Background: an optimization exercise with open tools, aiming at small area, a short achievable clock period and few clock cycles per item. Do not read the settings as production practice.
Only simulation tests tie the RTL to the original design; equivalence was not proved.
Not every run is shown, and edits may drop behaviour that the tests do not exercise.

**flow/config.mk**
```make
export PLATFORM = sky130hd
export DESIGN_NAME = PROCESSOR
export DESIGN_NICKNAME = PROCESSOR
export VERILOG_FILES = /design/flow/design.v
export SDC_FILE = /design/flow/constraint.sdc
export NUM_CORES = 4
export LEC_CHECK = 0
export CAP_MARGIN = 20
export CORE_MARGIN = 2
export CORE_UTILIZATION = 40
export SLEW_MARGIN = 20
```
**flow/constraint.sdc**
```tcl
create_clock -name core_clock -period 10.0 [get_ports {iClk}]
set_input_delay 2.0000 -clock core_clock [delete_from_list [all_inputs] [get_ports {iClk}]]
set_output_delay 2.0000 -clock core_clock [all_outputs]
set_load 0.01 [all_outputs]
```
**flow/design.v**
```verilog
module REG32(
    iClk,
    nRst, iEn,
    iD, oQ
);
input wire iClk, nRst, iEn;
input wire [31:0] iD;
output reg [31:0] oQ;
always@(posedge iClk or negedge nRst)
begin
    if(!nRst) oQ <= 32'd0;
    else begin
        if(iEn) oQ <= iD;
    end
end
endmodule
module registers(
    iClk, nRst, iWrite,
    iAddrA, iAddrB, iAddrC,
    oRegA, oRegB, iRegC
);
input wire iClk, nRst, iWrite;
input wire [4:0] iAddrA, iAddrB, iAddrC;
output wire [31:0] oRegA, oRegB;
input wire [31:0] iRegC;
wire r1_write, r2_write, r3_write, r5_write, r6_write,
     r7_write, r8_write, r9_write, r10_write, r11_write,
     r12_write, r13_write, r14_write, r15_write, r16_write,
     r17_write, r18_write, r19_write, r20_write, r21_write,
     r22_write, r23_write, r24_write, r25_write, r26_write,
     r27_write, r28_write, r29_write, r30_write, r31_write;
wire [31:0] r1_out, r2_out, r3_out, r4_out, r5_out,
            r6_out, r7_out, r8_out, r9_out, r10_out,
            r11_out, r12_out, r13_out, r14_out, r15_out,
            r16_out, r17_out, r18_out, r19_out, r20_out,
            r21_out, r22_out, r23_out, r24_out, r25_out,
            r26_out, r27_out, r28_out, r29_out, r30_out, r31_out;
assign r1_write  = (iAddrC == 5'b00001) && iWrite;
assign r2_write  = (iAddrC == 5'b00010) && iWrite;
assign r3_write  = (iAddrC == 5'b00011) && iWrite;
assign r4_write  = (iAddrC == 5'b00100) && iWrite;
assign r5_write  = (iAddrC == 5'b00101) && iWrite;
assign r6_write  = (iAddrC == 5'b00110) && iWrite;
assign r7_write  = (iAddrC == 5'b00111) && iWrite;
assign r8_write  = (iAddrC == 5'b01000) && iWrite;
assign r9_write  = (iAddrC == 5'b01001) && iWrite;
assign r10_write = (iAddrC == 5'b01010) && iWrite;
assign r11_write = (iAddrC == 5'b01011) && iWrite;
assign r12_write = (iAddrC == 5'b01100) && iWrite;
assign r13_write = (iAddrC == 5'b01101) && iWrite;
assign r14_write = (iAddrC == 5'b01110) && iWrite;
assign r15_write = (iAddrC == 5'b01111) && iWrite;
assign r16_write = (iAddrC == 5'b10000) && iWrite;
assign r17_write = (iAddrC == 5'b10001) && iWrite;
assign r18_write = (iAddrC == 5'b10010) && iWrite;
assign r19_write = (iAddrC == 5'b10011) && iWrite;
assign r20_write = (iAddrC == 5'b10100) && iWrite;
assign r21_write = (iAddrC == 5'b10101) && iWrite;
assign r22_write = (iAddrC == 5'b10110) && iWrite;
assign r23_write = (iAddrC == 5'b10111) && iWrite;
assign r24_write = (iAddrC == 5'b11000) && iWrite;
assign r25_write = (iAddrC == 5'b11001) && iWrite;
assign r26_write = (iAddrC == 5'b11010) && iWrite;
assign r27_write = (iAddrC == 5'b11011) && iWrite;
assign r28_write = (iAddrC == 5'b11100) && iWrite;
assign r29_write = (iAddrC == 5'b11101) && iWrite;
assign r30_write = (iAddrC == 5'b11110) && iWrite;
assign r31_write = (iAddrC == 5'b11111) && iWrite;
assign oRegA =  (iAddrA == 5'b00001) ? r1_out  :
                (iAddrA == 5'b00010) ? r2_out  :
                (iAddrA == 5'b00011) ? r3_out  :
                (iAddrA == 5'b00100) ? r4_out  :
                (iAddrA == 5'b00101) ? r5_out  :
                (iAddrA == 5'b00110) ? r6_out  :
                (iAddrA == 5'b00111) ? r7_out  :
                (iAddrA == 5'b01000) ? r8_out  :
                (iAddrA == 5'b01001) ? r9_out  :
                (iAddrA == 5'b01010) ? r10_out :
                (iAddrA == 5'b01011) ? r11_out :
                (iAddrA == 5'b01100) ? r12_out :
                (iAddrA == 5'b01101) ? r13_out :
                (iAddrA == 5'b01110) ? r14_out :
                (iAddrA == 5'b01111) ? r15_out :
                (iAddrA == 5'b10000) ? r16_out :
                (iAddrA == 5'b10001) ? r17_out :
                (iAddrA == 5'b10010) ? r18_out :
                (iAddrA == 5'b10011) ? r19_out :
                (iAddrA == 5'b10100) ? r20_out :
                (iAddrA == 5'b10101) ? r21_out :
                (iAddrA == 5'b10110) ? r22_out :
                (iAddrA == 5'b10111) ? r23_out :
                (iAddrA == 5'b11000) ? r24_out :
                (iAddrA == 5'b11001) ? r25_out :
                (iAddrA == 5'b11010) ? r26_out :
                (iAddrA == 5'b11011) ? r27_out :
                (iAddrA == 5'b11100) ? r28_out :
                (iAddrA == 5'b11101) ? r29_out :
                (iAddrA == 5'b11110) ? r30_out :
                (iAddrA == 5'b11111) ? r31_out :
                32'd0;
assign oRegB =  (iAddrB == 5'b00001) ? r1_out  :
                (iAddrB == 5'b00010) ? r2_out  :
                (iAddrB == 5'b00011) ? r3_out  :
                (iAddrB == 5'b00100) ? r4_out  :
                (iAddrB == 5'b00101) ? r5_out  :
                (iAddrB == 5'b00110) ? r6_out  :
                (iAddrB == 5'b00111) ? r7_out  :
                (iAddrB == 5'b01000) ? r8_out  :
                (iAddrB == 5'b01001) ? r9_out  :
                (iAddrB == 5'b01010) ? r10_out :
                (iAddrB == 5'b01011) ? r11_out :
                (iAddrB == 5'b01100) ? r12_out :
                (iAddrB == 5'b01101) ? r13_out :
                (iAddrB == 5'b01110) ? r14_out :
                (iAddrB == 5'b01111) ? r15_out :
                (iAddrB == 5'b10000) ? r16_out :
                (iAddrB == 5'b10001) ? r17_out :
                (iAddrB == 5'b10010) ? r18_out :
                (iAddrB == 5'b10011) ? r19_out :
                (iAddrB == 5'b10100) ? r20_out :
                (iAddrB == 5'b10101) ? r21_out :
                (iAddrB == 5'b10110) ? r22_out :
                (iAddrB == 5'b10111) ? r23_out :
                (iAddrB == 5'b11000) ? r24_out :
                (iAddrB == 5'b11001) ? r25_out :
                (iAddrB == 5'b11010) ? r26_out :
                (iAddrB == 5'b11011) ? r27_out :
                (iAddrB == 5'b11100) ? r28_out :
                (iAddrB == 5'b11101) ? r29_out :
                (iAddrB == 5'b11110) ? r30_out :
                (iAddrB == 5'b11111) ? r31_out :
                32'd0;
REG32 r1(  .iClk(iClk), .nRst(nRst), .iEn(r1_write),  .iD(iRegC), .oQ(r1_out)  );
REG32 r2(  .iClk(iClk), .nRst(nRst), .iEn(r2_write),  .iD(iRegC), .oQ(r2_out)  );
REG32 r3(  .iClk(iClk), .nRst(nRst), .iEn(r3_write),  .iD(iRegC), .oQ(r3_out)  );
REG32 r4(  .iClk(iClk), .nRst(nRst), .iEn(r4_write),  .iD(iRegC), .oQ(r4_out)  );
REG32 r5(  .iClk(iClk), .nRst(nRst), .iEn(r5_write),  .iD(iRegC), .oQ(r5_out)  );
REG32 r6(  .iClk(iClk), .nRst(nRst), .iEn(r6_write),  .iD(iRegC), .oQ(r6_out)  );
REG32 r7(  .iClk(iClk), .nRst(nRst), .iEn(r7_write),  .iD(iRegC), .oQ(r7_out)  );
REG32 r8(  .iClk(iClk), .nRst(nRst), .iEn(r8_write),  .iD(iRegC), .oQ(r8_out)  );
REG32 r9(  .iClk(iClk), .nRst(nRst), .iEn(r9_write),  .iD(iRegC), .oQ(r9_out)  );
REG32 r10( .iClk(iClk), .nRst(nRst), .iEn(r10_write), .iD(iRegC), .oQ(r10_out) );
REG32 r11( .iClk(iClk), .nRst(nRst), .iEn(r11_write), .iD(iRegC), .oQ(r11_out) );
REG32 r12( .iClk(iClk), .nRst(nRst), .iEn(r12_write), .iD(iRegC), .oQ(r12_out) );
REG32 r13( .iClk(iClk), .nRst(nRst), .iEn(r13_write), .iD(iRegC), .oQ(r13_out) );
REG32 r14( .iClk(iClk), .nRst(nRst), .iEn(r14_write), .iD(iRegC), .oQ(r14_out) );
REG32 r15( .iClk(iClk), .nRst(nRst), .iEn(r15_write), .iD(iRegC), .oQ(r15_out) );
REG32 r16( .iClk(iClk), .nRst(nRst), .iEn(r16_write), .iD(iRegC), .oQ(r16_out) );
REG32 r17( .iClk(iClk), .nRst(nRst), .iEn(r17_write), .iD(iRegC), .oQ(r17_out) );
REG32 r18( .iClk(iClk), .nRst(nRst), .iEn(r18_write), .iD(iRegC), .oQ(r18_out) );
REG32 r19( .iClk(iClk), .nRst(nRst), .iEn(r19_write), .iD(iRegC), .oQ(r19_out) );
REG32 r20( .iClk(iClk), .nRst(nRst), .iEn(r20_write), .iD(iRegC), .oQ(r20_out) );
REG32 r21( .iClk(iClk), .nRst(nRst), .iEn(r21_write), .iD(iRegC), .oQ(r21_out) );
REG32 r22( .iClk(iClk), .nRst(nRst), .iEn(r22_write), .iD(iRegC), .oQ(r22_out) );
REG32 r23( .iClk(iClk), .nRst(nRst), .iEn(r23_write), .iD(iRegC), .oQ(r23_out) );
REG32 r24( .iClk(iClk), .nRst(nRst), .iEn(r24_write), .iD(iRegC), .oQ(r24_out) );
REG32 r25( .iClk(iClk), .nRst(nRst), .iEn(r25_write), .iD(iRegC), .oQ(r25_out) );
REG32 r26( .iClk(iClk), .nRst(nRst), .iEn(r26_write), .iD(iRegC), .oQ(r26_out) );
REG32 r27( .iClk(iClk), .nRst(nRst), .iEn(r27_write), .iD(iRegC), .oQ(r27_out) );
REG32 r28( .iClk(iClk), .nRst(nRst), .iEn(r28_write), .iD(iRegC), .oQ(r28_out) );
REG32 r29( .iClk(iClk), .nRst(nRst), .iEn(r29_write), .iD(iRegC), .oQ(r29_out) );
REG32 r30( .iClk(iClk), .nRst(nRst), .iEn(r30_write), .iD(iRegC), .oQ(r30_out) );
REG32 r31( .iClk(iClk), .nRst(nRst), .iEn(r31_write), .iD(iRegC), .oQ(r31_out) );
endmodule
module ALU(
    iOP,
    iRegA, iRegB,
    oRegC,
    oNEG, oZERO
);
input  wire [3:0]  iOP;
input  wire [31:0] iRegA, iRegB;
output wire [31:0] oRegC;
output wire        oNEG, oZERO;
assign oRegC =  (iOP == 4'b0000) ? iRegA  +   iRegB  :  
                (iOP == 4'b0001) ? iRegA  -   iRegB  :  
                (iOP == 4'b0010) ? iRegA  *   iRegB  :  
                (iOP == 4'b0011) ? iRegA  <<  iRegB  :  
                (iOP == 4'b0100) ? iRegA  <<< iRegB  :  
                (iOP == 4'b0101) ? iRegA  >>  iRegB  :  
                (iOP == 4'b0111) ? iRegA  >>> iRegB  :  
                (iOP == 4'b1000) ? (iRegA >=  iRegB) :  
                (iOP == 4'b1000) ? (iRegA >   iRegB) :  
                iRegA + iRegB;
assign oNEG = oRegC[31];
assign oZERO = (oRegC == 32'd0);
endmodule
module PROCESSOR (
    iClk, nRst, iRDY,
    oMemAddr, oMemData,
    iMemData,
    oMemWrite, oMemRead
);
input wire iClk, nRst, iRDY;  
output wire [31:0] oMemAddr, oMemData;
input wire  [31:0] iMemData;
output wire        oMemWrite, oMemRead;
parameter REG_RA = 5'b11111;
wire [31:0] PC_out, PC_TEMP_out, IR_out;
wire [31:0] RA_out, RB_out, RM_out;
wire [31:0] RY_out, RZ_out;
wire [31:0] PC_adder_out;
wire [3:0] ALU_op;
wire [31:0] ALU_out;
wire ALU_zero_out, ALU_neg_out;
wire [31:0] MuxB_out;
wire [4:0] MuxC_out;
wire [31:0] MuxINC_out;
wire [31:0] MuxMA_out;
wire [31:0] MuxPC_out;
wire [31:0] MuxY_out;
reg T1, T2, T3, T4, T5;
wire [4:0] RF_AddrA, RF_AddrB, RF_AddrC;  
wire [31:0] RF_oA, RF_oB;
wire RF_Write;
wire INS_addi, INS_br, INS_ldw, INS_stw, INS_call, INS_Rtype;
wire INSX_add, INSX_sub, INSX_ret;
wire INS_beq, INS_blt;
wire [5:0] IR_Opcode;
wire [10:0] IR_OPX;  
wire [4:0] IR_src1;
wire [4:0] IR_src2;
wire [4:0] IR_dest;
wire [15:0] IR_imm16;  
wire [25:0] IR_imm26;  
wire [31:0] imm32;     
assign imm32[31:16] = {16{IR_imm16[15]}};
assign imm32[15:0]  = IR_imm16;
assign IR_src1   = IR_out[31:27];
assign IR_src2   = IR_out[26:22];
assign IR_dest   = IR_out[21:17];
assign IR_imm16  = IR_out[21:6];
assign IR_imm26  = IR_out[31:6];
assign IR_OPX    = IR_out[16:6];
assign IR_Opcode = IR_out[5:0];
wire B_Select, INC_Select, MA_Select;
wire [1:0] C_Select, Y_Select, PC_Select;
wire PC_en, PC_temp_en, IR_en;
assign RF_AddrA = IR_src1;
assign RF_AddrB = IR_src2;
assign RF_AddrC = MuxC_out;
assign RF_Write = iRDY && T5 && (INS_ldw || INS_addi || INSX_add || INSX_sub || INS_call);
registers regs(
    .iClk(iClk),
    .nRst(nRst),
    .iWrite(RF_Write),
    .iAddrA(RF_AddrA),
    .iAddrB(RF_AddrB),
    .iAddrC(RF_AddrC),
    .oRegA(RF_oA),
    .oRegB(RF_oB),
    .iRegC(RY_out)
);
assign ALU_op = (INS_addi || INSX_add)            ? 4'b000  :
                (INSX_sub || INS_blt || INS_beq)  ? 4'b0001 :
                                                    4'b0000 ;
ALU u1(
    .iOP(ALU_op),
    .iRegA(RA_out),
    .iRegB(MuxB_out),
    .oRegC(ALU_out),
    .oNEG(ALU_neg_out),
    .oZERO(ALU_zero_out)
);
assign PC_en = iRDY && (T1 || (T3 && (INS_br || INS_call)));
assign PC_temp_en = iRDY && T3 && INS_call;  
assign IR_en = iRDY && T1;
REG32 PC      ( .iClk(iClk), .nRst(nRst), .iEn(PC_en),      .iD(MuxPC_out), .oQ(PC_out) );
REG32 PC_Temp ( .iClk(iClk), .nRst(nRst), .iEn(PC_temp_en), .iD(PC_out),    .oQ(PC_TEMP_out) );
REG32 IR      ( .iClk(iClk), .nRst(nRst), .iEn(IR_en),      .iD(iMemData),  .oQ(IR_out) );
REG32 RA      ( .iClk(iClk), .nRst(nRst), .iEn(iRDY),       .iD(RF_oA),     .oQ(RA_out) );
REG32 RB      ( .iClk(iClk), .nRst(nRst), .iEn(iRDY),       .iD(RF_oB),     .oQ(RB_out) );
REG32 RM      ( .iClk(iClk), .nRst(nRst), .iEn(iRDY),       .iD(RB_out),    .oQ(RM_out) );
REG32 RY      ( .iClk(iClk), .nRst(nRst), .iEn(iRDY),       .iD(MuxY_out),  .oQ(RY_out) );
REG32 RZ      ( .iClk(iClk), .nRst(nRst), .iEn(iRDY),       .iD(ALU_out),   .oQ(RZ_out) );
assign PC_adder_out = PC_out + MuxINC_out;
assign B_Select = ~INS_Rtype;  
assign C_Select = INS_Rtype ?  2'b01 :   
                  INS_call  ?  2'b10 :
                  2'b00; 
assign INC_Select = T3 && INS_br;  
assign MA_Select = T1;  
assign PC_Select = INS_call ? 2'b10 :
                   INSX_ret  ? 2'b01 : 2'b00; 
assign Y_Select = (T4 && INS_ldw)  ? 2'b01 :
                  (T4 && INS_call) ? 2'b10 : 2'b00;
assign MuxB_out   = B_Select   ? imm32        : RB_out;
assign MuxINC_out = INC_Select ? imm32        : 32'd4;
assign MuxMA_out  = MA_Select  ? PC_out       : RZ_out;
assign MuxPC_out  = (PC_Select == 2'b01) ? RA_out   :
                    (PC_Select == 2'b10) ? IR_imm26 :
                     PC_adder_out;
assign MuxY_out   = (Y_Select == 2'b10) ? PC_TEMP_out :
                    (Y_Select == 2'b01) ? iMemData    :
                    RZ_out;
assign MuxC_out   = (C_Select == 2'b01) ? IR_dest :
                    (C_Select == 2'b10) ? REG_RA  :
                    IR_src2;
assign INS_addi = (IR_Opcode == 6'b000100);
assign INS_br = (IR_Opcode == 6'b000110) || (INS_beq && ALU_zero_out) || (INS_blt && (RA_out < RB_out));
assign INS_ldw = (IR_Opcode == 6'b010111);
assign INS_stw = (IR_Opcode == 6'b010101);
assign INS_beq = (IR_Opcode == 6'h26);
assign INS_blt = (IR_Opcode == 6'h16);
assign INS_call = (IR_Opcode == 6'h00);
assign INS_Rtype = (IR_Opcode == 6'h3A);
assign INSX_add = INS_Rtype && (IR_OPX == {6'h31, 5'h0});
assign INSX_sub = INS_Rtype && (IR_OPX == {6'h39, 5'h0});
assign INSX_ret = INS_Rtype && (IR_OPX == {6'h05, 5'h0});
assign oMemRead = (T1 || (T4 && INS_ldw));  
assign oMemWrite = T4 && INS_stw;  
assign oMemAddr = MuxMA_out;
assign oMemData = RM_out;
always@(posedge iClk or negedge nRst)
begin
    if(!nRst) begin
        T1 <= 1'b1;
        T2 <= 1'b0;
        T3 <= 1'b0;
        T4 <= 1'b0;
        T5 <= 1'b0;
    end
    else if(iRDY) begin
        T1 <= T5;
        T2 <= T1;
        T3 <= T2;
        T4 <= T3;
        T5 <= T4;
    end
end
endmodule
```
**flow/run.sh**
```bash
#!/bin/bash
# synth_recipe.tcl (not shown) runs the flow's synth.tcl, then flattens the netlist and writes it again
# the make line also repeats each setting of config.mk as NAME=value (left out here)
make -C /OpenROAD-flow-scripts/flow DESIGN_CONFIG=/design/flow/config.mk WORK_HOME=/design/flow/orfs CLKGATE_MAP_FILE= SYNTH_SCRIPT=/design/flow/synth_recipe.tcl finish
```
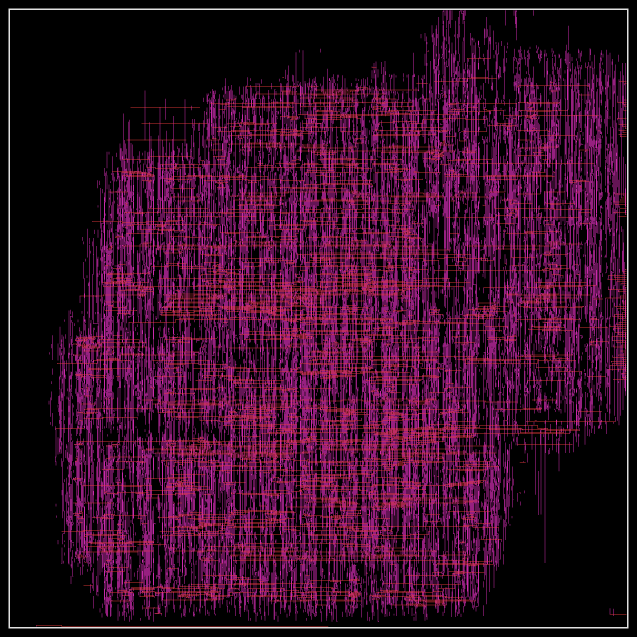
run_1/layers.png
(1.5 px per um) Only two layers are drawn.
[magenta] M2 | wire length: 122 mm
[red] M3 | wire length: 27.9 mm
total global-route track usage: 0.314
WL per Instance: 32.1 um
Vias: 56418

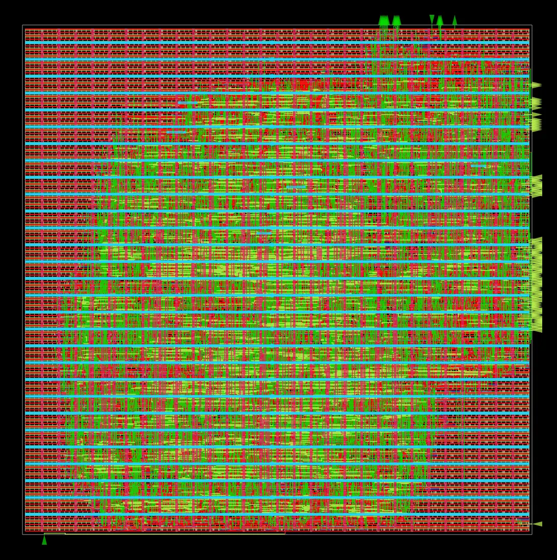
run_1/top_view.png
Layout Utilization: 0.457
Die Width: 411 um
final non-filler cell total: 8462
row count: 149

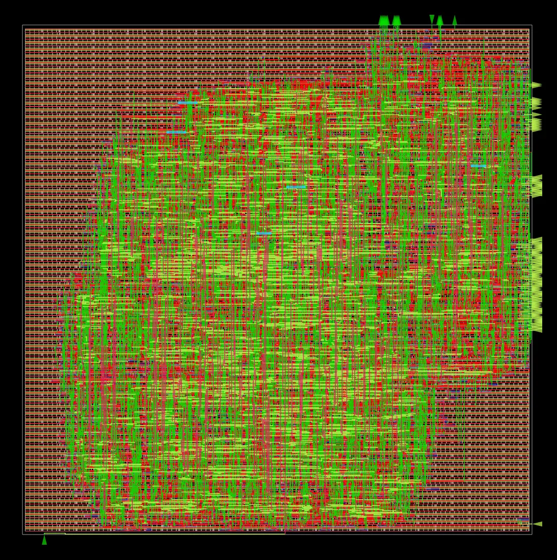
run_1/routed.png
M1 wire length: 106000 um
Top Layer Used: met5
Routed met2 length: 122000 um
DR WL met3: 27900 um

==> impl_results.md, run 1 <==
- Status: complete, no violations
- Number of global-route vias before repair: 54584
- Worst-path fanout max: 7
- Cell area after layout: 75300 um2
- Setup WS post-layout: 0.453 ns
- Main combinational cell family by area after synthesis: multiplexers
- CTS buffer count: 144
- GRT overflow: 0
- Worst Setup End Kind: flop
- Worst stage delay on the critical path: 0.58 ns
- Setup bufs post-CTS: 0
- First-pass GRT wire length: 391000 um
- DR vias/cell: 6.67
- I/O pin cnt: 101
- Synth top area cells: dfrtp_1 (47%), mux2_2 (20%), a22oi_1 (3.4%)
- FFs & Latches: 1253
- Post-synth EDFFs: 0
- Most frequent cell after synthesis: dfrtp_1
- Met1 usage: 0.412
- Fraction of area in multi-input gates: 0.440
- Grt peak-use layer: met2
- Worst r2r path cells: 44
- Max cap viols: 0
- Core footprint: 165000 um2
- Drt first-iter violations: 7887
- Placer congestion estimate: 0.971
- Share of cells above drive strength 1: 0.282
- Post-Syn Area: 66400 um2
- Crit path top cell by count: o21ai_0
- Setup_tns: 0 ns
- Top Family by Delay on Critical Path: compound AO/OA/AOI/OAI gates
- Clk buf depth: 3
- Commonest non-fill, non-tap cell in the layout: dfrtp_1
- Largest class: multi-input gates
- Hold Path End: PC_Temp.oQ[30]
- Nets: 6286
- Critical R2R Launch: IR.oQ[9]
- FF-to-FF End: PC.oQ[31]
- Hold Path Cell Cnt: 2
- Initial antenna violation count: 11
- H-Tree Depth: 4
- CP Depth: 44
- Multi-input gate count: 4330
- Post-synthesis mux area share: 0.210
- Setup crit start kind: flop
- Slew headroom: 0.204
- Area of the multi-input gates: 33100 um2
- CP Launch Point: IR.oQ[9]
- DP Wirelength: 180000 um
- Post-Synth XOR/XNOR Area: 0.0118
- Worst Path Class, Setup: flop to flop
- FF+latch count, synth: 1253
- Resize count post-CTS: 2
- ClkCell Share: 0.0635
- Total routed wirelength: 271000 um
- Non-clk bufs: 347
- Sequential share of cell area: 0.416
- Slew @ Worst Pin: 1.19 ns
- Most frequent cells in the layout: dfrtp_1 (1248), mux2_2 (1192), nor2_1 (395)
- Syn avg cell area: 10.8 um2
- Adder-Cell Fraction of Synth Area: 0.0181
- CTS tree: built
- Synth Area in Simple Gates: 0.0833
- Fillers: 15363
- Pin count of the biggest net entering global routing: 172
- Post-synth ARST share: 1.00
- CP max-delay cell: or4_4
- DRC Markers: 0
- Seq/Total Area, Yosys: 0.473
- Final setup viols: 0
- Worst min path class: flop to flop
- Leading area contributor after synthesis: dfrtp_1
- Final setup skew: 0.0365 ns
- Dpl ws: -0.0928 ns
- Netlist cell types: 87
- DP Area: 70300 um2
- TritonRoute pass-1 iters: 6
- Met2 Resource Use GR: 0.483
- ANT cells: 5
- Hold path start: PC_Temp.oQ[30]
- Arr. time, crit path: 10.28 ns
- Post-synthesis compound-gate area fraction: 0.171
- Worst reg2reg setup slack: 0.45 ns
- Tapcells inserted: 2189
- Mapped Cells: 6159
- Max Fclk: 105 MHz
- Initial Util: 0.403
- Final ANT Viol Nets: 0
- Synth cell count leaders: dfrtp_1 (1252), mux2_2 (1192), nor2_1 (421)
- CP Capture Point: PC.oQ[31]
- Min Tclk post-route: 9.55 ns
- # hold bufs at CTS: 0
- Inverters excl. clock: 80
- Yosys top cell area share: 0.472
- Clock buf count: 211
- Root buffer cell: clkbuf_16
- Clk sink count: 1253
- Main synth FF type: dfrtp_1
- Synth Warn #: 3
- Die area: 169000 um2
- WP data required: 10.73 ns
- Layout area overhead: 13.5%
- Buf+Inv Stages, Crit Path: 1
- Max-slew violation count: 0
Testbench counts for the RTL of run 1, summed over its fixed seeds: cycles 319,205, txns 72,000.
## Run 2: files that changed since run 1, shown whole
==> flow/design.v <==
module REG32(
    iClk,
    nRst, iEn,
    iD, oQ
);
input wire iClk, nRst, iEn;
input wire [31:0] iD;
output reg [31:0] oQ;
always@(posedge iClk or negedge nRst)
begin
    if(!nRst) oQ <= 32'd0;
    else begin
        if(iEn) oQ <= iD;
    end
end
endmodule
module registers(
    iClk, nRst, iWrite,
    iAddrA, iAddrB, iAddrC,
    oRegA, oRegB, iRegC
);
input wire iClk, nRst, iWrite;
input wire [4:0] iAddrA, iAddrB, iAddrC;
output reg [31:0] oRegA, oRegB;
input wire [31:0] iRegC;
reg [32*32-1:32] rf;    
reg [31:1] vld;
wire [31:1] we;
wire [31:1] selA, selB;
genvar g;
generate
    for (g = 1; g < 32; g = g + 1) begin : dec
        assign we[g]   = iWrite && (iAddrC == g);
        assign selA[g] = vld[g] && (iAddrA == g);
        assign selB[g] = vld[g] && (iAddrB == g);
    end
endgenerate
integer k;
always @* begin
    oRegA = 32'd0;
    oRegB = 32'd0;
    for (k = 1; k < 32; k = k + 1) begin
        oRegA = oRegA | ({32{selA[k]}} & rf[k*32 +: 32]);
        oRegB = oRegB | ({32{selB[k]}} & rf[k*32 +: 32]);
    end
end
always @(posedge iClk) begin
    for (k = 1; k < 32; k = k + 1)
        if (we[k]) rf[k*32 +: 32] <= iRegC;
end
always @(posedge iClk or negedge nRst) begin
    if (!nRst) vld <= 31'd0;
    else vld <= vld | we;
end
endmodule
module ALU(
    iSub,
    iRegA, iRegB,
    oRegC
);
input  wire        iSub;
input  wire [31:0] iRegA, iRegB;
output wire [31:0] oRegC;
assign oRegC = iRegA + (iRegB ^ {32{iSub}}) + {31'd0, iSub};
endmodule
module PROCESSOR (
    iClk, nRst, iRDY,
    oMemAddr, oMemData,
    iMemData,
    oMemWrite, oMemRead
);
input wire iClk, nRst, iRDY;
output wire [31:0] oMemAddr, oMemData;
input wire  [31:0] iMemData;
output wire        oMemWrite, oMemRead;
reg        mcyc;       
reg        mst;        
reg [4:0]  db;         
reg [1:0]  pfm;        
reg [31:0] r1;         
wire [31:0] fa;        
wire [31:0] ins  = iMemData;
wire [4:0]  fA   = ins[31:27];
wire [4:0]  fB   = ins[26:22];
wire [4:0]  fC   = ins[21:17];
wire [10:0] opx  = ins[16:6];
wire [5:0]  op   = ins[5:0];
wire [31:0] imm  = {{16{ins[21]}}, ins[21:6]};
wire [31:0] imm26 = {6'd0, ins[31:6]};
wire i_addi = (op == 6'h04);
wire i_ldw  = (op == 6'h17);
wire i_stw  = (op == 6'h15);
wire i_br   = (op == 6'h06);
wire i_beq  = (op == 6'h26);
wire i_blt  = (op == 6'h16);
wire i_call = (op == 6'h00);
wire i_rt   = (op == 6'h3A);
wire x_add  = i_rt && (opx == 11'h620);
wire x_sub  = i_rt && (opx == 11'h720);
wire x_ret  = i_rt && (opx == 11'h0A0);
wire [31:0] ra, rb;
wire        rf_we;
wire [4:0]  rf_wa;
wire [31:0] rf_wd;
registers regs(
    .iClk(iClk), .nRst(nRst), .iWrite(rf_we),
    .iAddrA(fA), .iAddrB(mcyc ? db : fB), .iAddrC(rf_wa),
    .oRegA(ra), .oRegB(rb), .iRegC(rf_wd)
);
wire [31:0] pf = (pfm == 2'd1) ? fa :
                 (pfm == 2'd2) ? r1 :
                 fa + 32'd4;
wire [31:0] sum;
ALU alu(.iSub(x_sub), .iRegA(ra), .iRegB(i_rt ? rb : imm), .oRegC(sum));
wire taken = i_br || (i_beq && (ra == imm)) || (i_blt && (ra < rb));
wire [31:0] fa_nx = i_call ? imm26 :
                    taken  ? pf + imm :
                    pf;
wire fwr = i_addi || x_add || x_sub || i_call;
assign rf_we = iRDY && (mcyc ? !mst : fwr);
assign rf_wa = mcyc   ? db :
               i_rt   ? fC :
               i_call ? 5'd31 :
               fB;
assign rf_wd = mcyc   ? iMemData :
               i_call ? pf :
               sum;
wire fen = iRDY && !mcyc;    
REG32 FA(.iClk(iClk), .nRst(nRst), .iEn(fen), .iD(fa_nx), .oQ(fa));
always @(posedge iClk) begin
    if (fen) begin
        r1  <= x_ret ? ra : sum;
        db  <= fB;
        mst <= i_stw;
    end
end
always @(posedge iClk or negedge nRst) begin
    if (!nRst) begin
        mcyc <= 1'b0;
        pfm  <= 2'd1;    
    end else if (iRDY) begin
        if (mcyc) begin
            mcyc <= 1'b0;
        end else begin
            mcyc <= i_ldw || i_stw;
            pfm  <= i_call ? 2'd1 : x_ret ? 2'd2 : 2'd0;
        end
    end
end
assign oMemRead  = !mcyc || !mst;
assign oMemWrite = mcyc && mst;
assign oMemAddr  = mcyc ? r1 : fa;
assign oMemData  = rb;
endmodule
==> impl_results.md, run 2 <==
- Largest class: sequential cells
- Post-Syn Area: 54300 um2 (-18%)
- Multi-input gate count: 2884 (-33%)
- Post-synthesis mux area share: 0.0217 (-0.189)
- Final setup skew: 0.0369 ns (+0.000397 ns)
- Slew headroom: 0.119 (-0.0851)
- CP Launch Point: iMemData[24]
- Setup crit start kind: primary input
- H-Tree Depth: 3 (-1)
- Grt peak-use layer: met2
- Core footprint: 135000 um2 (-18%)
- Clk buf depth: 3 (unchanged)
- CP max-delay cell: and3_2
- Post-Synth XOR/XNOR Area: 0.0147 (+0.00283)
- Max cap viols: 0 (unchanged)
- Most frequent cells in the layout: edfxtp_1 (1030), a22oi_1 (510), nand3_1 (380)
- Commonest non-fill, non-tap cell in the layout: edfxtp_1
- Yosys top cell area share: 0.569 (+0.0972)
- Drt first-iter violations: 12656 (+60%)
- FF+latch count, synth: 1096 (-13%)
- Clock buf count: 131 (-38%)
- Max Fclk: 111 MHz (+6.2%)
- Seq/Total Area, Yosys: 0.600 (+0.127)
- DR vias/cell: 7.79 (+17%)
- Mapped Cells: 4388 (-29%)
- Post-synth EDFFs: 1030 (+1030)
- Worst min path class: flop to flop
- Syn avg cell area: 12.4 um2 (+15%)
- Most frequent cell after synthesis: edfxtp_1
- Final hold viol count: 0
- Top Family by Delay on Critical Path: simple AND/OR/NAND/NOR gates
- Number of global-route vias before repair: 45448 (-17%)
- Post-synthesis compound-gate area fraction: 0.167 (-0.00366)
- CP Depth: 24 (-45%)
- Root buffer cell: clkbuf_16
- Hold path start: regs.vld[9]
- Initial Util: 0.402 (-0.000615)
- CP Capture Point: regs.rf[603]
- Routed met2 length: 117000 um (-3.5%)
- WP data required: 10.48 ns (-0.25 ns)
- Share of cells above drive strength 1: 0.153 (-0.130)
- Arr. time, crit path: 9.47 ns (-0.81 ns)
- GRT overflow: 0 (unchanged)
- Main synth FF type: edfxtp_1
- Nets: 4724 (-25%)
- Synth Area in Simple Gates: 0.139 (+0.0558)
- Hold Path End: regs.vld[9]
- DP Wirelength: 185000 um (+2.7%)
- Slew @ Worst Pin: 1.32 ns (+0.128 ns)
- TritonRoute pass-1 iters: 17 (+11)
- CTS tree: built
- DR WL met3: 54600 um (+96%)
- Resize count post-CTS: 0 (-2)
- Top Layer Used: met5
- IO buf count: 100
- Fillers: 12011 (-22%)
- Setup_tns: 0 ns (unchanged)
- Setup bufs post-CTS: 0 (unchanged)
- Min Hold Slack: 0.534 ns
- Final non-filler cell total: 6514 (-23%)
- Min Tclk post-route: 8.99 ns (-0.556 ns)
- Sequential share of cell area: 0.513 (+0.0967)
- Worst reg2reg setup slack: 2.03 ns (+1.58 ns)
- Adder-Cell Fraction of Synth Area: 0.0262 (+0.00802)
- M1 wire length: 100000 um (-5.7%)
- FFs & Latches: 1096 (-13%)
- Initial antenna violation count: 30 (+19)
- Setup WS post-layout: 1.01 ns (+0.556 ns)
- Layout area overhead: 16.9%
- DP Area: 59400 um2 (-15%)
- Placer congestion estimate: 1.01 (+4.5%)
- Inverters excl. clock: 91 (+14%)
- Met2 Resource Use GR: 0.566 (+0.0837)
- Main combinational cell family by area after synthesis: compound AO/OA/AOI/OAI gates
- Dpl ws: 0.215 ns (+0.308 ns)
- ClkCell Share: 0.0610 (-0.00254)
- FF-to-FF End: regs.rf[603]
- Post-synth ARST share: 0.0602 (-0.940)
- Worst stage delay on the critical path: 0.84 ns (+0.26 ns)
- Tapcells inserted: 1781 (-19%)
- ANT cells: 41 (+36)
- Met1 usage: 0.509 (+0.0976)
- Fraction of area in multi-input gates: 0.329 (-0.111)
- First-pass GRT wire length: 394000 um (+0.78%)
- Pin count of the biggest net entering global routing: 67 (-61%)
- Area of the multi-input gates: 20900 um2 (-37%)
- Netlist cell types: 93 (+6.9%)
- Clk sink count: 1096 (-13%)
- Non-clk bufs: 408 (+18%)
- Critical R2R Launch: mcyc
- CTS buffer count: 114 (-21%)
- Status: complete, no violations
- # hold bufs at CTS: 0 (unchanged)
- Worst Setup End Kind: flop
- Worst-path fanout max: 31 (+24)
- Worst r2r path cells: 20 (-55%)
- Leading area contributor after synthesis: edfxtp_1
- DRC Markers: 0 (unchanged)
- Hold Path Cell Cnt: 2 (unchanged)
- Synth Warn #: 3 (unchanged)
- Synth cell count leaders: edfxtp_1 (1030), a22oi_1 (511), nand3_1 (380)
- Max-slew violation count: 0 (unchanged)
- Worst Path Class, Setup: primary input to flop
- Final setup viols: 0 (unchanged)
- Crit path top cell by count: nand2_1
- Synth top area cells: edfxtp_1 (57%), a22oi_1 (7.1%), nand3_1 (3.5%)
- Final ANT Viol Nets: 0 (unchanged)
- Buf+Inv Stages, Crit Path: 4 (+3)
Testbench counts for the RTL of run 2, summed over its fixed seeds: cycles 72,000, txns 72,000.
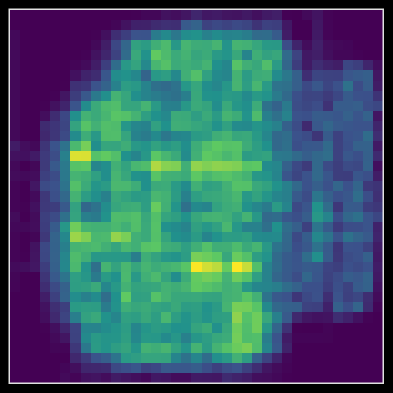
run_2/route_heat.png
(1 px per um) The die is cut into 37 by 37 equal tiles; dark purple is low, yellow is high, scaled to the fullest tile. Values are wire area over tile area, all layers added.
densest ninth of the die: center
tiles over half the peak: 36%
mean over tiles: 0.41
fullest tile: 1.2
nearly empty tiles: 17%
total routed wirelength: 299000 um
Vias: 50747
WL per Instance: 45.9 um
total global-route track usage: 0.419

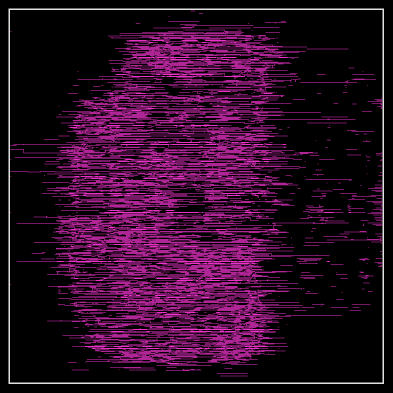
run_2/m3.png
(1 px per um)
share of all routed wire: 18%
main direction: horizontal
grt met3 use: 0.225

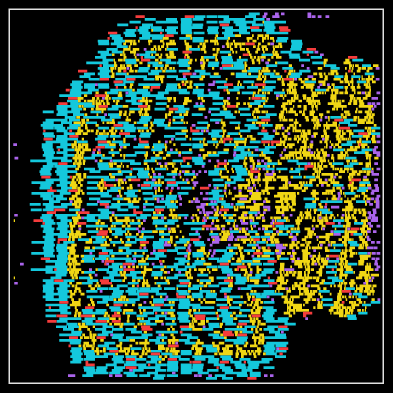
run_2/class_map.png
(1 px per um)
[red] clock drivers and dummy loads | cells: 213 | share of their area: 6.3%
[yellow] remaining logic cells | cells: 2975 | share of their area: 35%
[purple] remaining buffers and delay cells | cells: 408 | share of their area: 5.7%
[cyan] registers | cells: 1096 | share of their area: 53%
cell area after layout: 63500 um2
row count: 135
Layout Utilization: 0.470

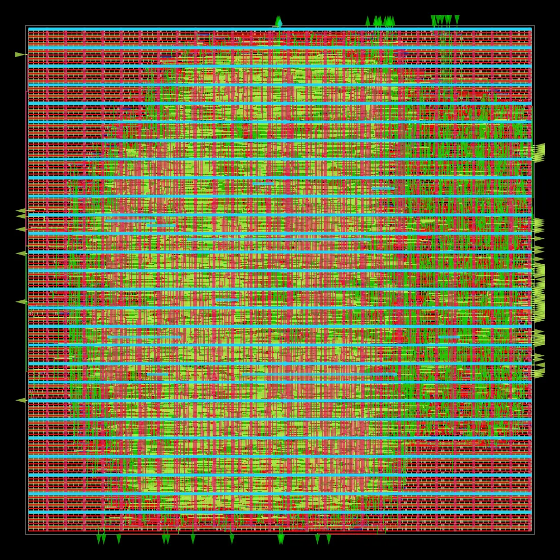
run_2/top_view.png
Die Width: 373 um
die area: 139000 um2
I/O pin cnt: 101
chip height: 373 um

--- run 3 (changed files replaced; the others as in run 2) ---
==> flow/design.v <==
module AO22(a1, a2, b1, b2, x);
input wire a1, a2, b1, b2;
output wire x;
assign x = (a1 & a2) | (b1 & b2);
endmodule
module AOI222(a1, a2, b1, b2, c1, c2, y);
input wire a1, a2, b1, b2, c1, c2;
output wire y;
assign y = ~((a1 & a2) | (b1 & b2) | (c1 & c2));
endmodule
module AOI22(a1, a2, b1, b2, y);
input wire a1, a2, b1, b2;
output wire y;
assign y = ~((a1 & a2) | (b1 & b2));
endmodule
module REG32(
    iClk,
    nRst, iEn,
    iD, oQ
);
input wire iClk, nRst, iEn;
input wire [31:0] iD;
output reg [31:0] oQ;
always@(posedge iClk or negedge nRst)
begin
    if(!nRst) oQ <= 32'd0;
    else begin
        if(iEn) oQ <= iD;
    end
end
endmodule
module registers(
    iClk, nRst,
    iWrite, iAddrW, iDataW,
    iBypV, iBypAddr, iBypData,
    iAddrA, iAddrB,
    oRegA, oRegB
);
input wire iClk, nRst;
input wire iWrite;
input wire [4:0] iAddrW;
input wire [31:0] iDataW;
input wire iBypV;
input wire [4:0] iBypAddr;
input wire [31:0] iBypData;
input wire [4:0] iAddrA, iAddrB;
output wire [31:0] oRegA, oRegB;
reg  [32*32-1:32] rf;    
wire [32*32-1:32] rf_d;
reg  [31:1] vld;
wire [31:1] we, nwe, byp;
wire [31:0] selA, selB;   
assign selA[0] = iBypV && (iBypAddr == iAddrA) && (iAddrA != 5'd0);
assign selB[0] = iBypV && (iBypAddr == iAddrB) && (iAddrB != 5'd0);
genvar g, b;
generate
    for (g = 1; g < 32; g = g + 1) begin : dec
        assign we[g]   = iWrite && (iAddrW == g);
        assign nwe[g]  = !we[g];
        assign byp[g]  = iBypV && (iBypAddr == g);
        assign selA[g] = vld[g] && !byp[g] && (iAddrA == g);
        assign selB[g] = vld[g] && !byp[g] && (iAddrB == g);
        for (b = 0; b < 32; b = b + 1) begin : wb
            AO22 wr(.a1(we[g]), .a2(iDataW[b]), .b1(nwe[g]), .b2(rf[g*32+b]), .x(rf_d[g*32+b]));
        end
    end
    for (b = 0; b < 32; b = b + 1) begin : rd
        wire [31:0] col = {rf[31*32+b], rf[30*32+b], rf[29*32+b], rf[28*32+b],
                           rf[27*32+b], rf[26*32+b], rf[25*32+b], rf[24*32+b],
                           rf[23*32+b], rf[22*32+b], rf[21*32+b], rf[20*32+b],
                           rf[19*32+b], rf[18*32+b], rf[17*32+b], rf[16*32+b],
                           rf[15*32+b], rf[14*32+b], rf[13*32+b], rf[12*32+b],
                           rf[11*32+b], rf[10*32+b], rf[ 9*32+b], rf[ 8*32+b],
                           rf[ 7*32+b], rf[ 6*32+b], rf[ 5*32+b], rf[ 4*32+b],
                           rf[ 3*32+b], rf[ 2*32+b], rf[ 1*32+b], iBypData[b]};
        RDBIT pa(.iSel(selA), .iD(col), .oQ(oRegA[b]));
        RDBIT pb(.iSel(selB), .iD(col), .oQ(oRegB[b]));
    end
endgenerate
always @(posedge iClk) rf <= rf_d;
always @(posedge iClk or negedge nRst) begin
    if (!nRst) vld <= 31'd0;
    else vld <= vld | we;
end
endmodule
module RDBIT(iSel, iD, oQ);
input  wire [31:0] iSel, iD;
output wire        oQ;
wire [10:0] n;
genvar t;
generate
    for (t = 0; t < 10; t = t + 1) begin : g3
        AOI222 u(.a1(iSel[3*t]), .a2(iD[3*t]), .b1(iSel[3*t+1]), .b2(iD[3*t+1]),
                 .c1(iSel[3*t+2]), .c2(iD[3*t+2]), .y(n[t]));
    end
endgenerate
AOI222 u10(.a1(iSel[30]), .a2(iD[30]), .b1(iSel[31]), .b2(iD[31]), .c1(1'b0), .c2(1'b0), .y(n[10]));
assign oQ = ~(&n[3:0]) | ~(&n[7:4]) | ~(&n[10:8]);
endmodule
module ALU(
    iSub,
    iRegA, iRegB,
    oRegC
);
input  wire        iSub;
input  wire [31:0] iRegA, iRegB;
output wire [31:0] oRegC;
assign oRegC = iRegA + iRegB + {31'd0, iSub};
endmodule
module PROCESSOR (
    iClk, nRst, iRDY,
    oMemAddr, oMemData,
    iMemData,
    oMemWrite, oMemRead
);
input wire iClk, nRst, iRDY;
output wire [31:0] oMemAddr, oMemData;
input wire  [31:0] iMemData;
output wire        oMemWrite, oMemRead;
wire [4:0]  fA   = iMemData[31:27];
wire [4:0]  fB   = iMemData[26:22];
wire [10:0] fOpx = iMemData[16:6];
wire [5:0]  fOp  = iMemData[5:0];
wire f_addi = (fOp == 6'h04);
wire f_ldw  = (fOp == 6'h17);
wire f_stw  = (fOp == 6'h15);
wire f_br   = (fOp == 6'h06);
wire f_beq  = (fOp == 6'h26);
wire f_blt  = (fOp == 6'h16);
wire f_call = (fOp == 6'h00);
wire f_rt   = (fOp == 6'h3A);
wire f_add  = f_rt && (fOpx == 11'h620);
wire f_sub  = f_rt && (fOpx == 11'h720);
wire f_ret  = f_rt && (fOpx == 11'h0A0);
wire f_wr   = f_addi || f_add || f_sub || f_call;
wire [4:0] f_dest = f_rt ? iMemData[21:17] : f_call ? 5'd31 : fB;
reg [31:0] eA, eB;       
reg [31:0] eY;           
reg [25:0] eI;           
reg [31:0] ePF;          
reg e_wr, e_call, e_ret, e_br, e_beq, e_blt, e_ldw, e_stw, e_rt, e_sub;
reg e_done;              
reg [4:0] e_dest;        
wire [31:0] e_imm   = {{16{eI[15]}}, eI[15:0]};
wire [31:0] e_imm26 = {6'd0, eI};
wire [31:0] sum;
ALU alu(.iSub(e_sub), .iRegA(eA), .iRegB(eY), .oRegC(sum));
wire [31:0] e_res = e_call ? ePF : sum;
wire e_taken = e_br || (e_beq && (eA == e_imm)) || (e_blt && (eA < eB));
wire [31:0] nfa = e_call  ? e_imm26 :
                  e_taken ? ePF + e_imm :
                  ePF;
wire mem = (e_ldw || e_stw) && !e_done;    
wire [31:0] ra, rb;
registers regs(
    .iClk(iClk), .nRst(nRst),
    .iWrite(iRDY && (mem ? e_ldw : e_wr)), .iAddrW(e_dest), .iDataW(mem ? iMemData : e_res),
    .iBypV(e_wr), .iBypAddr(e_dest), .iBypData(e_res),
    .iAddrA(fA), .iAddrB(fB),
    .oRegA(ra), .oRegB(rb)
);
wire [31:0] pf_nx = e_call ? e_imm26 :
                    e_ret  ? eA :
                    nfa + 32'd4;
wire fetch = iRDY && !mem;    
always @(posedge iClk) begin
    if (fetch) begin
        eA    <= ra;
        eB    <= rb;
        eY    <= f_rt ? (rb ^ {32{f_sub}}) : {{16{iMemData[21]}}, iMemData[21:6]};
        ePF   <= pf_nx;
        e_ret <= f_ret;
        e_br  <= f_br;
        e_beq <= f_beq;
        e_blt <= f_blt;
        e_rt  <= f_rt;
        e_sub <= f_sub;
        e_dest <= f_dest;
    end
end
always @(posedge iClk or negedge nRst) begin
    if (!nRst) begin
        eI     <= 26'd0;
        e_call <= 1'b1;
        e_wr   <= 1'b0;
        e_ldw  <= 1'b0;
        e_stw  <= 1'b0;
        e_done <= 1'b0;
    end else if (iRDY) begin
        if (mem) begin
            e_done <= 1'b1;
        end else begin
            eI     <= iMemData[31:6];
            e_call <= f_call;
            e_wr   <= f_wr;
            e_ldw  <= f_ldw;
            e_stw  <= f_stw;
            e_done <= 1'b0;
        end
    end
end
assign oMemAddr  = mem ? sum : nfa;
assign oMemRead  = !(mem && e_stw);
assign oMemWrite = mem && e_stw;
assign oMemData  = eB;
endmodule
==> flow/config.mk <==
export PLATFORM = sky130hd
export DESIGN_NAME = PROCESSOR
export DESIGN_NICKNAME = PROCESSOR
export VERILOG_FILES = /design/flow/design.v
export SDC_FILE = /design/flow/constraint.sdc
export NUM_CORES = 4
export LEC_CHECK = 0
export CAP_MARGIN = 20
export CORE_MARGIN = 2
export CORE_UTILIZATION = 30
export SETUP_SLACK_MARGIN = 5
export SLEW_MARGIN = 20
export SYNTH_HIERARCHICAL = 1
export SYNTH_MINIMUM_KEEP_SIZE = 0
==> impl_results.md, run 3 <==
- Resize count post-CTS: 285 (+285)
- Crit path top cell by count: fa_2
- Setup crit start kind: flop
- Post-synthesis mux area share: 0.0233 (+0.00158)
- Largest class: multi-input gates
- Worst Setup End Kind: output port
- Synth cell count leaders: a22o_1 (994), dfxtp_1 (992), a222oi_1 (704)
- Non-clk bufs: 404 (-0.98%)
- Critical R2R Launch: eA[31]
- Die Width: 427 um (+15%)
- Clock buf count: 196 (+50%)
- Synth Area in Simple Gates: 0.0914 (-0.0477)
- Worst Path Class, Setup: flop to output port
- Top Layer Used: met5
- Setup bufs post-CTS: 87 (+87)
- Post-synth EDFFs: 138 (-87%)
- CP Depth: 11 (-54%)
- Leading area contributor after synthesis: dfxtp_1
- H-Tree Depth: 4 (+1)
- WL per Instance: 33.9 um (-26%)
- Clk buf depth: 3 (unchanged)
- Number of global-route vias before repair: 51041 (+12%)
- Final non-filler cell total: 7834 (+20%)
- First-pass GRT wire length: 368000 um (-6.4%)
- ANT cells: 15 (-63%)
- Syn avg cell area: 11.1 um2 (-10%)
- Post-synth ARST share: 0.0520 (-0.00821)
- CTS buffer count: 132 (+16%)
- FF+latch count, synth: 1192 (+8.8%)
- Worst-path fanout max: 3 (-90%)
- Min Hold Slack: 0.466 ns (-0.0672 ns)
- Worst stage delay on the critical path: 0.54 ns (-0.30 ns)
- Max-slew violation count: 0 (unchanged)
- Adder-Cell Fraction of Synth Area: 0.0227 (-0.00342)
- Final ANT Viol Nets: 0 (unchanged)
- Status: complete, no violations
- CP max-delay cell: or4b_4
- Fillers: 17304 (+44%)
- Min Tclk post-route: 6.14 ns (-2.85 ns)
- Initial antenna violation count: 32 (+6.7%)
- # hold bufs at CTS: 0 (unchanged)
- Grt peak-use layer: met2
- I/O pin cnt: 101 (unchanged)
- Seq/Total Area, Yosys: 0.475 (-0.125)
- Chip height: 427 um (+15%)
- Fraction of area in multi-input gates: 0.446 (+0.118)
- Synth Warn #: 8 (+5)
- DR vias/cell: 6.93 (-11%)
- Slew headroom: 0.299 (+0.180)
- DRC Markers: 0 (unchanged)
- Max Fclk: 163 MHz (+47%)
- DP Wirelength: 156000 um (-15%)
- Commonest non-fill, non-tap cell in the layout: a22o_1
- Setup_tns: 0 ns (unchanged)
- IO buf count: 100 (unchanged)
- Initial Util: 0.302 (-0.100)
- WP data required: 8.00 ns (-2.48 ns)
- TritonRoute pass-1 iters: 17 (unchanged)
- Multi-input gate count: 3534 (+23%)
- Root buffer cell: clkbuf_16
- Layout Utilization: 0.373 (-0.0974)
- Share of cells above drive strength 1: 0.170 (+0.0178)
- Die area: 183000 um2 (+32%)
- Dpl ws: 3.57 ns (+3.35 ns)
- Post-Synth XOR/XNOR Area: 0.0182 (+0.00356)
- CP Capture Point: oMemAddr[16]
- Nets: 5492 (+16%)
Testbench counts for the RTL of run 3, summed over its fixed seeds: cycles 72,000, txns 72,000.
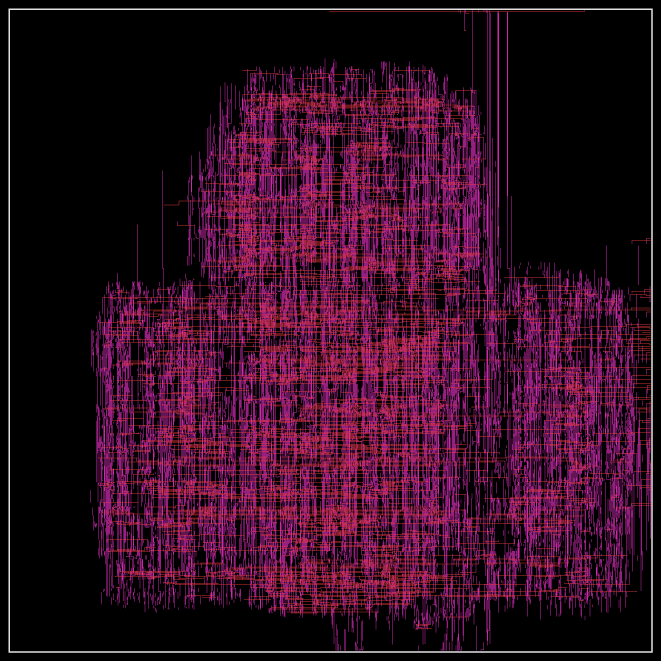
run_3/layers.png
(1.5 px per um) Only two layers are drawn.
[magenta] M2 | wire length: 112 mm
[red] M3 | wire length: 36.3 mm
total global-route track usage: 0.274
Vias: 54273

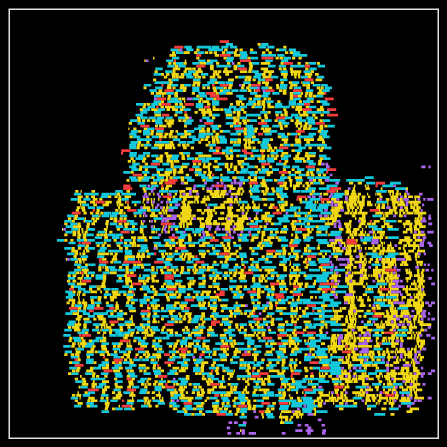
run_3/class_map.png
(1 px per um)
[red] clock drivers and dummy loads | cells: 237 | share of their area: 6.9%
[cyan] registers | cells: 1192 | share of their area: 40%
[purple] remaining buffers and delay cells | cells: 404 | share of their area: 5.4%
[yellow] remaining logic cells | cells: 3631 | share of their area: 47%
sequential share of cell area: 0.385
cell area after layout: 66400 um2

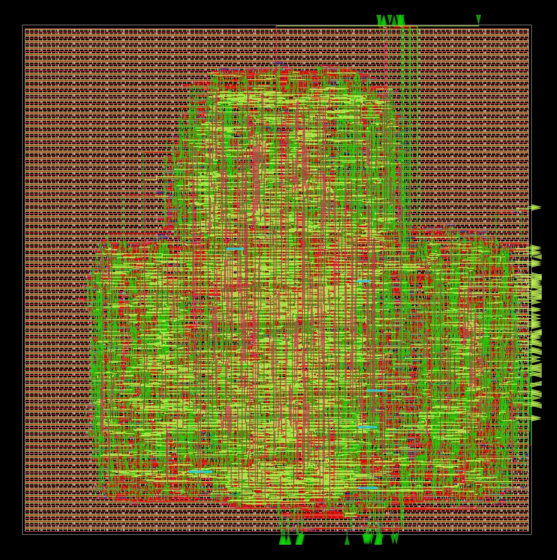
run_3/routed.png
total routed wirelength: 266000 um
M1 wire length: 98300 um
Routed met2 length: 112000 um

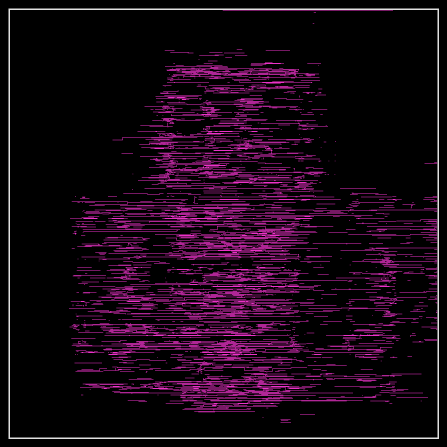
run_3/m3.png
(1 px per um)
longest straight run: 177 um
wire length on this layer: 36.3 mm
grt met3 use: 0.0871

## Run 4: what changed since run 3
--- a/flow/design.v
+++ b/flow/design.v
@@ -105,7 +105,8 @@
 input  wire        iSub;
 input  wire [31:0] iRegA, iRegB;
 output wire [31:0] oRegC;
-assign oRegC = iRegA + iRegB + {31'd0, iSub};
+wire [32:0] t = {iRegA, 1'b1} + {iRegB, iSub};
+assign oRegC = t[32:1];
 endmodule
 module PROCESSOR (
     iClk, nRst, iRDY,
--- a/flow/config.mk
+++ b/flow/config.mk
@@ -8,6 +8,8 @@
 export CAP_MARGIN = 20
 export CORE_MARGIN = 2
 export CORE_UTILIZATION = 30
+export CTS_CLUSTER_DIAMETER = 80
+export CTS_CLUSTER_SIZE = 25
 export SETUP_SLACK_MARGIN = 5
 export SLEW_MARGIN = 20
 export SYNTH_HIERARCHICAL = 1
==> impl_results.md, run 4 <==
- Clk buf depth: 3 (unchanged)
- Number of global-route vias before repair: 50903 (-0.27%)
- CTS buffer count: 60 (-55%)
- Main synth FF type: dfxtp_1
- Placed cell count: 7375
- First-pass GRT wire length: 367000 um (-0.39%)
- Post-synth ARST share: 0.0520 (unchanged)
- Setup bufs post-CTS: 182 (+110%)
- Synth top area cells: dfxtp_1 (37%), a22o_1 (16%), a222oi_1 (13%)
- CP Launch Point: ePF[1]
- Slew headroom: 0.201 (-0.0982)
- Top Family by Delay on Critical Path: compound AO/OA/AOI/OAI gates
- Post-synthesis mux area share: 0.0238 (+0.000536)
- DP Wirelength: 158000 um (+1.0%)
- Crit path top cell by count: a21o_1
- Inverters excl. clock: 84
- Hold Path Cell Cnt: 1
- Clock buf count: 77 (-61%)
- Synth cell count leaders: a22o_1 (996), dfxtp_1 (992), a222oi_1 (704)
- H-Tree Depth: 2 (-2)
- NonClk Buf Share: 0.0675
- DRC Markers: 0 (unchanged)
- Top Layer Used: met5
- Grt peak-use layer: met2
- Setup WS post-layout: 3.92 ns
- Worst-path fanout max: 3 (unchanged)
- Resize count post-CTS: 363 (+27%)
- Worst reg2reg setup slack: 4.05 ns
- Status: complete, no violations
- Largest class: multi-input gates
- DR vias/cell: 7.00 (+1.1%)
- Worst Setup End Kind: output port
- CP Capture Point: oMemAddr[26]
- Dpl ws: 3.65 ns (+0.0840 ns)
- # hold bufs at CTS: 0 (unchanged)
- Critical R2R Launch: ePF[2]
- I/O pin cnt: 101 (unchanged)
- Post-Synth XOR/XNOR Area: 0.0206 (+0.00236)
- Adder-Cell Fraction of Synth Area: 0.0227 (-0.0000498)
- Final non-filler cell total: 7737 (-1.2%)
- Initial antenna violation count: 29 (-9.4%)
- Yosys top cell area share: 0.371
- CP Depth: 11 (unchanged)
- Worst Path Class, Setup: flop to output port
- Leading area contributor after synthesis: dfxtp_1
- Worst stage delay on the critical path: 0.45 ns (-0.09 ns)
- Root buffer cell: clkbuf_16
- Final ANT Viol Nets: 0 (unchanged)
- Seq/Total Area, Yosys: 0.477 (+0.00189)
- Synth Warn #: 8 (unchanged)
- Initial Util: 0.301 (-0.000866)
- TritonRoute pass-1 iters: 15 (-2)
- Nets: 5468 (-0.44%)
- Fillers: 17387 (+0.48%)
- Multi-input gate count: 3498 (-1.0%)
- Placer congestion estimate: 1.00
- Setup_tns: 0 ns (unchanged)
- Met1 usage: 0.344
- Post-synth EDFFs: 138 (unchanged)
- Min Tclk post-route: 6.08 ns (-0.0539 ns)
- Synth Area in Simple Gates: 0.0884 (-0.00305)
- Most frequent cells in the layout: a22o_1 (995), dfxtp_1 (992), a222oi_1 (704)
- Biggest register: regs.rf
- ANT cells: 12 (-3)
- Main combinational cell family by area after synthesis: compound AO/OA/AOI/OAI gates
- Non-clk bufs: 501 (+24%)
- Setup crit start kind: flop
- CP max-delay cell: edfxtp_1
- Grt met3 use: 0.0834 (-0.00366)
- Max reg flops: 992
- Min Hold Slack: 0.473 ns (+0.00688 ns)
- Commonest non-fill, non-tap cell in the layout: a22o_1
- Worst min path class: flop to flop
- Max Fclk: 164 MHz (+0.89%)
- WP data required: 8.00 ns (about the same)
- FF+latch count, synth: 1192 (unchanged)
- Share of cells above drive strength 1: 0.172 (+0.00168)
- Fraction of area in multi-input gates: 0.458 (+0.0115)
- Tapcells inserted: 2355
- Max-slew violation count: 0 (unchanged)
- Syn avg cell area: 11.2 um2 (+0.56%)
- Post-synthesis compound-gate area fraction: 0.350
- IO buf count: 100 (unchanged)
Testbench counts for the RTL of run 4, summed over its fixed seeds: cycles 72,000, txns 72,000.
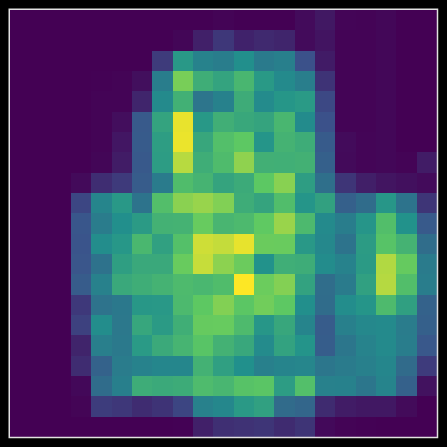
run_4/route_heat.png
(1 px per um) The die is cut into 21 by 21 equal tiles; dark purple is low, yellow is high, scaled to the fullest tile. Values are wire area over tile area, all layers added.
fullest tile: 0.83
nearly empty tiles: 33%
densest ninth of the die: center
tiles over half the peak: 32%
total global-route track usage: 0.272
Vias: 54174
WL per Instance: 34.1 um
total routed wirelength: 264000 um

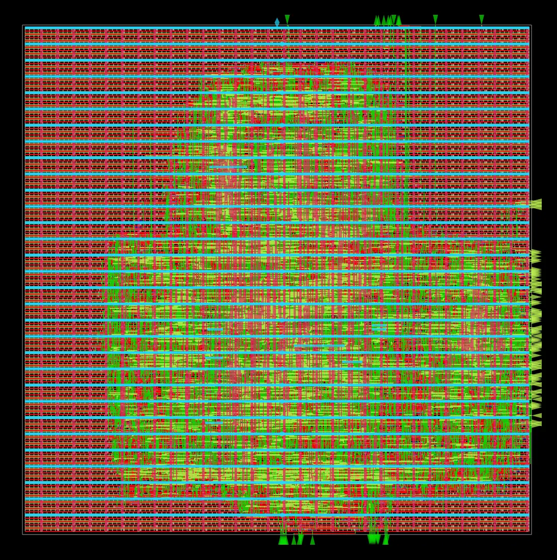
run_4/top_view.png
Die Width: 427 um
die area: 182000 um2

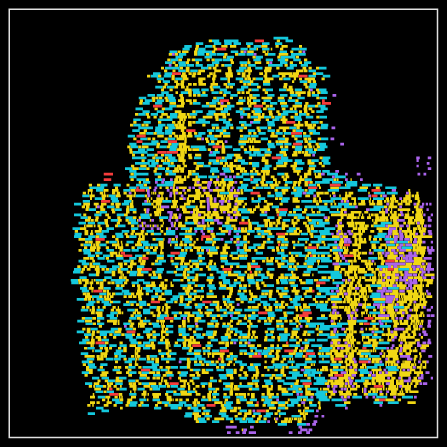
run_4/class_map.png
(1 px per um)
[red] clock drivers and dummy loads | cells: 95 | share of their area: 3.0%
[cyan] registers | cells: 1192 | share of their area: 41%
[purple] remaining buffers and delay cells | cells: 501 | share of their area: 7.1%
[yellow] remaining logic cells | cells: 3582 | share of their area: 49%
Layout Utilization: 0.364
cell area after layout: 64800 um2
sequential share of cell area: 0.395
row count: 155

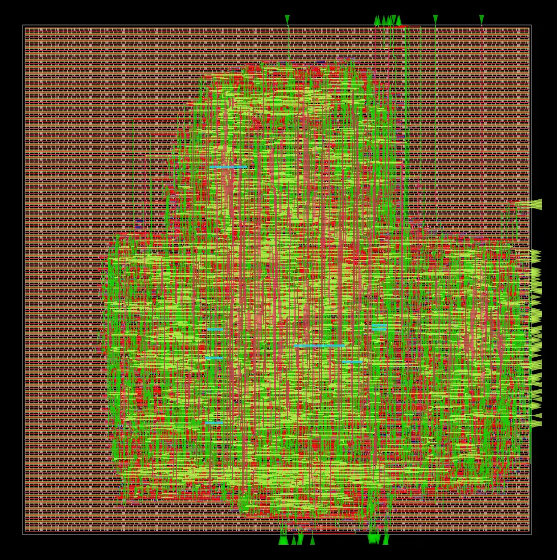
run_4/routed.png
DR WL met3: 37200 um
Routed met2 length: 111000 um
M1 wire length: 96300 um

## Run 5: what changed since run 4
--- a/flow/design.v
+++ b/flow/design.v
@@ -72,9 +72,9 @@
                            rf[15*32+b], rf[14*32+b], rf[13*32+b], rf[12*32+b],
                            rf[11*32+b], rf[10*32+b], rf[ 9*32+b], rf[ 8*32+b],
                            rf[ 7*32+b], rf[ 6*32+b], rf[ 5*32+b], rf[ 4*32+b],
-                           rf[ 3*32+b], rf[ 2*32+b], rf[ 1*32+b], iBypData[b]};
-        RDBIT pa(.iSel(selA), .iD(col), .oQ(oRegA[b]));
-        RDBIT pb(.iSel(selB), .iD(col), .oQ(oRegB[b]));
+                           rf[ 3*32+b], rf[ 2*32+b], rf[ 1*32+b], 1'b0};
+        RDBIT pa(.iSel(selA[31:1]), .iD(col[31:1]), .iBypS(selA[0]), .iBypD(iBypData[b]), .oQ(oRegA[b]));
+        RDBIT pb(.iSel(selB[31:1]), .iD(col[31:1]), .iBypS(selB[0]), .iBypD(iBypData[b]), .oQ(oRegB[b]));
     end
 endgenerate
 always @(posedge iClk) rf <= rf_d;
@@ -83,19 +83,19 @@
     else vld <= vld | we;
 end
 endmodule
-module RDBIT(iSel, iD, oQ);
-input  wire [31:0] iSel, iD;
+module RDBIT(iSel, iD, iBypS, iBypD, oQ);
+input  wire [31:1] iSel, iD;
+input  wire        iBypS, iBypD;
 output wire        oQ;
-wire [10:0] n;
+wire [9:0] n;
 genvar t;
 generate
     for (t = 0; t < 10; t = t + 1) begin : g3
-        AOI222 u(.a1(iSel[3*t]), .a2(iD[3*t]), .b1(iSel[3*t+1]), .b2(iD[3*t+1]),
-                 .c1(iSel[3*t+2]), .c2(iD[3*t+2]), .y(n[t]));
+        AOI222 u(.a1(iSel[3*t+1]), .a2(iD[3*t+1]), .b1(iSel[3*t+2]), .b2(iD[3*t+2]),
+                 .c1(iSel[3*t+3]), .c2(iD[3*t+3]), .y(n[t]));
     end
 endgenerate
-AOI222 u10(.a1(iSel[30]), .a2(iD[30]), .b1(iSel[31]), .b2(iD[31]), .c1(1'b0), .c2(1'b0), .y(n[10]));
-assign oQ = ~(&n[3:0]) | ~(&n[7:4]) | ~(&n[10:8]);
+assign oQ = ~(&n[3:0]) | ~(&n[7:4]) | ~(&n[9:8]) | (iSel[31] & iD[31]) | (iBypS & iBypD);
 endmodule
 module ALU(
     iSub,
--- a/flow/config.mk
+++ b/flow/config.mk
@@ -14,3 +14,4 @@
 export SLEW_MARGIN = 20
 export SYNTH_HIERARCHICAL = 1
 export SYNTH_MINIMUM_KEEP_SIZE = 0
+export TNS_END_PERCENT = 20
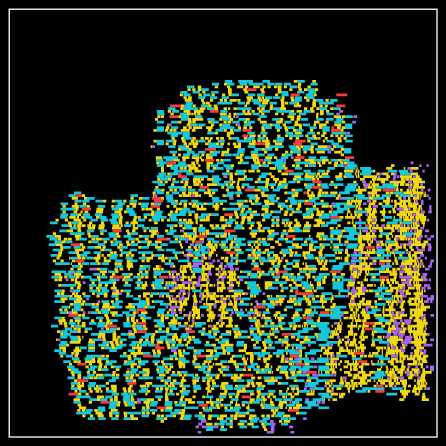
run_5/class_map.png
(1 px per um)
[yellow] remaining logic cells | cells: 3454 | share of their area: 48%
[purple] remaining buffers and delay cells | cells: 392 | share of their area: 5.8%
[red] clock drivers and dummy loads | cells: 108 | share of their area: 3.7%
[cyan] registers | cells: 1192 | share of their area: 42%
cell area after layout: 63300 um2
Layout Utilization: 0.356

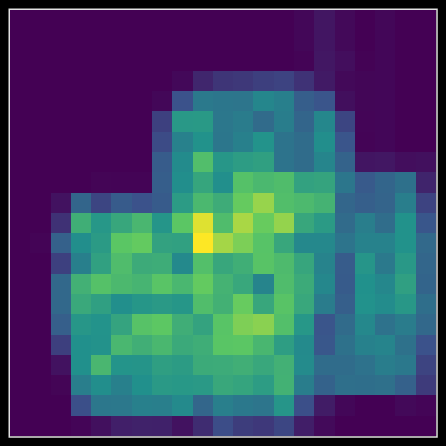
run_5/route_heat.png
(1 px per um) The die is cut into 21 by 21 equal tiles; dark purple is low, yellow is high, scaled to the fullest tile. Values are wire area over tile area, all layers added.
emptiest ninth of the die: upper left
nearly empty tiles: 35%
fullest tile: 0.89
tiles over half the peak: 28%
mean over tiles: 0.26
densest ninth of the die: center
total routed wirelength: 259000 um
Vias: 52728
WL per Instance: 34.4 um

==> impl_results.md, run 5 <==
- Setup WS post-layout: 3.88 ns (-0.0373 ns)
- Nets: 5237 (-4.2%)
- CP Capture Point: oMemAddr[28]
- Dpl ws: 3.56 ns (-0.0903 ns)
- Placed cell count: 7240 (-1.8%)
- CP max-delay cell: edfxtp_1
- Worst reg2reg setup slack: 4.86 ns (+0.81 ns)
- Worst Setup End Kind: output port
- Main combinational cell family by area after synthesis: compound AO/OA/AOI/OAI gates
- Grt met3 use: 0.0918 (+0.00840)
- Die area: 182000 um2 (-0.15%)
- Adder-Cell Fraction of Synth Area: 0.0227 (+0.0000340)
- Setup_tns: 0 ns (unchanged)
- Netlist cell types: 97
- Min Tclk post-route: 6.12 ns (+0.0373 ns)
- Resize count post-CTS: 229 (-37%)
- Fraction of area in multi-input gates: 0.454 (-0.00409)
- Setup crit start kind: flop
- Worst min path class: flop to flop
- Initial Util: 0.301 (about the same)
- Post-Syn Area: 53500 um2
- Hold path start: regs.vld[28]
- Syn avg cell area: 11.3 um2 (+1.2%)
- Final hold viol count: 0
- DP Wirelength: 156000 um (-1.0%)
- Max reg flops: 992 (unchanged)
- Max Fclk: 163 MHz (-0.61%)
- Synth cell count leaders: a22o_1 (1060), dfxtp_1 (992), a222oi_1 (640)
- DRC Markers: 0 (unchanged)
- Tcrit/Tclk final: 0.612
- TritonRoute pass-1 iters: 13 (-2)
- Worst-path fanout max: 4 (+1)
- Post-Synth XOR/XNOR Area: 0.0206 (+0.0000308)
- Most frequent cell after synthesis: a22o_1
- Clk buf depth: 3 (unchanged)
- Multi-input gate count: 3370 (-3.7%)
- Hold Path Cell Cnt: 1 (unchanged)
- CP Launch Point: ePF[0]
- Met1 usage: 0.342 (-0.00205)
- Clock buf count: 84 (+9.1%)
- Worst stage delay on the critical path: 0.45 ns (about the same)
- Status: complete, no violations
- WP data required: 8.00 ns (about the same)
- # hold bufs at CTS: 0 (unchanged)
- Most frequent cells in the layout: a22o_1 (1060), dfxtp_1 (992), a222oi_1 (640)
- Yosys top cell area share: 0.371 (+0.000555)
- Critical R2R Launch: eA[2]
- Slew headroom: 0.206 (+0.00503)
- Final ANT Viol Nets: 0 (unchanged)
- IO buf count: 100 (unchanged)
- Fillers: 17319 (-0.39%)
- Post-synth ARST share: 0.0520 (unchanged)
- Number of global-route vias before repair: 48742 (-4.2%)
- CTS buffer count: 66 (+10%)
- Tapcells inserted: 2355 (unchanged)
- M1 wire length: 94800 um (-1.6%)
- Post-synth EDFFs: 138 (unchanged)
- Top Family by Delay on Critical Path: compound AO/OA/AOI/OAI gates
- Final setup skew: 0.0433 ns
- ANT cells: 5 (-7)
- Final setup viols: 0
- Post-synthesis mux area share: 0.0239 (+0.0000357)
- Leading area contributor after synthesis: dfxtp_1
- Non-clk bufs: 392 (-22%)
- Area of the multi-input gates: 28700 um2
- Synth Warn #: 8 (unchanged)
- Row count: 155 (unchanged)
- Seq/Total Area, Yosys: 0.478 (+0.000714)
- Top Layer Used: met5
- Die Width: 426 um (about the same)
- Grt peak-use layer: met2
- Initial antenna violation count: 12 (-59%)
- Commonest non-fill, non-tap cell in the layout: a22o_1
- H-Tree Depth: 3 (+1)
- Crit path top cell by count: buf_4
- I/O pin cnt: 101 (unchanged)
- Max-slew violation count: 0 (unchanged)
- Biggest register: regs.rf
- Synth top area cells: dfxtp_1 (37%), a22o_1 (17%), a222oi_1 (12%)
- Main synth FF type: dfxtp_1
- Post-synthesis compound-gate area fraction: 0.349 (-0.000973)
- Worst Path Class, Setup: flop to output port
- Sequential share of cell area: 0.404 (+0.00889)
- Root buffer cell: clkbuf_16
- First-pass GRT wire length: 360000 um (-1.9%)
- Met2 Resource Use GR: 0.390
- Setup bufs post-CTS: 87 (-52%)
- Buf+Inv Stages, Crit Path: 3
- FF+latch count, synth: 1192 (unchanged)
- Synth Area in Simple Gates: 0.0930 (+0.00462)
- CP Depth: 14 (+3)
- Placer congestion estimate: 0.977 (-2.8%)
- FF-to-FF End: ePF[30]
- Routed met2 length: 107000 um (-3.5%)
- Min Hold Slack: 0.476 ns (+0.00261 ns)
- DR vias/cell: 7.02 (+0.33%)
- Share of cells above drive strength 1: 0.167 (-0.00534)
- CTS tree: built
- Final non-filler cell total: 7506 (-3.0%)
- Inverters excl. clock: 84 (unchanged)
- Largest class: multi-input gates
- NonClk Buf Share: 0.0555 (-0.0120)
Testbench counts for the RTL of run 5, summed over its fixed seeds: cycles 72,000, txns 72,000.
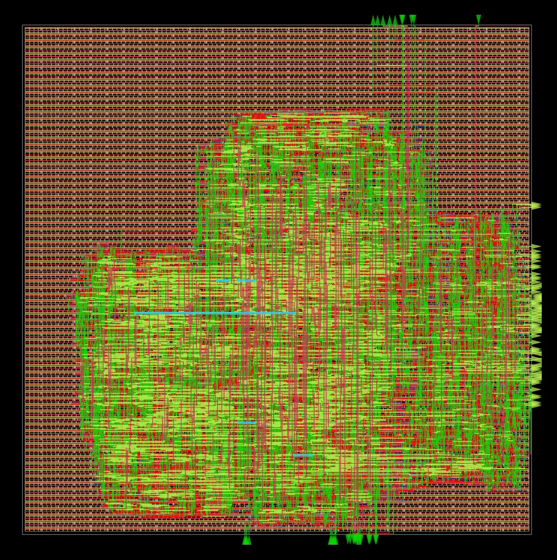
run_5/routed.png
total global-route track usage: 0.268
DR WL met3: 39400 um

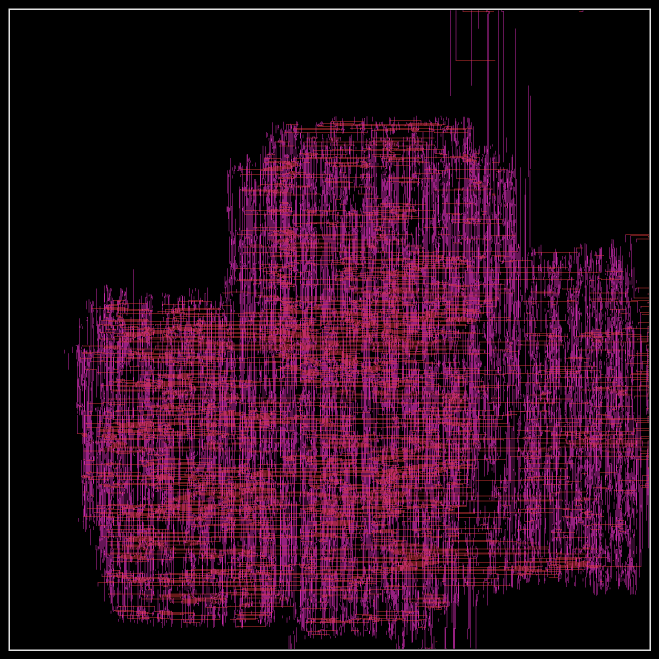
run_5/layers.png
(1.5 px per um) Only two layers are drawn.
[red] M3 | wire length: 39.4 mm
[magenta] M2 | wire length: 107 mm

run_5/top_view.png
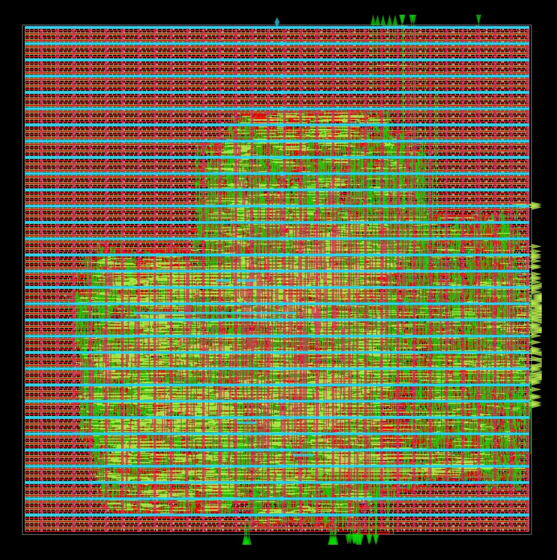

--- run 6: outline of the changes from run 5 ---
flow/design.v: 207 -> 1221 lines; modules unchanged: 6
  ALU: edited, 11 -> 10 lines
  G_NAND2: new, 1 lines
  G_NOR2: new, 1 lines
  G_INV: new, 1 lines
  G_XOR2: new, 1 lines
  G_XNOR2: new, 1 lines
  G_AOI21: new, 1 lines
  G_OAI21: new, 1 lines
  G_NAND2B: new, 1 lines
  G_NOR2B: new, 1 lines
  G_NOR3: new, 1 lines
  G_AO221: new, 1 lines
  G_NAND4: new, 1 lines
  FADD32C: new, 402 lines
  FADD32: new, 390 lines
  FLT32: new, 136 lines
  FEQ32: new, 56 lines
  PROCESSOR: edited, 97 -> 116 lines
==> module G_NAND2B as of run 6 <==
module G_NAND2B(a, b, y); input wire a, b; output wire y; assign y = ~(a & ~b); endmodule
==> module PROCESSOR as of run 6 <==
module PROCESSOR (
    iClk, nRst, iRDY,
    oMemAddr, oMemData,
    iMemData,
    oMemWrite, oMemRead
);
input wire iClk, nRst, iRDY;
output wire [31:0] oMemAddr, oMemData;
input wire  [31:0] iMemData;
output wire        oMemWrite, oMemRead;
wire [4:0]  fA   = iMemData[31:27];
wire [4:0]  fB   = iMemData[26:22];
wire [10:0] fOpx = iMemData[16:6];
wire [5:0]  fOp  = iMemData[5:0];
wire f_addi = (fOp == 6'h04);
wire f_ldw  = (fOp == 6'h17);
wire f_stw  = (fOp == 6'h15);
wire f_br   = (fOp == 6'h06);
wire f_beq  = (fOp == 6'h26);
wire f_blt  = (fOp == 6'h16);
wire f_call = (fOp == 6'h00);
wire f_rt   = (fOp == 6'h3A);
wire f_add  = f_rt && (fOpx == 11'h620);
wire f_sub  = f_rt && (fOpx == 11'h720);
wire f_ret  = f_rt && (fOpx == 11'h0A0);
wire f_wr   = f_addi || f_add || f_sub || f_call;
wire [4:0] f_dest = f_rt ? iMemData[21:17] : f_call ? 5'd31 : fB;
reg [31:0] eA, eB;       
reg [31:0] eY;           
reg [25:0] eI;           
reg [31:0] ePF;          
reg e_wr, e_call, e_ret, e_br, e_beq, e_blt, e_ldw, e_stw, e_rt, e_sub;
reg e_done;              
reg [4:0] e_dest;        
wire [31:0] e_imm   = {{16{eI[15]}}, eI[15:0]};
wire [31:0] e_imm26 = {6'd0, eI};
wire [31:0] sum;
ALU alu(.iSub(e_sub), .iRegA(eA), .iRegB(eY), .oRegC(sum));
wire [31:0] e_res = e_call ? ePF : sum;
wire [3:0] e_eq, e_lt;
FEQ32 ceq(.iA(eA), .iB(e_imm), .oEQ(e_eq));
FLT32 clt(.iA(eA), .iB(eB), .oLT(e_lt));
wire [31:0] tgt;
FADD32 atg(.iA(ePF), .iB(e_imm), .oS(tgt));
wire mem = (e_ldw || e_stw) && !e_done;    
wire sc = !mem && e_call;
genvar gq, gb;
generate
    for (gq = 0; gq < 4; gq = gq + 1) begin : nf
        wire st, sp;
        G_AO221 ust(.a1(e_blt), .a2(e_lt[gq]), .b1(e_beq), .b2(e_eq[gq]), .c1(e_br), .y(st));
        G_NOR3  usp(.a(st), .b(mem), .c(e_call), .y(sp));
        for (gb = 8*gq; gb < 8*gq + 8; gb = gb + 1) begin : b
            wire y1, y2;
            AOI222 uo(.a1(mem), .a2(sum[gb]), .b1(st), .b2(tgt[gb]), .c1(sp), .c2(ePF[gb]), .y(y1));
            if (gb < 26) begin : i26
                G_NAND2 ui(.a(sc), .b(eI[gb]), .y(y2));
                G_NAND2 uc(.a(y1), .b(y2), .y(oMemAddr[gb]));
            end else begin : n26
                G_INV uc(.a(y1), .y(oMemAddr[gb]));
            end
        end
    end
endgenerate
wire [31:0] ra, rb;
registers regs(
    .iClk(iClk), .nRst(nRst),
    .iWrite(iRDY && (mem ? e_ldw : e_wr)), .iAddrW(e_dest), .iDataW(mem ? iMemData : e_res),
    .iBypV(e_wr), .iBypAddr(e_dest), .iBypData(e_res),
    .iAddrA(fA), .iAddrB(fB),
    .oRegA(ra), .oRegB(rb)
);
wire [31:0] pf_nx = e_call ? e_imm26 :
                    e_ret  ? eA :
                    oMemAddr + 32'd4;     
wire fetch = iRDY && !mem;    
always @(posedge iClk) begin
    if (fetch) begin
        eA    <= ra;
        eB    <= rb;
        eY    <= f_rt ? (rb ^ {32{f_sub}}) : {{16{iMemData[21]}}, iMemData[21:6]};
        ePF   <= pf_nx;
        e_ret <= f_ret;
        e_br  <= f_br;
        e_beq <= f_beq;
        e_blt <= f_blt;
        e_rt  <= f_rt;
        e_sub <= f_sub;
        e_dest <= f_dest;
    end
end
always @(posedge iClk or negedge nRst) begin
    if (!nRst) begin
        eI     <= 26'd0;
        e_call <= 1'b1;
        e_wr   <= 1'b0;
        e_ldw  <= 1'b0;
        e_stw  <= 1'b0;
        e_done <= 1'b0;
    end else if (iRDY) begin
        if (mem) begin
            e_done <= 1'b1;
        end else begin
            eI     <= iMemData[31:6];
            e_call <= f_call;
            e_wr   <= f_wr;
            e_ldw  <= f_ldw;
            e_stw  <= f_stw;
            e_done <= 1'b0;
        end
    end
end
assign oMemRead  = !(mem && e_stw);
assign oMemWrite = mem && e_stw;
assign oMemData  = eB;
endmodule
==> module FLT32 as of run 6 <==
module FLT32(iA, iB, oLT);
input  wire [31:0] iA, iB;
output wire [3:0] oLT;
wire n1, n3, n5, n7, n9, n11, n13, n15, n17, n19, n21, n23, n25, n27, n29, n31, n33, n35, n37, n39, n41, n43, n45, n47, n49, n51, n53, n55, n57, n59, n61, n63, n65, n67, n69, n71, n73, n75, n77, n79, n81, n83, n85, n87, n89, n91, n93, n95, n97, n99, n101, n103, n105, n107, n109, n111, n113, n115, n117, n119, n121, n123, n125, n127, n129, n131, n133, n135, n137, n139, n141, n143, n145, n147, n149, n151, n153, n155, n157, n159, n161, n163, n165, n167, n169, n171, n173, n175, n177, n179, n181, n183, n185, n187, n189, n191, n193, n195, n197, n199, n201, n203, n205, n207, n209, n211, n213, n215, n217, n219, n221, n223, n225, n227, n229, n231, n233, n235, n237, n239, n241, n243, n245, n247, n249, n251, n253, n255, n257, n259;
G_NAND2B u2(.a(iA[0]), .b(iB[0]), .y(n1));
G_NOR2B u4(.a(iA[0]), .b(iB[0]), .y(n3));
G_NAND2B u6(.a(iA[1]), .b(iB[1]), .y(n5));
G_NOR2B u8(.a(iA[1]), .b(iB[1]), .y(n7));
G_NAND2B u10(.a(iA[2]), .b(iB[2]), .y(n9));
G_NOR2B u12(.a(iA[2]), .b(iB[2]), .y(n11));
G_NAND2B u14(.a(iA[3]), .b(iB[3]), .y(n13));
G_NOR2B u16(.a(iA[3]), .b(iB[3]), .y(n15));
G_NAND2B u18(.a(iA[4]), .b(iB[4]), .y(n17));
G_NOR2B u20(.a(iA[4]), .b(iB[4]), .y(n19));
G_NAND2B u22(.a(iA[5]), .b(iB[5]), .y(n21));
G_NOR2B u24(.a(iA[5]), .b(iB[5]), .y(n23));
G_NAND2B u26(.a(iA[6]), .b(iB[6]), .y(n25));
G_NOR2B u28(.a(iA[6]), .b(iB[6]), .y(n27));
G_NAND2B u30(.a(iA[7]), .b(iB[7]), .y(n29));
G_NOR2B u32(.a(iA[7]), .b(iB[7]), .y(n31));
G_NAND2B u34(.a(iA[8]), .b(iB[8]), .y(n33));
G_NOR2B u36(.a(iA[8]), .b(iB[8]), .y(n35));
G_NAND2B u38(.a(iA[9]), .b(iB[9]), .y(n37));
G_NOR2B u40(.a(iA[9]), .b(iB[9]), .y(n39));
G_NAND2B u42(.a(iA[10]), .b(iB[10]), .y(n41));
G_NOR2B u44(.a(iA[10]), .b(iB[10]), .y(n43));
G_NAND2B u46(.a(iA[11]), .b(iB[11]), .y(n45));
G_NOR2B u48(.a(iA[11]), .b(iB[11]), .y(n47));
G_NAND2B u50(.a(iA[12]), .b(iB[12]), .y(n49));
G_NOR2B u52(.a(iA[12]), .b(iB[12]), .y(n51));
G_NAND2B u54(.a(iA[13]), .b(iB[13]), .y(n53));
G_NOR2B u56(.a(iA[13]), .b(iB[13]), .y(n55));
G_NAND2B u58(.a(iA[14]), .b(iB[14]), .y(n57));
G_NOR2B u60(.a(iA[14]), .b(iB[14]), .y(n59));
G_NAND2B u62(.a(iA[15]), .b(iB[15]), .y(n61));
G_NOR2B u64(.a(iA[15]), .b(iB[15]), .y(n63));
G_NAND2B u66(.a(iA[16]), .b(iB[16]), .y(n65));
G_NOR2B u68(.a(iA[16]), .b(iB[16]), .y(n67));
G_NAND2B u70(.a(iA[17]), .b(iB[17]), .y(n69));
G_NOR2B u72(.a(iA[17]), .b(iB[17]), .y(n71));
G_NAND2B u74(.a(iA[18]), .b(iB[18]), .y(n73));
G_NOR2B u76(.a(iA[18]), .b(iB[18]), .y(n75));
G_NAND2B u78(.a(iA[19]), .b(iB[19]), .y(n77));
G_NOR2B u80(.a(iA[19]), .b(iB[19]), .y(n79));
G_NAND2B u82(.a(iA[20]), .b(iB[20]), .y(n81));
G_NOR2B u84(.a(iA[20]), .b(iB[20]), .y(n83));
G_NAND2B u86(.a(iA[21]), .b(iB[21]), .y(n85));
G_NOR2B u88(.a(iA[21]), .b(iB[21]), .y(n87));
G_NAND2B u90(.a(iA[22]), .b(iB[22]), .y(n89));
G_NOR2B u92(.a(iA[22]), .b(iB[22]), .y(n91));
G_NAND2B u94(.a(iA[23]), .b(iB[23]), .y(n93));
G_NOR2B u96(.a(iA[23]), .b(iB[23]), .y(n95));
G_NAND2B u98(.a(iA[24]), .b(iB[24]), .y(n97));
G_NOR2B u100(.a(iA[24]), .b(iB[24]), .y(n99));
G_NAND2B u102(.a(iA[25]), .b(iB[25]), .y(n101));
G_NOR2B u104(.a(iA[25]), .b(iB[25]), .y(n103));
G_NAND2B u106(.a(iA[26]), .b(iB[26]), .y(n105));
G_NOR2B u108(.a(iA[26]), .b(iB[26]), .y(n107));
G_NAND2B u110(.a(iA[27]), .b(iB[27]), .y(n109));
G_NOR2B u112(.a(iA[27]), .b(iB[27]), .y(n111));
G_NAND2B u114(.a(iA[28]), .b(iB[28]), .y(n113));
G_NOR2B u116(.a(iA[28]), .b(iB[28]), .y(n115));
G_NAND2B u118(.a(iA[29]), .b(iB[29]), .y(n117));
G_NOR2B u120(.a(iA[29]), .b(iB[29]), .y(n119));
G_NAND2B u122(.a(iA[30]), .b(iB[30]), .y(n121));
G_NOR2B u124(.a(iA[30]), .b(iB[30]), .y(n123));
G_NAND2B u126(.a(iA[31]), .b(iB[31]), .y(n125));
G_NOR2B u128(.a(iA[31]), .b(iB[31]), .y(n127));
G_OAI21 u130(.a1(n127), .a2(n121), .b1(n125), .y(n129));
G_NOR2 u132(.a(n127), .b(n123), .y(n131));
G_OAI21 u134(.a1(n119), .a2(n113), .b1(n117), .y(n133));
G_NOR2 u136(.a(n119), .b(n115), .y(n135));
G_OAI21 u138(.a1(n111), .a2(n105), .b1(n109), .y(n137));
G_NOR2 u140(.a(n111), .b(n107), .y(n139));
G_OAI21 u142(.a1(n103), .a2(n97), .b1(n101), .y(n141));
G_NOR2 u144(.a(n103), .b(n99), .y(n143));
G_OAI21 u146(.a1(n95), .a2(n89), .b1(n93), .y(n145));
G_NOR2 u148(.a(n95), .b(n91), .y(n147));
G_OAI21 u150(.a1(n87), .a2(n81), .b1(n85), .y(n149));
G_NOR2 u152(.a(n87), .b(n83), .y(n151));
G_OAI21 u154(.a1(n79), .a2(n73), .b1(n77), .y(n153));
G_NOR2 u156(.a(n79), .b(n75), .y(n155));
G_OAI21 u158(.a1(n71), .a2(n65), .b1(n69), .y(n157));
G_NOR2 u160(.a(n71), .b(n67), .y(n159));
G_OAI21 u162(.a1(n63), .a2(n57), .b1(n61), .y(n161));
G_NOR2 u164(.a(n63), .b(n59), .y(n163));
G_OAI21 u166(.a1(n55), .a2(n49), .b1(n53), .y(n165));
G_NOR2 u168(.a(n55), .b(n51), .y(n167));
G_OAI21 u170(.a1(n47), .a2(n41), .b1(n45), .y(n169));
G_NOR2 u172(.a(n47), .b(n43), .y(n171));
G_OAI21 u174(.a1(n39), .a2(n33), .b1(n37), .y(n173));
G_NOR2 u176(.a(n39), .b(n35), .y(n175));
G_OAI21 u178(.a1(n31), .a2(n25), .b1(n29), .y(n177));
G_NOR2 u180(.a(n31), .b(n27), .y(n179));
G_OAI21 u182(.a1(n23), .a2(n17), .b1(n21), .y(n181));
G_NOR2 u184(.a(n23), .b(n19), .y(n183));
G_OAI21 u186(.a1(n15), .a2(n9), .b1(n13), .y(n185));
G_NOR2 u188(.a(n15), .b(n11), .y(n187));
G_OAI21 u190(.a1(n7), .a2(n1), .b1(n5), .y(n189));
G_NOR2 u192(.a(n7), .b(n3), .y(n191));
G_AOI21 u194(.a1(n131), .a2(n133), .b1(n129), .y(n193));
G_NAND2 u196(.a(n131), .b(n135), .y(n195));
G_AOI21 u198(.a1(n139), .a2(n141), .b1(n137), .y(n197));
G_NAND2 u200(.a(n139), .b(n143), .y(n199));
G_AOI21 u202(.a1(n147), .a2(n149), .b1(n145), .y(n201));
G_NAND2 u204(.a(n147), .b(n151), .y(n203));
G_AOI21 u206(.a1(n155), .a2(n157), .b1(n153), .y(n205));
G_NAND2 u208(.a(n155), .b(n159), .y(n207));
G_AOI21 u210(.a1(n163), .a2(n165), .b1(n161), .y(n209));
G_NAND2 u212(.a(n163), .b(n167), .y(n211));
G_AOI21 u214(.a1(n171), .a2(n173), .b1(n169), .y(n213));
G_NAND2 u216(.a(n171), .b(n175), .y(n215));
G_AOI21 u218(.a1(n179), .a2(n181), .b1(n177), .y(n217));
G_NAND2 u220(.a(n179), .b(n183), .y(n219));
G_AOI21 u222(.a1(n187), .a2(n189), .b1(n185), .y(n221));
G_NAND2 u224(.a(n187), .b(n191), .y(n223));
G_OAI21 u226(.a1(n195), .a2(n197), .b1(n193), .y(n225));
G_NOR2 u228(.a(n195), .b(n199), .y(n227));
G_OAI21 u230(.a1(n203), .a2(n205), .b1(n201), .y(n229));
G_NOR2 u232(.a(n203), .b(n207), .y(n231));
G_OAI21 u234(.a1(n211), .a2(n213), .b1(n209), .y(n233));
G_NOR2 u236(.a(n211), .b(n215), .y(n235));
G_OAI21 u238(.a1(n219), .a2(n221), .b1(n217), .y(n237));
G_NOR2 u240(.a(n219), .b(n223), .y(n239));
G_AOI21 u242(.a1(n227), .a2(n229), .b1(n225), .y(n241));
G_NAND2 u244(.a(n227), .b(n231), .y(n243));
G_AOI21 u246(.a1(n235), .a2(n237), .b1(n233), .y(n245));
G_NAND2 u248(.a(n235), .b(n239), .y(n247));
G_OAI21 u250(.a1(n243), .a2(n245), .b1(n241), .y(n249));
G_NOR2 u252(.a(n243), .b(n247), .y(n251));
G_NOR2 u254(.a(n249), .b(n251), .y(n253));
G_NOR2 u256(.a(n249), .b(n251), .y(n255));
G_NOR2 u258(.a(n249), .b(n251), .y(n257));
G_NOR2 u260(.a(n249), .b(n251), .y(n259));
assign oLT = {n259, n257, n255, n253};
endmodule
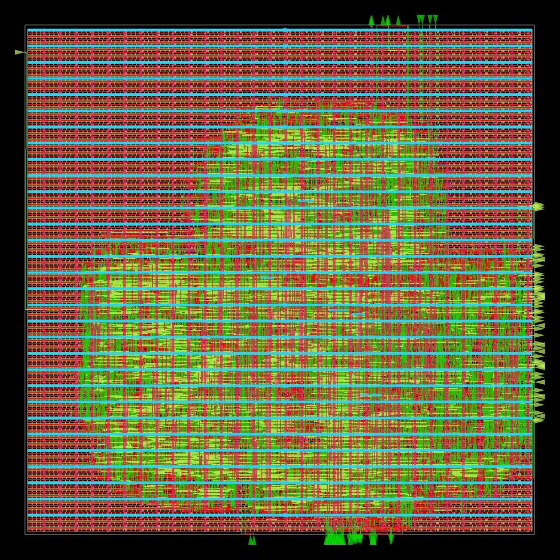
run_6/top_view.png
total routed wirelength: 261000 um
Die Width: 429 um
chip height: 429 um

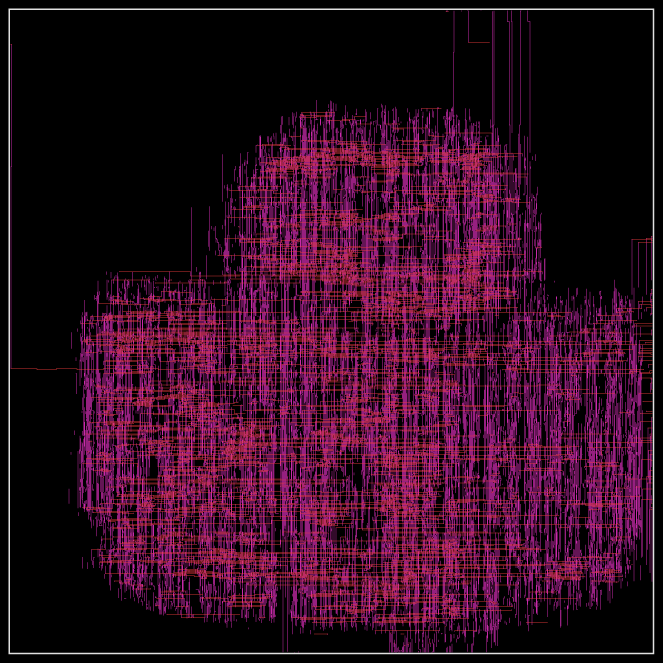
run_6/layers.png
(1.5 px per um) Only two layers are drawn.
[magenta] M2 | wire length: 110 mm
[red] M3 | wire length: 37.2 mm
WL per Instance: 34.1 um
total global-route track usage: 0.266

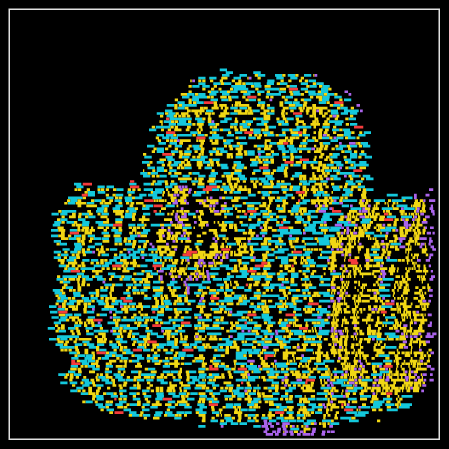
run_6/class_map.png
(1 px per um)
[red] clock drivers and dummy loads | cells: 96 | share of their area: 3.2%
[cyan] registers | cells: 1192 | share of their area: 43%
[yellow] remaining logic cells | cells: 3605 | share of their area: 48%
[purple] remaining buffers and delay cells | cells: 400 | share of their area: 5.6%
core footprint: 179000 um2
Layout Utilization: 0.350
sequential share of cell area: 0.409
cell area after layout: 62500 um2

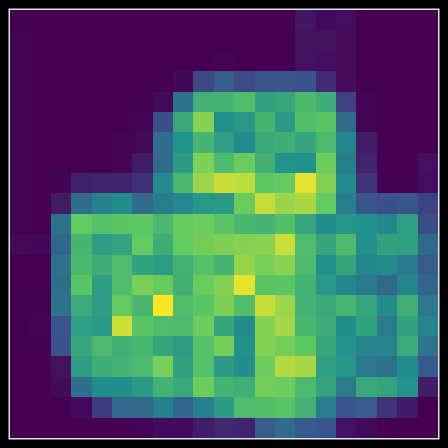
run_6/route_heat.png
The die is cut into 21 by 21 equal tiles; dark purple is low, yellow is high, scaled to the fullest tile. Values are wire area over tile area, all layers added.
densest ninth of the die: center
fullest tile: 0.73
nearly empty tiles: 32%
tiles over half the peak: 41%
emptiest ninth of the die: upper left
mean over tiles: 0.25
Vias: 52949

==> impl_results.md, run 6 <==
- Top Layer Used: met5
- Resize count post-CTS: 228 (-0.44%)
- Final setup skew: 0.0511 ns (+0.00784 ns)
- FF-to-FF End: eY[21]
- Setup bufs post-CTS: 147 (+69%)
- Synth top area cells: dfxtp_1 (37%), a22o_1 (17%), a222oi_1 (12%)
- Routed met2 length: 110000 um (+2.3%)
- DR WL met3: 37200 um (-5.8%)
- Max-slew violation count: 0 (unchanged)
- CP Capture Point: oMemAddr[19]
- Most frequent cells in the layout: a22o_1 (1056), dfxtp_1 (992), a222oi_1 (672)
- Tcrit/Tclk final: 0.569 (-0.0432)
- FFs & Latches: 1192
- DP Area: 58900 um2
- Final hold viol count: 0 (unchanged)
- Grt met3 use: 0.0789 (-0.0129)
- Worst Setup End Kind: output port
- Critical R2R Launch: e_wr
- Top Family by Delay on Critical Path: compound AO/OA/AOI/OAI gates
- Buf+Inv Stages, Crit Path: 3 (unchanged)
- Worst r2r path cells: 9
- Worst stage delay on the critical path: 0.55 ns (+0.10 ns)
- Hold Path End: regs.vld[14]
- Commonest non-fill, non-tap cell in the layout: a22o_1
- Biggest register: regs.rf
- Synth Area in Simple Gates: 0.106 (+0.0127)
- Setup WS post-layout: 4.31 ns (+0.432 ns)
- Clk sink count: 1192
- Arr. time, crit path: 3.69 ns
- Netlist cell types: 60 (-38%)
- Max Fclk: 176 MHz (+7.6%)
- Synth cell count leaders: a22o_1 (1056), dfxtp_1 (992), a222oi_1 (672)
- Leading area contributor after synthesis: dfxtp_1
- CTS buffer count: 61 (-7.6%)
- Die area: 184000 um2 (+1.0%)
- M1 wire length: 97200 um (+2.6%)
- Setup crit start kind: flop
- Final non-filler cell total: 7655 (+2.0%)
- Max cap viols: 0
- Adder-Cell Fraction of Synth Area: 0.000231 (-0.0225)
- DRC Markers: 0 (unchanged)
- Sequential cell area: 25600 um2
- CP Depth: 14 (unchanged)
- Post-synth EDFFs: 138 (unchanged)
- Clock slew at the register clock pins of the worst setup and hold paths: 0.10 ns
- Max reg flops: 992 (unchanged)
- Final setup viols: 0 (unchanged)
- Yosys top cell area share: 0.367 (-0.00386)
- Inverters excl. clock: 73 (-13%)
- Status: complete, no violations
- Synth Warn #: 8 (unchanged)
- Min Tclk post-route: 5.69 ns (-0.432 ns)
- Non-clk bufs: 400 (+2.0%)
- Clk buf depth: 3 (unchanged)
- Placed cell count: 7389 (+2.1%)
- Mapped Cells: 4919
- Tapcells inserted: 2355 (unchanged)
- Pin count of the biggest net entering global routing: 81
- Met2 Resource Use GR: 0.394 (+0.00440)
- First-pass GRT wire length: 362000 um (+0.48%)
- IO buf count: 100 (unchanged)
- Post-Synth XOR/XNOR Area: 0.0364 (+0.0158)
- Multi-input gate count: 3532 (+4.8%)
- Grt peak-use layer: met2
- Clock buf count: 73 (-13%)
- DR vias/cell: 6.92 (-1.5%)
- Worst Path Class, Setup: flop to output port
- Post-synth ARST share: 0.0520 (unchanged)
- Crit path top cell by count: buf_6
- Setup_tns: 0 ns (unchanged)
- Dpl ws: 3.85 ns (+0.285 ns)
- Worst reg2reg setup slack: 5.21 ns (+0.35 ns)
- Hold path start: regs.vld[14]
- Main synth FF type: dfxtp_1
- FF+latch count, synth: 1192 (unchanged)
- GRT overflow: 0
- Drt first-iter violations: 13759
- ANT cells: 7 (+2)
- Area of the multi-input gates: 28500 um2 (-0.78%)
- Main combinational cell family by area after synthesis: compound AO/OA/AOI/OAI gates
- Worst-path fanout max: 4 (unchanged)
- # hold bufs at CTS: 0 (unchanged)
- Fillers: 17828 (+2.9%)
- Root buffer cell: clkbuf_16
- RSZ-0062 raised after global routing: true
- Crit-path cells: buf_6 > nor2b_4 > nor2_2 > a21oi_2 > o21ai_2 > a21oi_4 > o21ai_4 > nor2_1 > a221o_2 > nor3_4 > buf_6 > a222oi_1 > nand2_2 > buf_6
- Fraction of area in multi-input gates: 0.456 (+0.00230)
- Initial Util: 0.302 (+0.00152)
- H-Tree Depth: 2 (-1)
- Slew headroom: 0.232 (+0.0258)
- Syn avg cell area: 11.0 um2 (-2.6%)
- ClkCell Share: 0.0300
- NonClk Buf Share: 0.0530 (-0.00252)
- TritonRoute pass-1 iters: 15 (+2)
- CP max-delay cell: a222oi_1
- WP data required: 8.00 ns (about the same)
- I/O pin cnt: 101 (unchanged)
- Slew @ Worst Pin: 1.15 ns
- Seq/Total Area, Yosys: 0.473 (-0.00497)
- Post-synthesis compound-gate area fraction: 0.345 (-0.00375)
- DP Wirelength: 163000 um (+4.4%)
- Initial antenna violation count: 18 (+6)
- Met1 usage: 0.346 (+0.00368)
- Nets: 5296 (+1.1%)
- Placer congestion estimate: 0.999 (+2.3%)
- Post-synthesis mux area share: 0.0204 (-0.00344)
- Share of cells above drive strength 1: 0.172 (+0.00557)
- Worst min path class: flop to flop
- Layout area overhead: 15.6%
- Final ANT Viol Nets: 0 (unchanged)
- Most frequent cell after synthesis: a22o_1
- CP Launch Point: eA[18]
- Largest class: multi-input gates
- Min Hold Slack: 0.467 ns (-0.00860 ns)
- CTS tree: built
- Row count: 155 (unchanged)
- Hold Path Cell Cnt: 1 (unchanged)
- Clock latency on the worst-skew pair: 0.78 ns
- Post-Syn Area: 54100 um2 (+1.1%)
- Number of global-route vias before repair: 47860 (-1.8%)
Testbench counts for the RTL of run 6, summed over its fixed seeds: cycles 72,000, txns 72,000.
## Run 7: what changed since run 6
--- a/flow/design.v
+++ b/flow/design.v
@@ -118,6 +118,8 @@
 module G_NOR2B(a, b, y);  input wire a, b; output wire y; assign y = ~(a | ~b); endmodule
 module G_NOR3(a, b, c, y);  input wire a, b, c; output wire y; assign y = ~(a | b | c); endmodule
 module G_AO221(a1, a2, b1, b2, c1, y); input wire a1, a2, b1, b2, c1; output wire y; assign y = (a1 & a2) | (b1 & b2) | c1; endmodule
+module G_NAND3(a, b, c, y); input wire a, b, c; output wire y; assign y = ~(a & b & c); endmodule
+module G_AOI221(a1, a2, b1, b2, c1, y); input wire a1, a2, b1, b2, c1; output wire y; assign y = ~((a1 & a2) | (b1 & b2) | c1); endmodule
 module G_NAND4(a, b, c, d, y); input wire a, b, c, d; output wire y; assign y = ~(a & b & c & d); endmodule
 module FADD32C(iA, iB, iCI, oS);
 input  wire [31:0] iA, iB;
@@ -1134,10 +1136,11 @@
 reg [31:0] eY;           
 reg [25:0] eI;           
 reg [31:0] ePF;          
+reg        eS;           
 reg e_wr, e_call, e_ret, e_br, e_beq, e_blt, e_ldw, e_stw, e_rt, e_sub;
 reg e_done;              
 reg [4:0] e_dest;        
-wire [31:0] e_imm   = {{16{eI[15]}}, eI[15:0]};
+wire [31:0] e_imm   = {{16{eS}}, eI[15:0]};    
 wire [31:0] e_imm26 = {6'd0, eI};
 wire [31:0] sum;
 ALU alu(.iSub(e_sub), .iRegA(eA), .iRegB(eY), .oRegC(sum));
@@ -1149,20 +1152,23 @@
 FADD32 atg(.iA(ePF), .iB(e_imm), .oS(tgt));
 wire mem = (e_ldw || e_stw) && !e_done;    
 wire sc = !mem && e_call;
+wire nmc = e_br || mem || e_call;    
 genvar gq, gb;
 generate
     for (gq = 0; gq < 4; gq = gq + 1) begin : nf
         wire st, sp;
         G_AO221 ust(.a1(e_blt), .a2(e_lt[gq]), .b1(e_beq), .b2(e_eq[gq]), .c1(e_br), .y(st));
-        G_NOR3  usp(.a(st), .b(mem), .c(e_call), .y(sp));
+        G_AOI221 usp(.a1(e_blt), .a2(e_lt[gq]), .b1(e_beq), .b2(e_eq[gq]), .c1(nmc), .y(sp));
         for (gb = 8*gq; gb < 8*gq + 8; gb = gb + 1) begin : b
-            wire y1, y2;
-            AOI222 uo(.a1(mem), .a2(sum[gb]), .b1(st), .b2(tgt[gb]), .c1(sp), .c2(ePF[gb]), .y(y1));
+            wire ys, yt, yp, yi;
+            G_NAND2 us(.a(mem), .b(sum[gb]), .y(ys));
+            G_NAND2 ut(.a(st), .b(tgt[gb]), .y(yt));
+            G_NAND2 up(.a(sp), .b(ePF[gb]), .y(yp));
             if (gb < 26) begin : i26
-                G_NAND2 ui(.a(sc), .b(eI[gb]), .y(y2));
-                G_NAND2 uc(.a(y1), .b(y2), .y(oMemAddr[gb]));
+                G_NAND2 ui(.a(sc), .b(eI[gb]), .y(yi));
+                G_NAND4 uc(.a(ys), .b(yt), .c(yp), .d(yi), .y(oMemAddr[gb]));
             end else begin : n26
-                G_INV uc(.a(y1), .y(oMemAddr[gb]));
+                G_NAND3 uc(.a(ys), .b(yt), .c(yp), .y(oMemAddr[gb]));
             end
         end
     end
@@ -1179,12 +1185,21 @@
                     e_ret  ? eA :
                     oMemAddr + 32'd4;     
 wire fetch = iRDY && !mem;    
+wire [128:0] eq_q = {eS, eA, eB, eY, ePF};
+wire [128:0] eq_n = {iMemData[21], ra, rb, f_rt ? (rb ^ {32{f_sub}}) : {{16{iMemData[21]}}, iMemData[21:6]}, pf_nx};
+wire [128:0] eq_d;
+wire nfetch = !fetch;
+genvar ge;
+generate
+    for (ge = 0; ge < 129; ge = ge + 1) begin : ed
+        AO22 u(.a1(fetch), .a2(eq_n[ge]), .b1(nfetch), .b2(eq_q[ge]), .x(eq_d[ge]));
+    end
+endgenerate
+always @(posedge iClk) begin
+    {eS, eA, eB, eY, ePF} <= eq_d;
+end
 always @(posedge iClk) begin
     if (fetch) begin
-        eA    <= ra;
-        eB    <= rb;
-        eY    <= f_rt ? (rb ^ {32{f_sub}}) : {{16{iMemData[21]}}, iMemData[21:6]};
-        ePF   <= pf_nx;
         e_ret <= f_ret;
         e_br  <= f_br;
         e_beq <= f_beq;
==> impl_results.md, run 7 <==
- Status: complete, no violations
- Share of cells above drive strength 1: 0.178 (+0.00533)
- Met2 Resource Use GR: 0.404 (+0.00970)
- Fillers: 17915 (+0.49%)
- Slew @ Worst Pin: 1.23 ns (+0.0826 ns)
- Core footprint: 179000 um2 (unchanged)
- DP Area: 58900 um2 (about the same)
- Max Fclk: 188 MHz (+6.9%)
- Synth cell count leaders: a22o_1 (1185), dfxtp_1 (1121), a222oi_1 (640)
- Area of the multi-input gates: 29900 um2 (+4.9%)
- Met1 usage: 0.357 (+0.0108)
- Grt peak-use layer: met2
- Post-synth EDFFs: 10 (-93%)
- Post-synthesis mux area share: 0.0205 (+0.0000723)
- Worst min path class: flop to flop
- CP Capture Point: eY[2]
- Biggest register: regs.rf
- FF+latch count, synth: 1193 (+0.084%)
- Tcrit/Tclk final: 0.532 (-0.0366)
- RSZ-0062 raised after global routing: true
- Root buffer cell: clkbuf_16
- CP Launch Point: iMemData[26]
- Setup crit start kind: primary input
- Post-synthesis compound-gate area fraction: 0.361 (+0.0158)
- Placed cell count: 7574 (+2.5%)
- DR WL met3: 38600 um (+4.0%)
- Hold path start: regs.vld[11]
- Worst stage delay on the critical path: 0.78 ns (+0.23 ns)
- Max reg flops: 992 (unchanged)
- Yosys top cell area share: 0.415 (+0.0478)
- FF-to-FF End: eY[2]
- TritonRoute pass-1 iters: 14 (-1)
- Worst r2r path cells: 10 (+1)
- Adder-Cell Fraction of Synth Area: 0.000231 (about the same)
- Syn avg cell area: 10.6 um2 (-3.5%)
- GRT overflow: 0 (unchanged)
- Sequential cell area: 24500 um2 (-4.2%)
- Multi-input gate count: 3727 (+5.5%)
- Initial Util: 0.302 (about the same)
- Clk buf depth: 3 (unchanged)
- DP Wirelength: 168000 um (+2.8%)
- Synth Warn #: 8 (unchanged)
- WP data required: 10.64 ns (+2.64 ns)
- Crit-path cells: clkdlybuf4s50_1 > buf_4 > nand3b_1 > buf_4 > nor3_4 > buf_6 > a222oi_1 > nand4_1 > or4_4 > xor2_1 > o21ai_0 > a22o_1
- I/O pin cnt: 101 (unchanged)
- Clock slew at the register clock pins of the worst setup and hold paths: 0.10 ns (about the same)
- Placer congestion estimate: 0.991 (-0.84%)
- Setup bufs post-CTS: 73 (-50%)
- Commonest non-fill, non-tap cell in the layout: a22o_1
- Main synth FF type: dfxtp_1
- NonClk Buf Share: 0.0444 (-0.00857)
- IO buf count: 100 (unchanged)
- # hold bufs at CTS: 0 (unchanged)
- Inverters excl. clock: 60 (-18%)
- Clk sink count: 1193 (+0.084%)
- Drt first-iter violations: 12724 (-7.5%)
- Worst-path fanout max: 32 (+28)
- Synth Area in Simple Gates: 0.115 (+0.00925)
- Final setup skew: 0.0689 ns (+0.0178 ns)
- Crit path top cell by count: buf_4
- Min Tclk post-route: 5.32 ns (-0.366 ns)
- FFs & Latches: 1193 (+0.084%)
- Routed met2 length: 113000 um (+2.5%)
- Final hold viol count: 0 (unchanged)
- Most frequent cells in the layout: a22o_1 (1185), dfxtp_1 (1046), a222oi_1 (640)
- Hold Path Cell Cnt: 1 (unchanged)
- Setup WS post-layout: 4.68 ns (+0.366 ns)
- Post-Syn Area: 54100 um2 (about the same)
- DR vias/cell: 6.96 (+0.58%)
- CP Depth: 12 (-2)
- Post-Synth XOR/XNOR Area: 0.0361 (-0.000319)
- CP max-delay cell: or4_4
- CTS buffer count: 69 (+13%)
- Resize count post-CTS: 309 (+36%)
- ANT cells: 7 (unchanged)
- Nets: 5417 (+2.3%)
- Clock buf count: 84 (+15%)
- Max cap viols: 0 (unchanged)
- Grt met3 use: 0.0871 (+0.00812)
- Number of global-route vias before repair: 50135 (+4.8%)
- CTS tree: built
- Initial antenna violation count: 18 (unchanged)
- Mapped Cells: 5098 (+3.6%)
- Non-clk bufs: 330 (-18%)
- Row count: 155 (unchanged)
- First-pass GRT wire length: 377000 um (+4.1%)
- Max-slew violation count: 0 (unchanged)
- ClkCell Share: 0.0366 (+0.00656)
- Slew headroom: 0.176 (-0.0556)
- Pin count of the biggest net entering global routing: 71 (-12%)
- DRC Markers: 0 (unchanged)
- Hold Path End: regs.vld[11]
- Layout area overhead: 15.9%
- Dpl ws: 3.81 ns (-0.0360 ns)
- Arr. time, crit path: 5.96 ns (+2.27 ns)
- Main combinational cell family by area after synthesis: compound AO/OA/AOI/OAI gates
- Largest class: multi-input gates
- Critical R2R Launch: e_dest[0]
- Leading area contributor after synthesis: dfxtp_1
- Seq/Total Area, Yosys: 0.449 (-0.0233)
- Worst Setup End Kind: flop
- M1 wire length: 101000 um (+4.3%)
- Worst reg2reg setup slack: 5.05 ns (-0.16 ns)
- Top Family by Delay on Critical Path: simple AND/OR/NAND/NOR gates
- Synth top area cells: dfxtp_1 (42%), a22o_1 (19%), a222oi_1 (12%)
- Worst Path Class, Setup: primary input to flop
- Top Layer Used: met5
- Setup_tns: 0 ns (unchanged)
- Final ANT Viol Nets: 0 (unchanged)
- Min Hold Slack: 0.475 ns (+0.00829 ns)
- Most frequent cell after synthesis: a22o_1
- Netlist cell types: 69 (+15%)
- Tapcells inserted: 2355 (unchanged)
- Fraction of area in multi-input gates: 0.477 (+0.0211)
- Buf+Inv Stages, Crit Path: 4 (+1)
- Clock latency on the worst-skew pair: 0.74 ns (-0.04 ns)
- Post-synth ARST share: 0.0520 (about the same)
- Final setup viols: 0 (unchanged)
- H-Tree Depth: 3 (+1)
Testbench counts for the RTL of run 7, summed over its fixed seeds: cycles 72,000, txns 72,000.
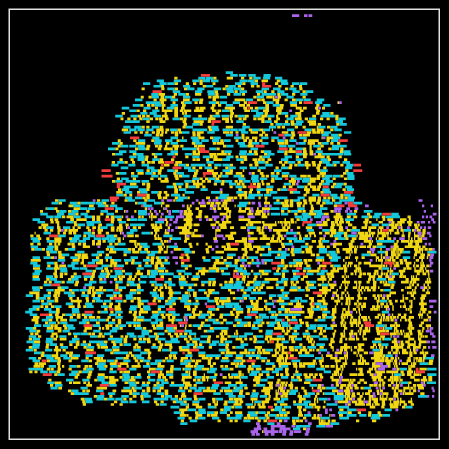
run_7/class_map.png
(1 px per um)
[red] clock drivers and dummy loads | cells: 117 | share of their area: 3.8%
[cyan] registers | cells: 1193 | share of their area: 41%
[yellow] remaining logic cells | cells: 3787 | share of their area: 50%
[purple] remaining buffers and delay cells | cells: 330 | share of their area: 4.7%
sequential share of cell area: 0.391
Layout Utilization: 0.351
cell area after layout: 62700 um2

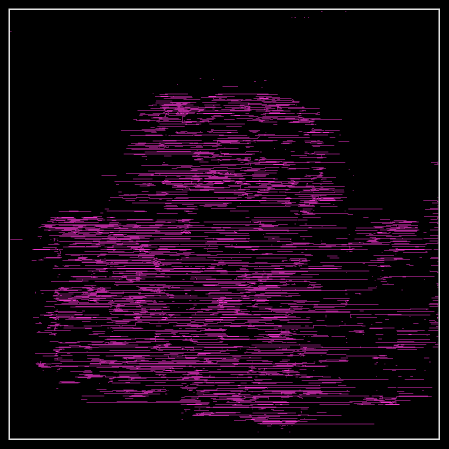
run_7/m3.png
(1 px per um)
wire length on this layer: 38.6 mm
longest straight run: 215 um
nets with wire on the layer: 1031
Vias: 54188
total routed wirelength: 272000 um

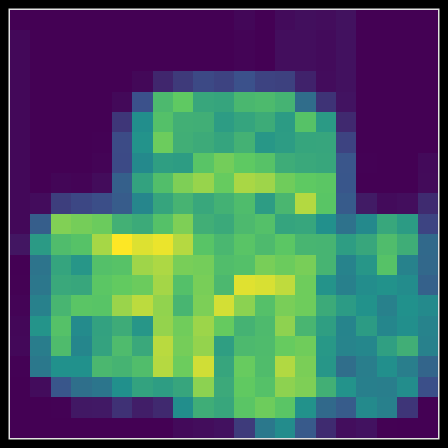
run_7/route_heat.png
The die is cut into 21 by 21 equal tiles; dark purple is low, yellow is high, scaled to the fullest tile. Values are wire area over tile area, all layers added.
fullest tile: 0.71
tiles over half the peak: 45%
densest ninth of the die: center
nearly empty tiles: 26%
emptiest ninth of the die: upper left
total global-route track usage: 0.277
WL per Instance: 34.9 um

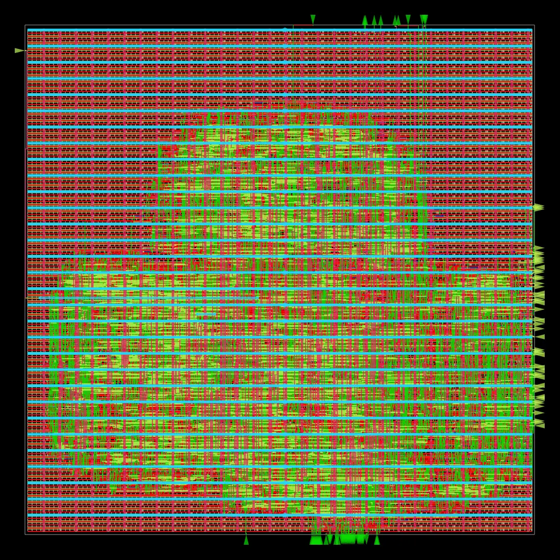
run_7/top_view.png
Die Width: 429 um
final non-filler cell total: 7789
chip height: 429 um
die area: 184000 um2

## Run 8: what changed since run 7
--- a/flow/design.v
+++ b/flow/design.v
@@ -1137,7 +1137,7 @@
 reg [25:0] eI;           
 reg [31:0] ePF;          
 reg        eS;           
-reg e_wr, e_call, e_ret, e_br, e_beq, e_blt, e_ldw, e_stw, e_rt, e_sub;
+reg e_wr, e_call, e_ret, e_br, e_beq, e_blt, e_ldw, e_stw, e_sub;
 reg e_done;              
 reg [4:0] e_dest;        
 wire [31:0] e_imm   = {{16{eS}}, eI[15:0]};    
@@ -1201,10 +1201,6 @@
 always @(posedge iClk) begin
     if (fetch) begin
         e_ret <= f_ret;
-        e_br  <= f_br;
-        e_beq <= f_beq;
-        e_blt <= f_blt;
-        e_rt  <= f_rt;
         e_sub <= f_sub;
         e_dest <= f_dest;
     end
@@ -1213,6 +1209,9 @@
     if (!nRst) begin
         eI     <= 26'd0;
         e_call <= 1'b1;
+        e_br   <= 1'b0;
+        e_beq  <= 1'b0;
+        e_blt  <= 1'b0;
         e_wr   <= 1'b0;
         e_ldw  <= 1'b0;
         e_stw  <= 1'b0;
@@ -1223,6 +1222,9 @@
         end else begin
             eI     <= iMemData[31:6];
             e_call <= f_call;
+            e_br   <= f_br;
+            e_beq  <= f_beq;
+            e_blt  <= f_blt;
             e_wr   <= f_wr;
             e_ldw  <= f_ldw;
             e_stw  <= f_stw;
==> impl_results.md, run 8 <==
- NonClk Buf Share: 0.0469 (+0.00252)
- Synth Area in Simple Gates: 0.115 (+0.000183)
- Netlist cell types: 63 (-8.7%)
- Final ANT Viol Nets: 0 (unchanged)
- Setup bufs post-CTS: 73 (unchanged)
- Synth cell count leaders: a22o_1 (1187), dfxtp_1 (1121), a222oi_1 (640)
- FF-to-FF End: eY[16]
- Seq/Total Area, Yosys: 0.449 (-0.000828)
- Max-slew violation count: 0 (unchanged)
- Fraction of area in multi-input gates: 0.481 (+0.00373)
- FF+latch count, synth: 1193 (unchanged)
- ClkCell Share: 0.0299 (-0.00669)
- Met1 usage: 0.356 (-0.00104)
- Final setup skew: 0.0516 ns (-0.0173 ns)
- Clk buf depth: 3 (unchanged)
- Core footprint: 179000 um2 (unchanged)
- Clock slew at the register clock pins of the worst setup and hold paths: 0.10 ns (about the same)
- Min Tclk post-route: 5.35 ns (+0.0293 ns)
- Min Hold Slack: 0.473 ns (-0.00212 ns)
- Status: complete, no violations
- WP data required: 10.70 ns (+0.06 ns)
- Initial antenna violation count: 19 (+1)
- CP Launch Point: iRDY
- Most frequent cells in the layout: a22o_1 (1187), dfxtp_1 (1042), a222oi_1 (640)
- Post-Syn Area: 54100 um2 (+0.12%)
- Synth top area cells: dfxtp_1 (41%), a22o_1 (19%), a222oi_1 (12%)
- Max cap viols: 0 (unchanged)
- Dpl ws: 3.66 ns (-0.150 ns)
- Placed cell count: 7580 (+0.079%)
- RSZ-0062 raised after global routing: true
- Nets: 5440 (+0.42%)
- CP Depth: 7 (-5)
- Max reg flops: 992 (unchanged)
- # hold bufs at CTS: 0 (unchanged)
- Top Layer Used: met5
- Buf+Inv Stages, Crit Path: 3 (-1)
- FFs & Latches: 1193 (unchanged)
- Drt first-iter violations: 14113 (+11%)
- Multi-input gate count: 3736 (+0.24%)
- Clock buf count: 71 (-15%)
- Layout area overhead: 15.9% (about the same)
- Max Fclk: 187 MHz (-0.55%)
- H-Tree Depth: 2 (-1)
- Setup WS post-layout: 4.65 ns (-0.0293 ns)
- Adder-Cell Fraction of Synth Area: 0.000231 (-0.000000284)
- First-pass GRT wire length: 388000 um (+3.1%)
- Pin count of the biggest net entering global routing: 76 (+7.0%)
- Worst-path fanout max: 32 (unchanged)
- GRT overflow: 0 (unchanged)
- Crit-path cells: clkdlybuf4s50_1 > nor2b_2 > and4b_1 > nand2_1 > buf_4 > inv_2 > a22o_1
- Post-synthesis compound-gate area fraction: 0.361 (about the same)
- Row count: 155 (unchanged)
- ANT cells: 10 (+3)
- Slew @ Worst Pin: 1.23 ns (-0.00488 ns)
- Worst min path class: flop to flop
- Tapcells inserted: 2355 (unchanged)
- I/O pin cnt: 101 (unchanged)
- Met2 Resource Use GR: 0.417 (+0.0130)
- Resize count post-CTS: 347 (+12%)
- Routed met2 length: 116000 um (+3.1%)
- Post-synth EDFFs: 7 (-3)
- IO buf count: 100 (unchanged)
- Clk sink count: 1193 (unchanged)
- CP max-delay cell: inv_2
- Worst stage delay on the critical path: 0.82 ns (+0.04 ns)
- Syn avg cell area: 10.6 um2 (-0.19%)
- Root buffer cell: clkbuf_16
- CP Capture Point: regs.rf[127]
- Worst r2r path cells: 10 (unchanged)
- DP Wirelength: 171000 um (+2.1%)
- Worst Setup End Kind: flop
- Initial Util: 0.303 (+0.000371)
- DR vias/cell: 7.04 (+1.2%)
- Hold Path Cell Cnt: 1 (unchanged)
- Synth Warn #: 8 (unchanged)
Testbench counts for the RTL of run 8, summed over its fixed seeds: cycles 72,000, txns 72,000.
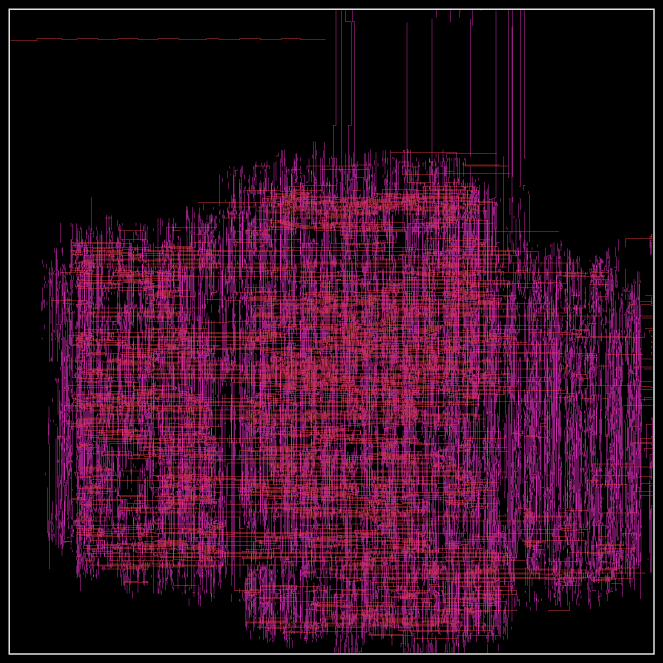
run_8/layers.png
(1.5 px per um) Only two layers are drawn.
[red] M3 | wire length: 43.3 mm
[magenta] M2 | wire length: 116 mm
total global-route track usage: 0.287
Vias: 54883
total routed wirelength: 282000 um

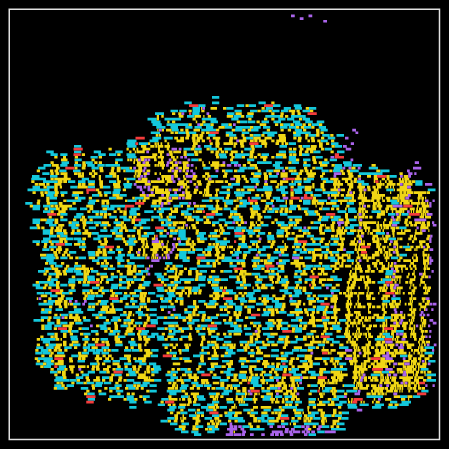
run_8/class_map.png
(1 px per um)
[red] clock drivers and dummy loads | cells: 93 | share of their area: 3.1%
[purple] remaining buffers and delay cells | cells: 347 | share of their area: 4.9%
[cyan] registers | cells: 1193 | share of their area: 41%
[yellow] remaining logic cells | cells: 3801 | share of their area: 51%
Layout Utilization: 0.351
cell area after layout: 62700 um2
sequential share of cell area: 0.391

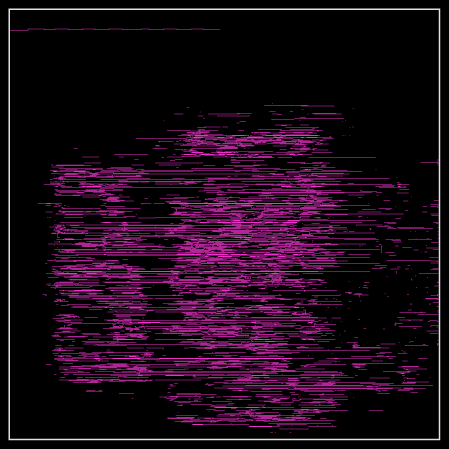
run_8/m3.png
(1 px per um)
main direction: horizontal
longest straight run: 236 um
share of all routed wire: 15%
grt met3 use: 0.109

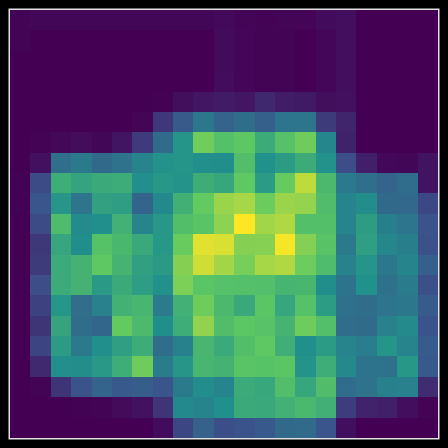
run_8/route_heat.png
The die is cut into 21 by 21 equal tiles; dark purple is low, yellow is high, scaled to the fullest tile. Values are wire area over tile area, all layers added.
densest ninth of the die: center
nearly empty tiles: 31%
mean over tiles: 0.28
WL per Instance: 36.2 um

## Run 9: large edit since run 8, in outline
flow/design.v: 1238 -> 1247 lines; modules unchanged: 23
  RDBIT: edited, 14 -> 23 lines
  FLT32: edited, 136 -> 136 lines
  PROCESSOR: edited, 131 -> 131 lines
==> module RDBIT as of run 9 <==
module RDBIT(iSel, iD, iBypS, iBypD, oQ);
input  wire [31:1] iSel, iD;
input  wire        iBypS, iBypD;
output wire        oQ;
wire [11:0] n;
wire [2:0] o;
wire x, y;
genvar t;
generate
    for (t = 0; t < 10; t = t + 1) begin : g3
        AOI222 u(.a1(iSel[3*t+1]), .a2(iD[3*t+1]), .b1(iSel[3*t+2]), .b2(iD[3*t+2]),
                 .c1(iSel[3*t+3]), .c2(iD[3*t+3]), .y(n[t]));
    end
endgenerate
G_NAND2 u31(.a(iSel[31]), .b(iD[31]), .y(n[10]));
G_NAND2 ubp(.a(iBypS), .b(iBypD), .y(n[11]));
G_NAND4 uo0(.a(n[0]), .b(n[1]), .c(n[2]),  .d(n[3]),  .y(o[0]));
G_NAND4 uo1(.a(n[4]), .b(n[5]), .c(n[6]),  .d(n[7]),  .y(o[1]));
G_NAND4 uo2(.a(n[8]), .b(n[9]), .c(n[10]), .d(n[11]), .y(o[2]));
G_NOR2  ux(.a(o[0]), .b(o[1]), .y(x));
G_INV   uy(.a(o[2]), .y(y));
G_NAND2 uq(.a(x), .b(y), .y(oQ));
endmodule
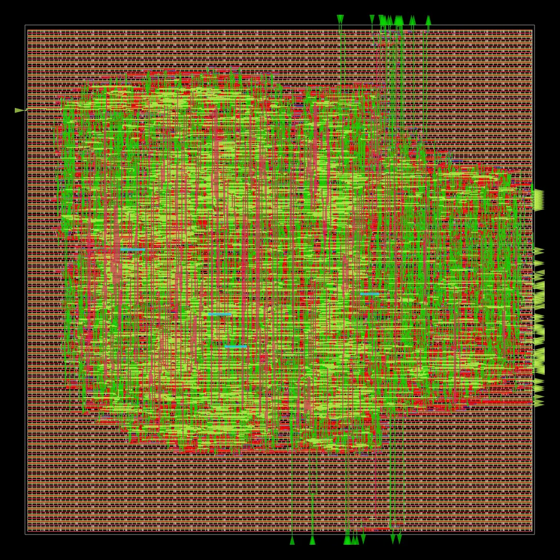
run_9/routed.png
total routed wirelength: 262000 um
WL per Instance: 32.5 um
M1 wire length: 99100 um
Vias: 54790
total global-route track usage: 0.266

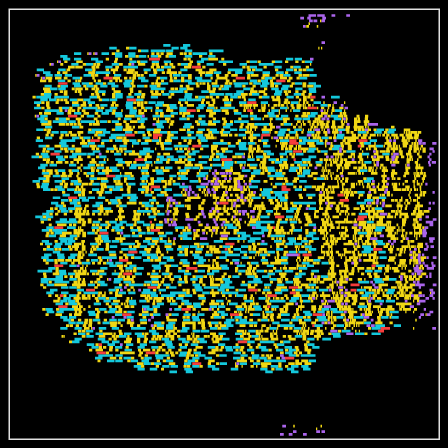
run_9/class_map.png
(1 px per um)
[cyan] registers | cells: 1193 | share of their area: 41%
[yellow] remaining logic cells | cells: 4064 | share of their area: 51%
[purple] remaining buffers and delay cells | cells: 355 | share of their area: 5.0%
[red] clock drivers and dummy loads | cells: 85 | share of their area: 2.9%
cell area after layout: 62200 um2
Layout Utilization: 0.348
sequential share of cell area: 0.393

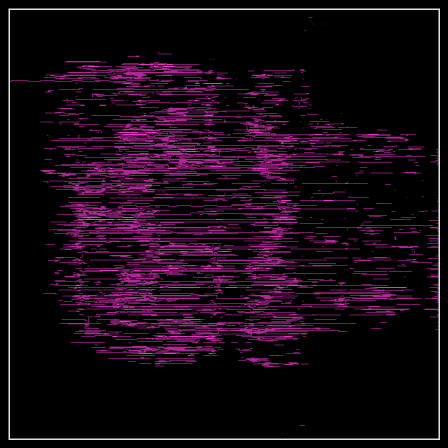
run_9/m3.png
(1 px per um)
main direction: horizontal
wire length on this layer: 35.6 mm
share of all routed wire: 14%
grt met3 use: 0.0766

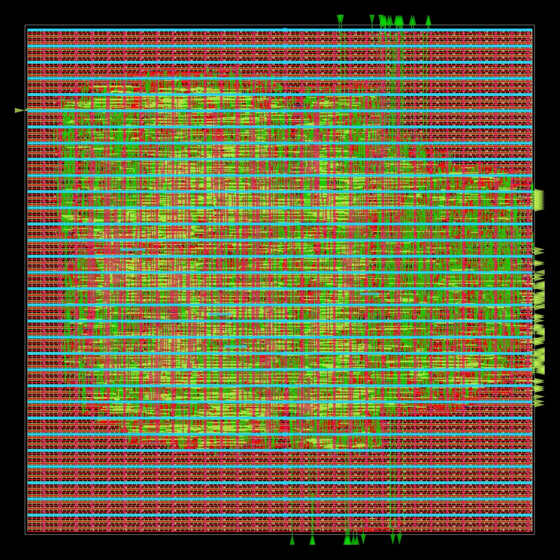
run_9/top_view.png
Die Width: 428 um
die area: 184000 um2
final non-filler cell total: 8059

==> impl_results.md, run 9 <==
- Initial Util: 0.302 (-0.000420)
- Worst min path class: flop to flop
- Synth top area cells: dfxtp_1 (42%), a22o_1 (18%), a222oi_1 (12%)
- Met2 Resource Use GR: 0.396 (-0.0207)
- Final ANT Viol Nets: 0 (unchanged)
- CP Capture Point: oMemAddr[0]
- Post-synthesis compound-gate area fraction: 0.351 (-0.00941)
- Worst stage delay on the critical path: 0.47 ns (-0.35 ns)
- Dpl ws: 3.94 ns (+0.276 ns)
- Netlist cell types: 66 (+4.8%)
- DR vias/cell: 6.80 (-3.4%)
- DP Wirelength: 163000 um (-5.1%)
- FF-to-FF End: ePF[25]
- Max cap viols: 0 (unchanged)
- Min Hold Slack: 0.473 ns (-0.000314 ns)
- CP Launch Point: eA[5]
- Drt first-iter violations: 12638 (-10%)
- ANT cells: 7 (-3)
- Routed met2 length: 110000 um (-5.5%)
- # hold bufs at CTS: 0 (unchanged)
- CP max-delay cell: a221o_2
- H-Tree Depth: 2 (unchanged)
- Most frequent cells in the layout: a22o_1 (1123), dfxtp_1 (1067), a222oi_1 (640)
- NonClk Buf Share: 0.0478 (+0.000836)
- Syn avg cell area: 10.0 um2 (-5.1%)
- Clk sink count: 1193 (unchanged)
- Synth Area in Simple Gates: 0.116 (+0.000762)
- Worst r2r path cells: 25 (+15)
- Resize count post-CTS: 296 (-15%)
- Layout area overhead: 15.1%
- FF+latch count, synth: 1193 (unchanged)
- Post-Syn Area: 54100 um2 (-0.14%)
- Seq/Total Area, Yosys: 0.449 (+0.000623)
- First-pass GRT wire length: 367000 um (-5.4%)
- Worst Setup End Kind: output port
- Top Layer Used: met5
- Synth cell count leaders: a22o_1 (1123), dfxtp_1 (1121), a222oi_1 (640)
- Hold Path Cell Cnt: 1 (unchanged)
- Clock buf count: 74 (+4.2%)
- Nets: 5707 (+4.9%)
- Pin count of the biggest net entering global routing: 74 (-2.6%)
- Core footprint: 179000 um2 (unchanged)
- Adder-Cell Fraction of Synth Area: 0.000231 (+0.000000321)
- Max Fclk: 188 MHz (+0.82%)
- Row count: 155 (unchanged)
- Worst-path fanout max: 5 (-84%)
- Crit-path cells: nor2_2 > nor2_1 > nand2_1 > o21ai_2 > a21oi_2 > o21ai_4 > nor2_4 > a221o_2 > buf_6 > nand2_1 > nand4_1 > buf_2
- Root buffer cell: clkbuf_16
- WP data required: 8.00 ns (-2.70 ns)
- Status: complete, no violations
- Final setup skew: 0.0494 ns (-0.00227 ns)
- Max reg flops: 992 (unchanged)
- Setup WS post-layout: 4.69 ns (+0.0435 ns)
- Setup bufs post-CTS: 92 (+26%)
- FFs & Latches: 1193 (unchanged)
- CP Depth: 12 (+5)
- Post-synth EDFFs: 7 (unchanged)
- Clock slew at the register clock pins of the worst setup and hold paths: 0.10 ns (about the same)
Testbench counts for the RTL of run 9, summed over its fixed seeds: cycles 72,000, txns 72,000.

[separate check: timing with driven ports]
The flow's constraints put no driver on any port. The routed layouts listed below were extracted and timed again, unchanged, in two steps.
Step 1 (the two cells are an assumption about what drives the block):
set clk [get_ports {iClk}]
set_driving_cell -lib_cell sky130_fd_sc_hd__clkbuf_16 $clk
set_driving_cell -lib_cell sky130_fd_sc_hd__buf_2 [delete_from_list [all_inputs] $clk]
Step 2, shift: input delay + t, output delay - t, t = (earliest + latest rising clock arrival at the registers) / 2. This alone moves slack from input paths to output paths.
Three values: no drivers, after step 1, after step 2; two values: the first two.
| run | t (ns) | slack for setup (ns) | worst setup path at the end | slew at the worst register clock pin (ns) |
|---|---|---|---|---|
| run 1 | 0.884 | 0.453 / 0.453 / 0.453 | register to register | 0.06 / 0.06 |
| run 2 | 0.859 | 1.009 / 1.025 / 0.199 | input to register | 0.07 / 0.07 |
| run 3 | 0.866 | 3.863 / 3.777 / 4.096 | input to register | 0.07 / 0.07 |
| run 4 | 0.837 | 3.917 / 3.827 / 3.974 | input to register | 0.11 / 0.11 |
| run 5 | 0.774 | 3.880 / 3.788 / 3.829 | input to register | 0.11 / 0.11 |
| run 6 | 0.826 | 4.312 / 4.236 / 3.571 | input to register | 0.11 / 0.11 |
| run 7 | 0.792 | 4.678 / 4.658 / 3.888 | input to register | 0.11 / 0.11 |
| run 8 | 0.843 | 4.649 / 4.637 / 3.873 | input to register | 0.11 / 0.11 |
| run 9 | 0.808 | 4.692 / 4.608 / 3.869 | input to register | 0.11 / 0.11 |
After both steps setup and hold are still met in every run listed. The setup slack of run 9, which loses most, moves by -0.084 ns with the drivers and by -0.823 ns with both steps.
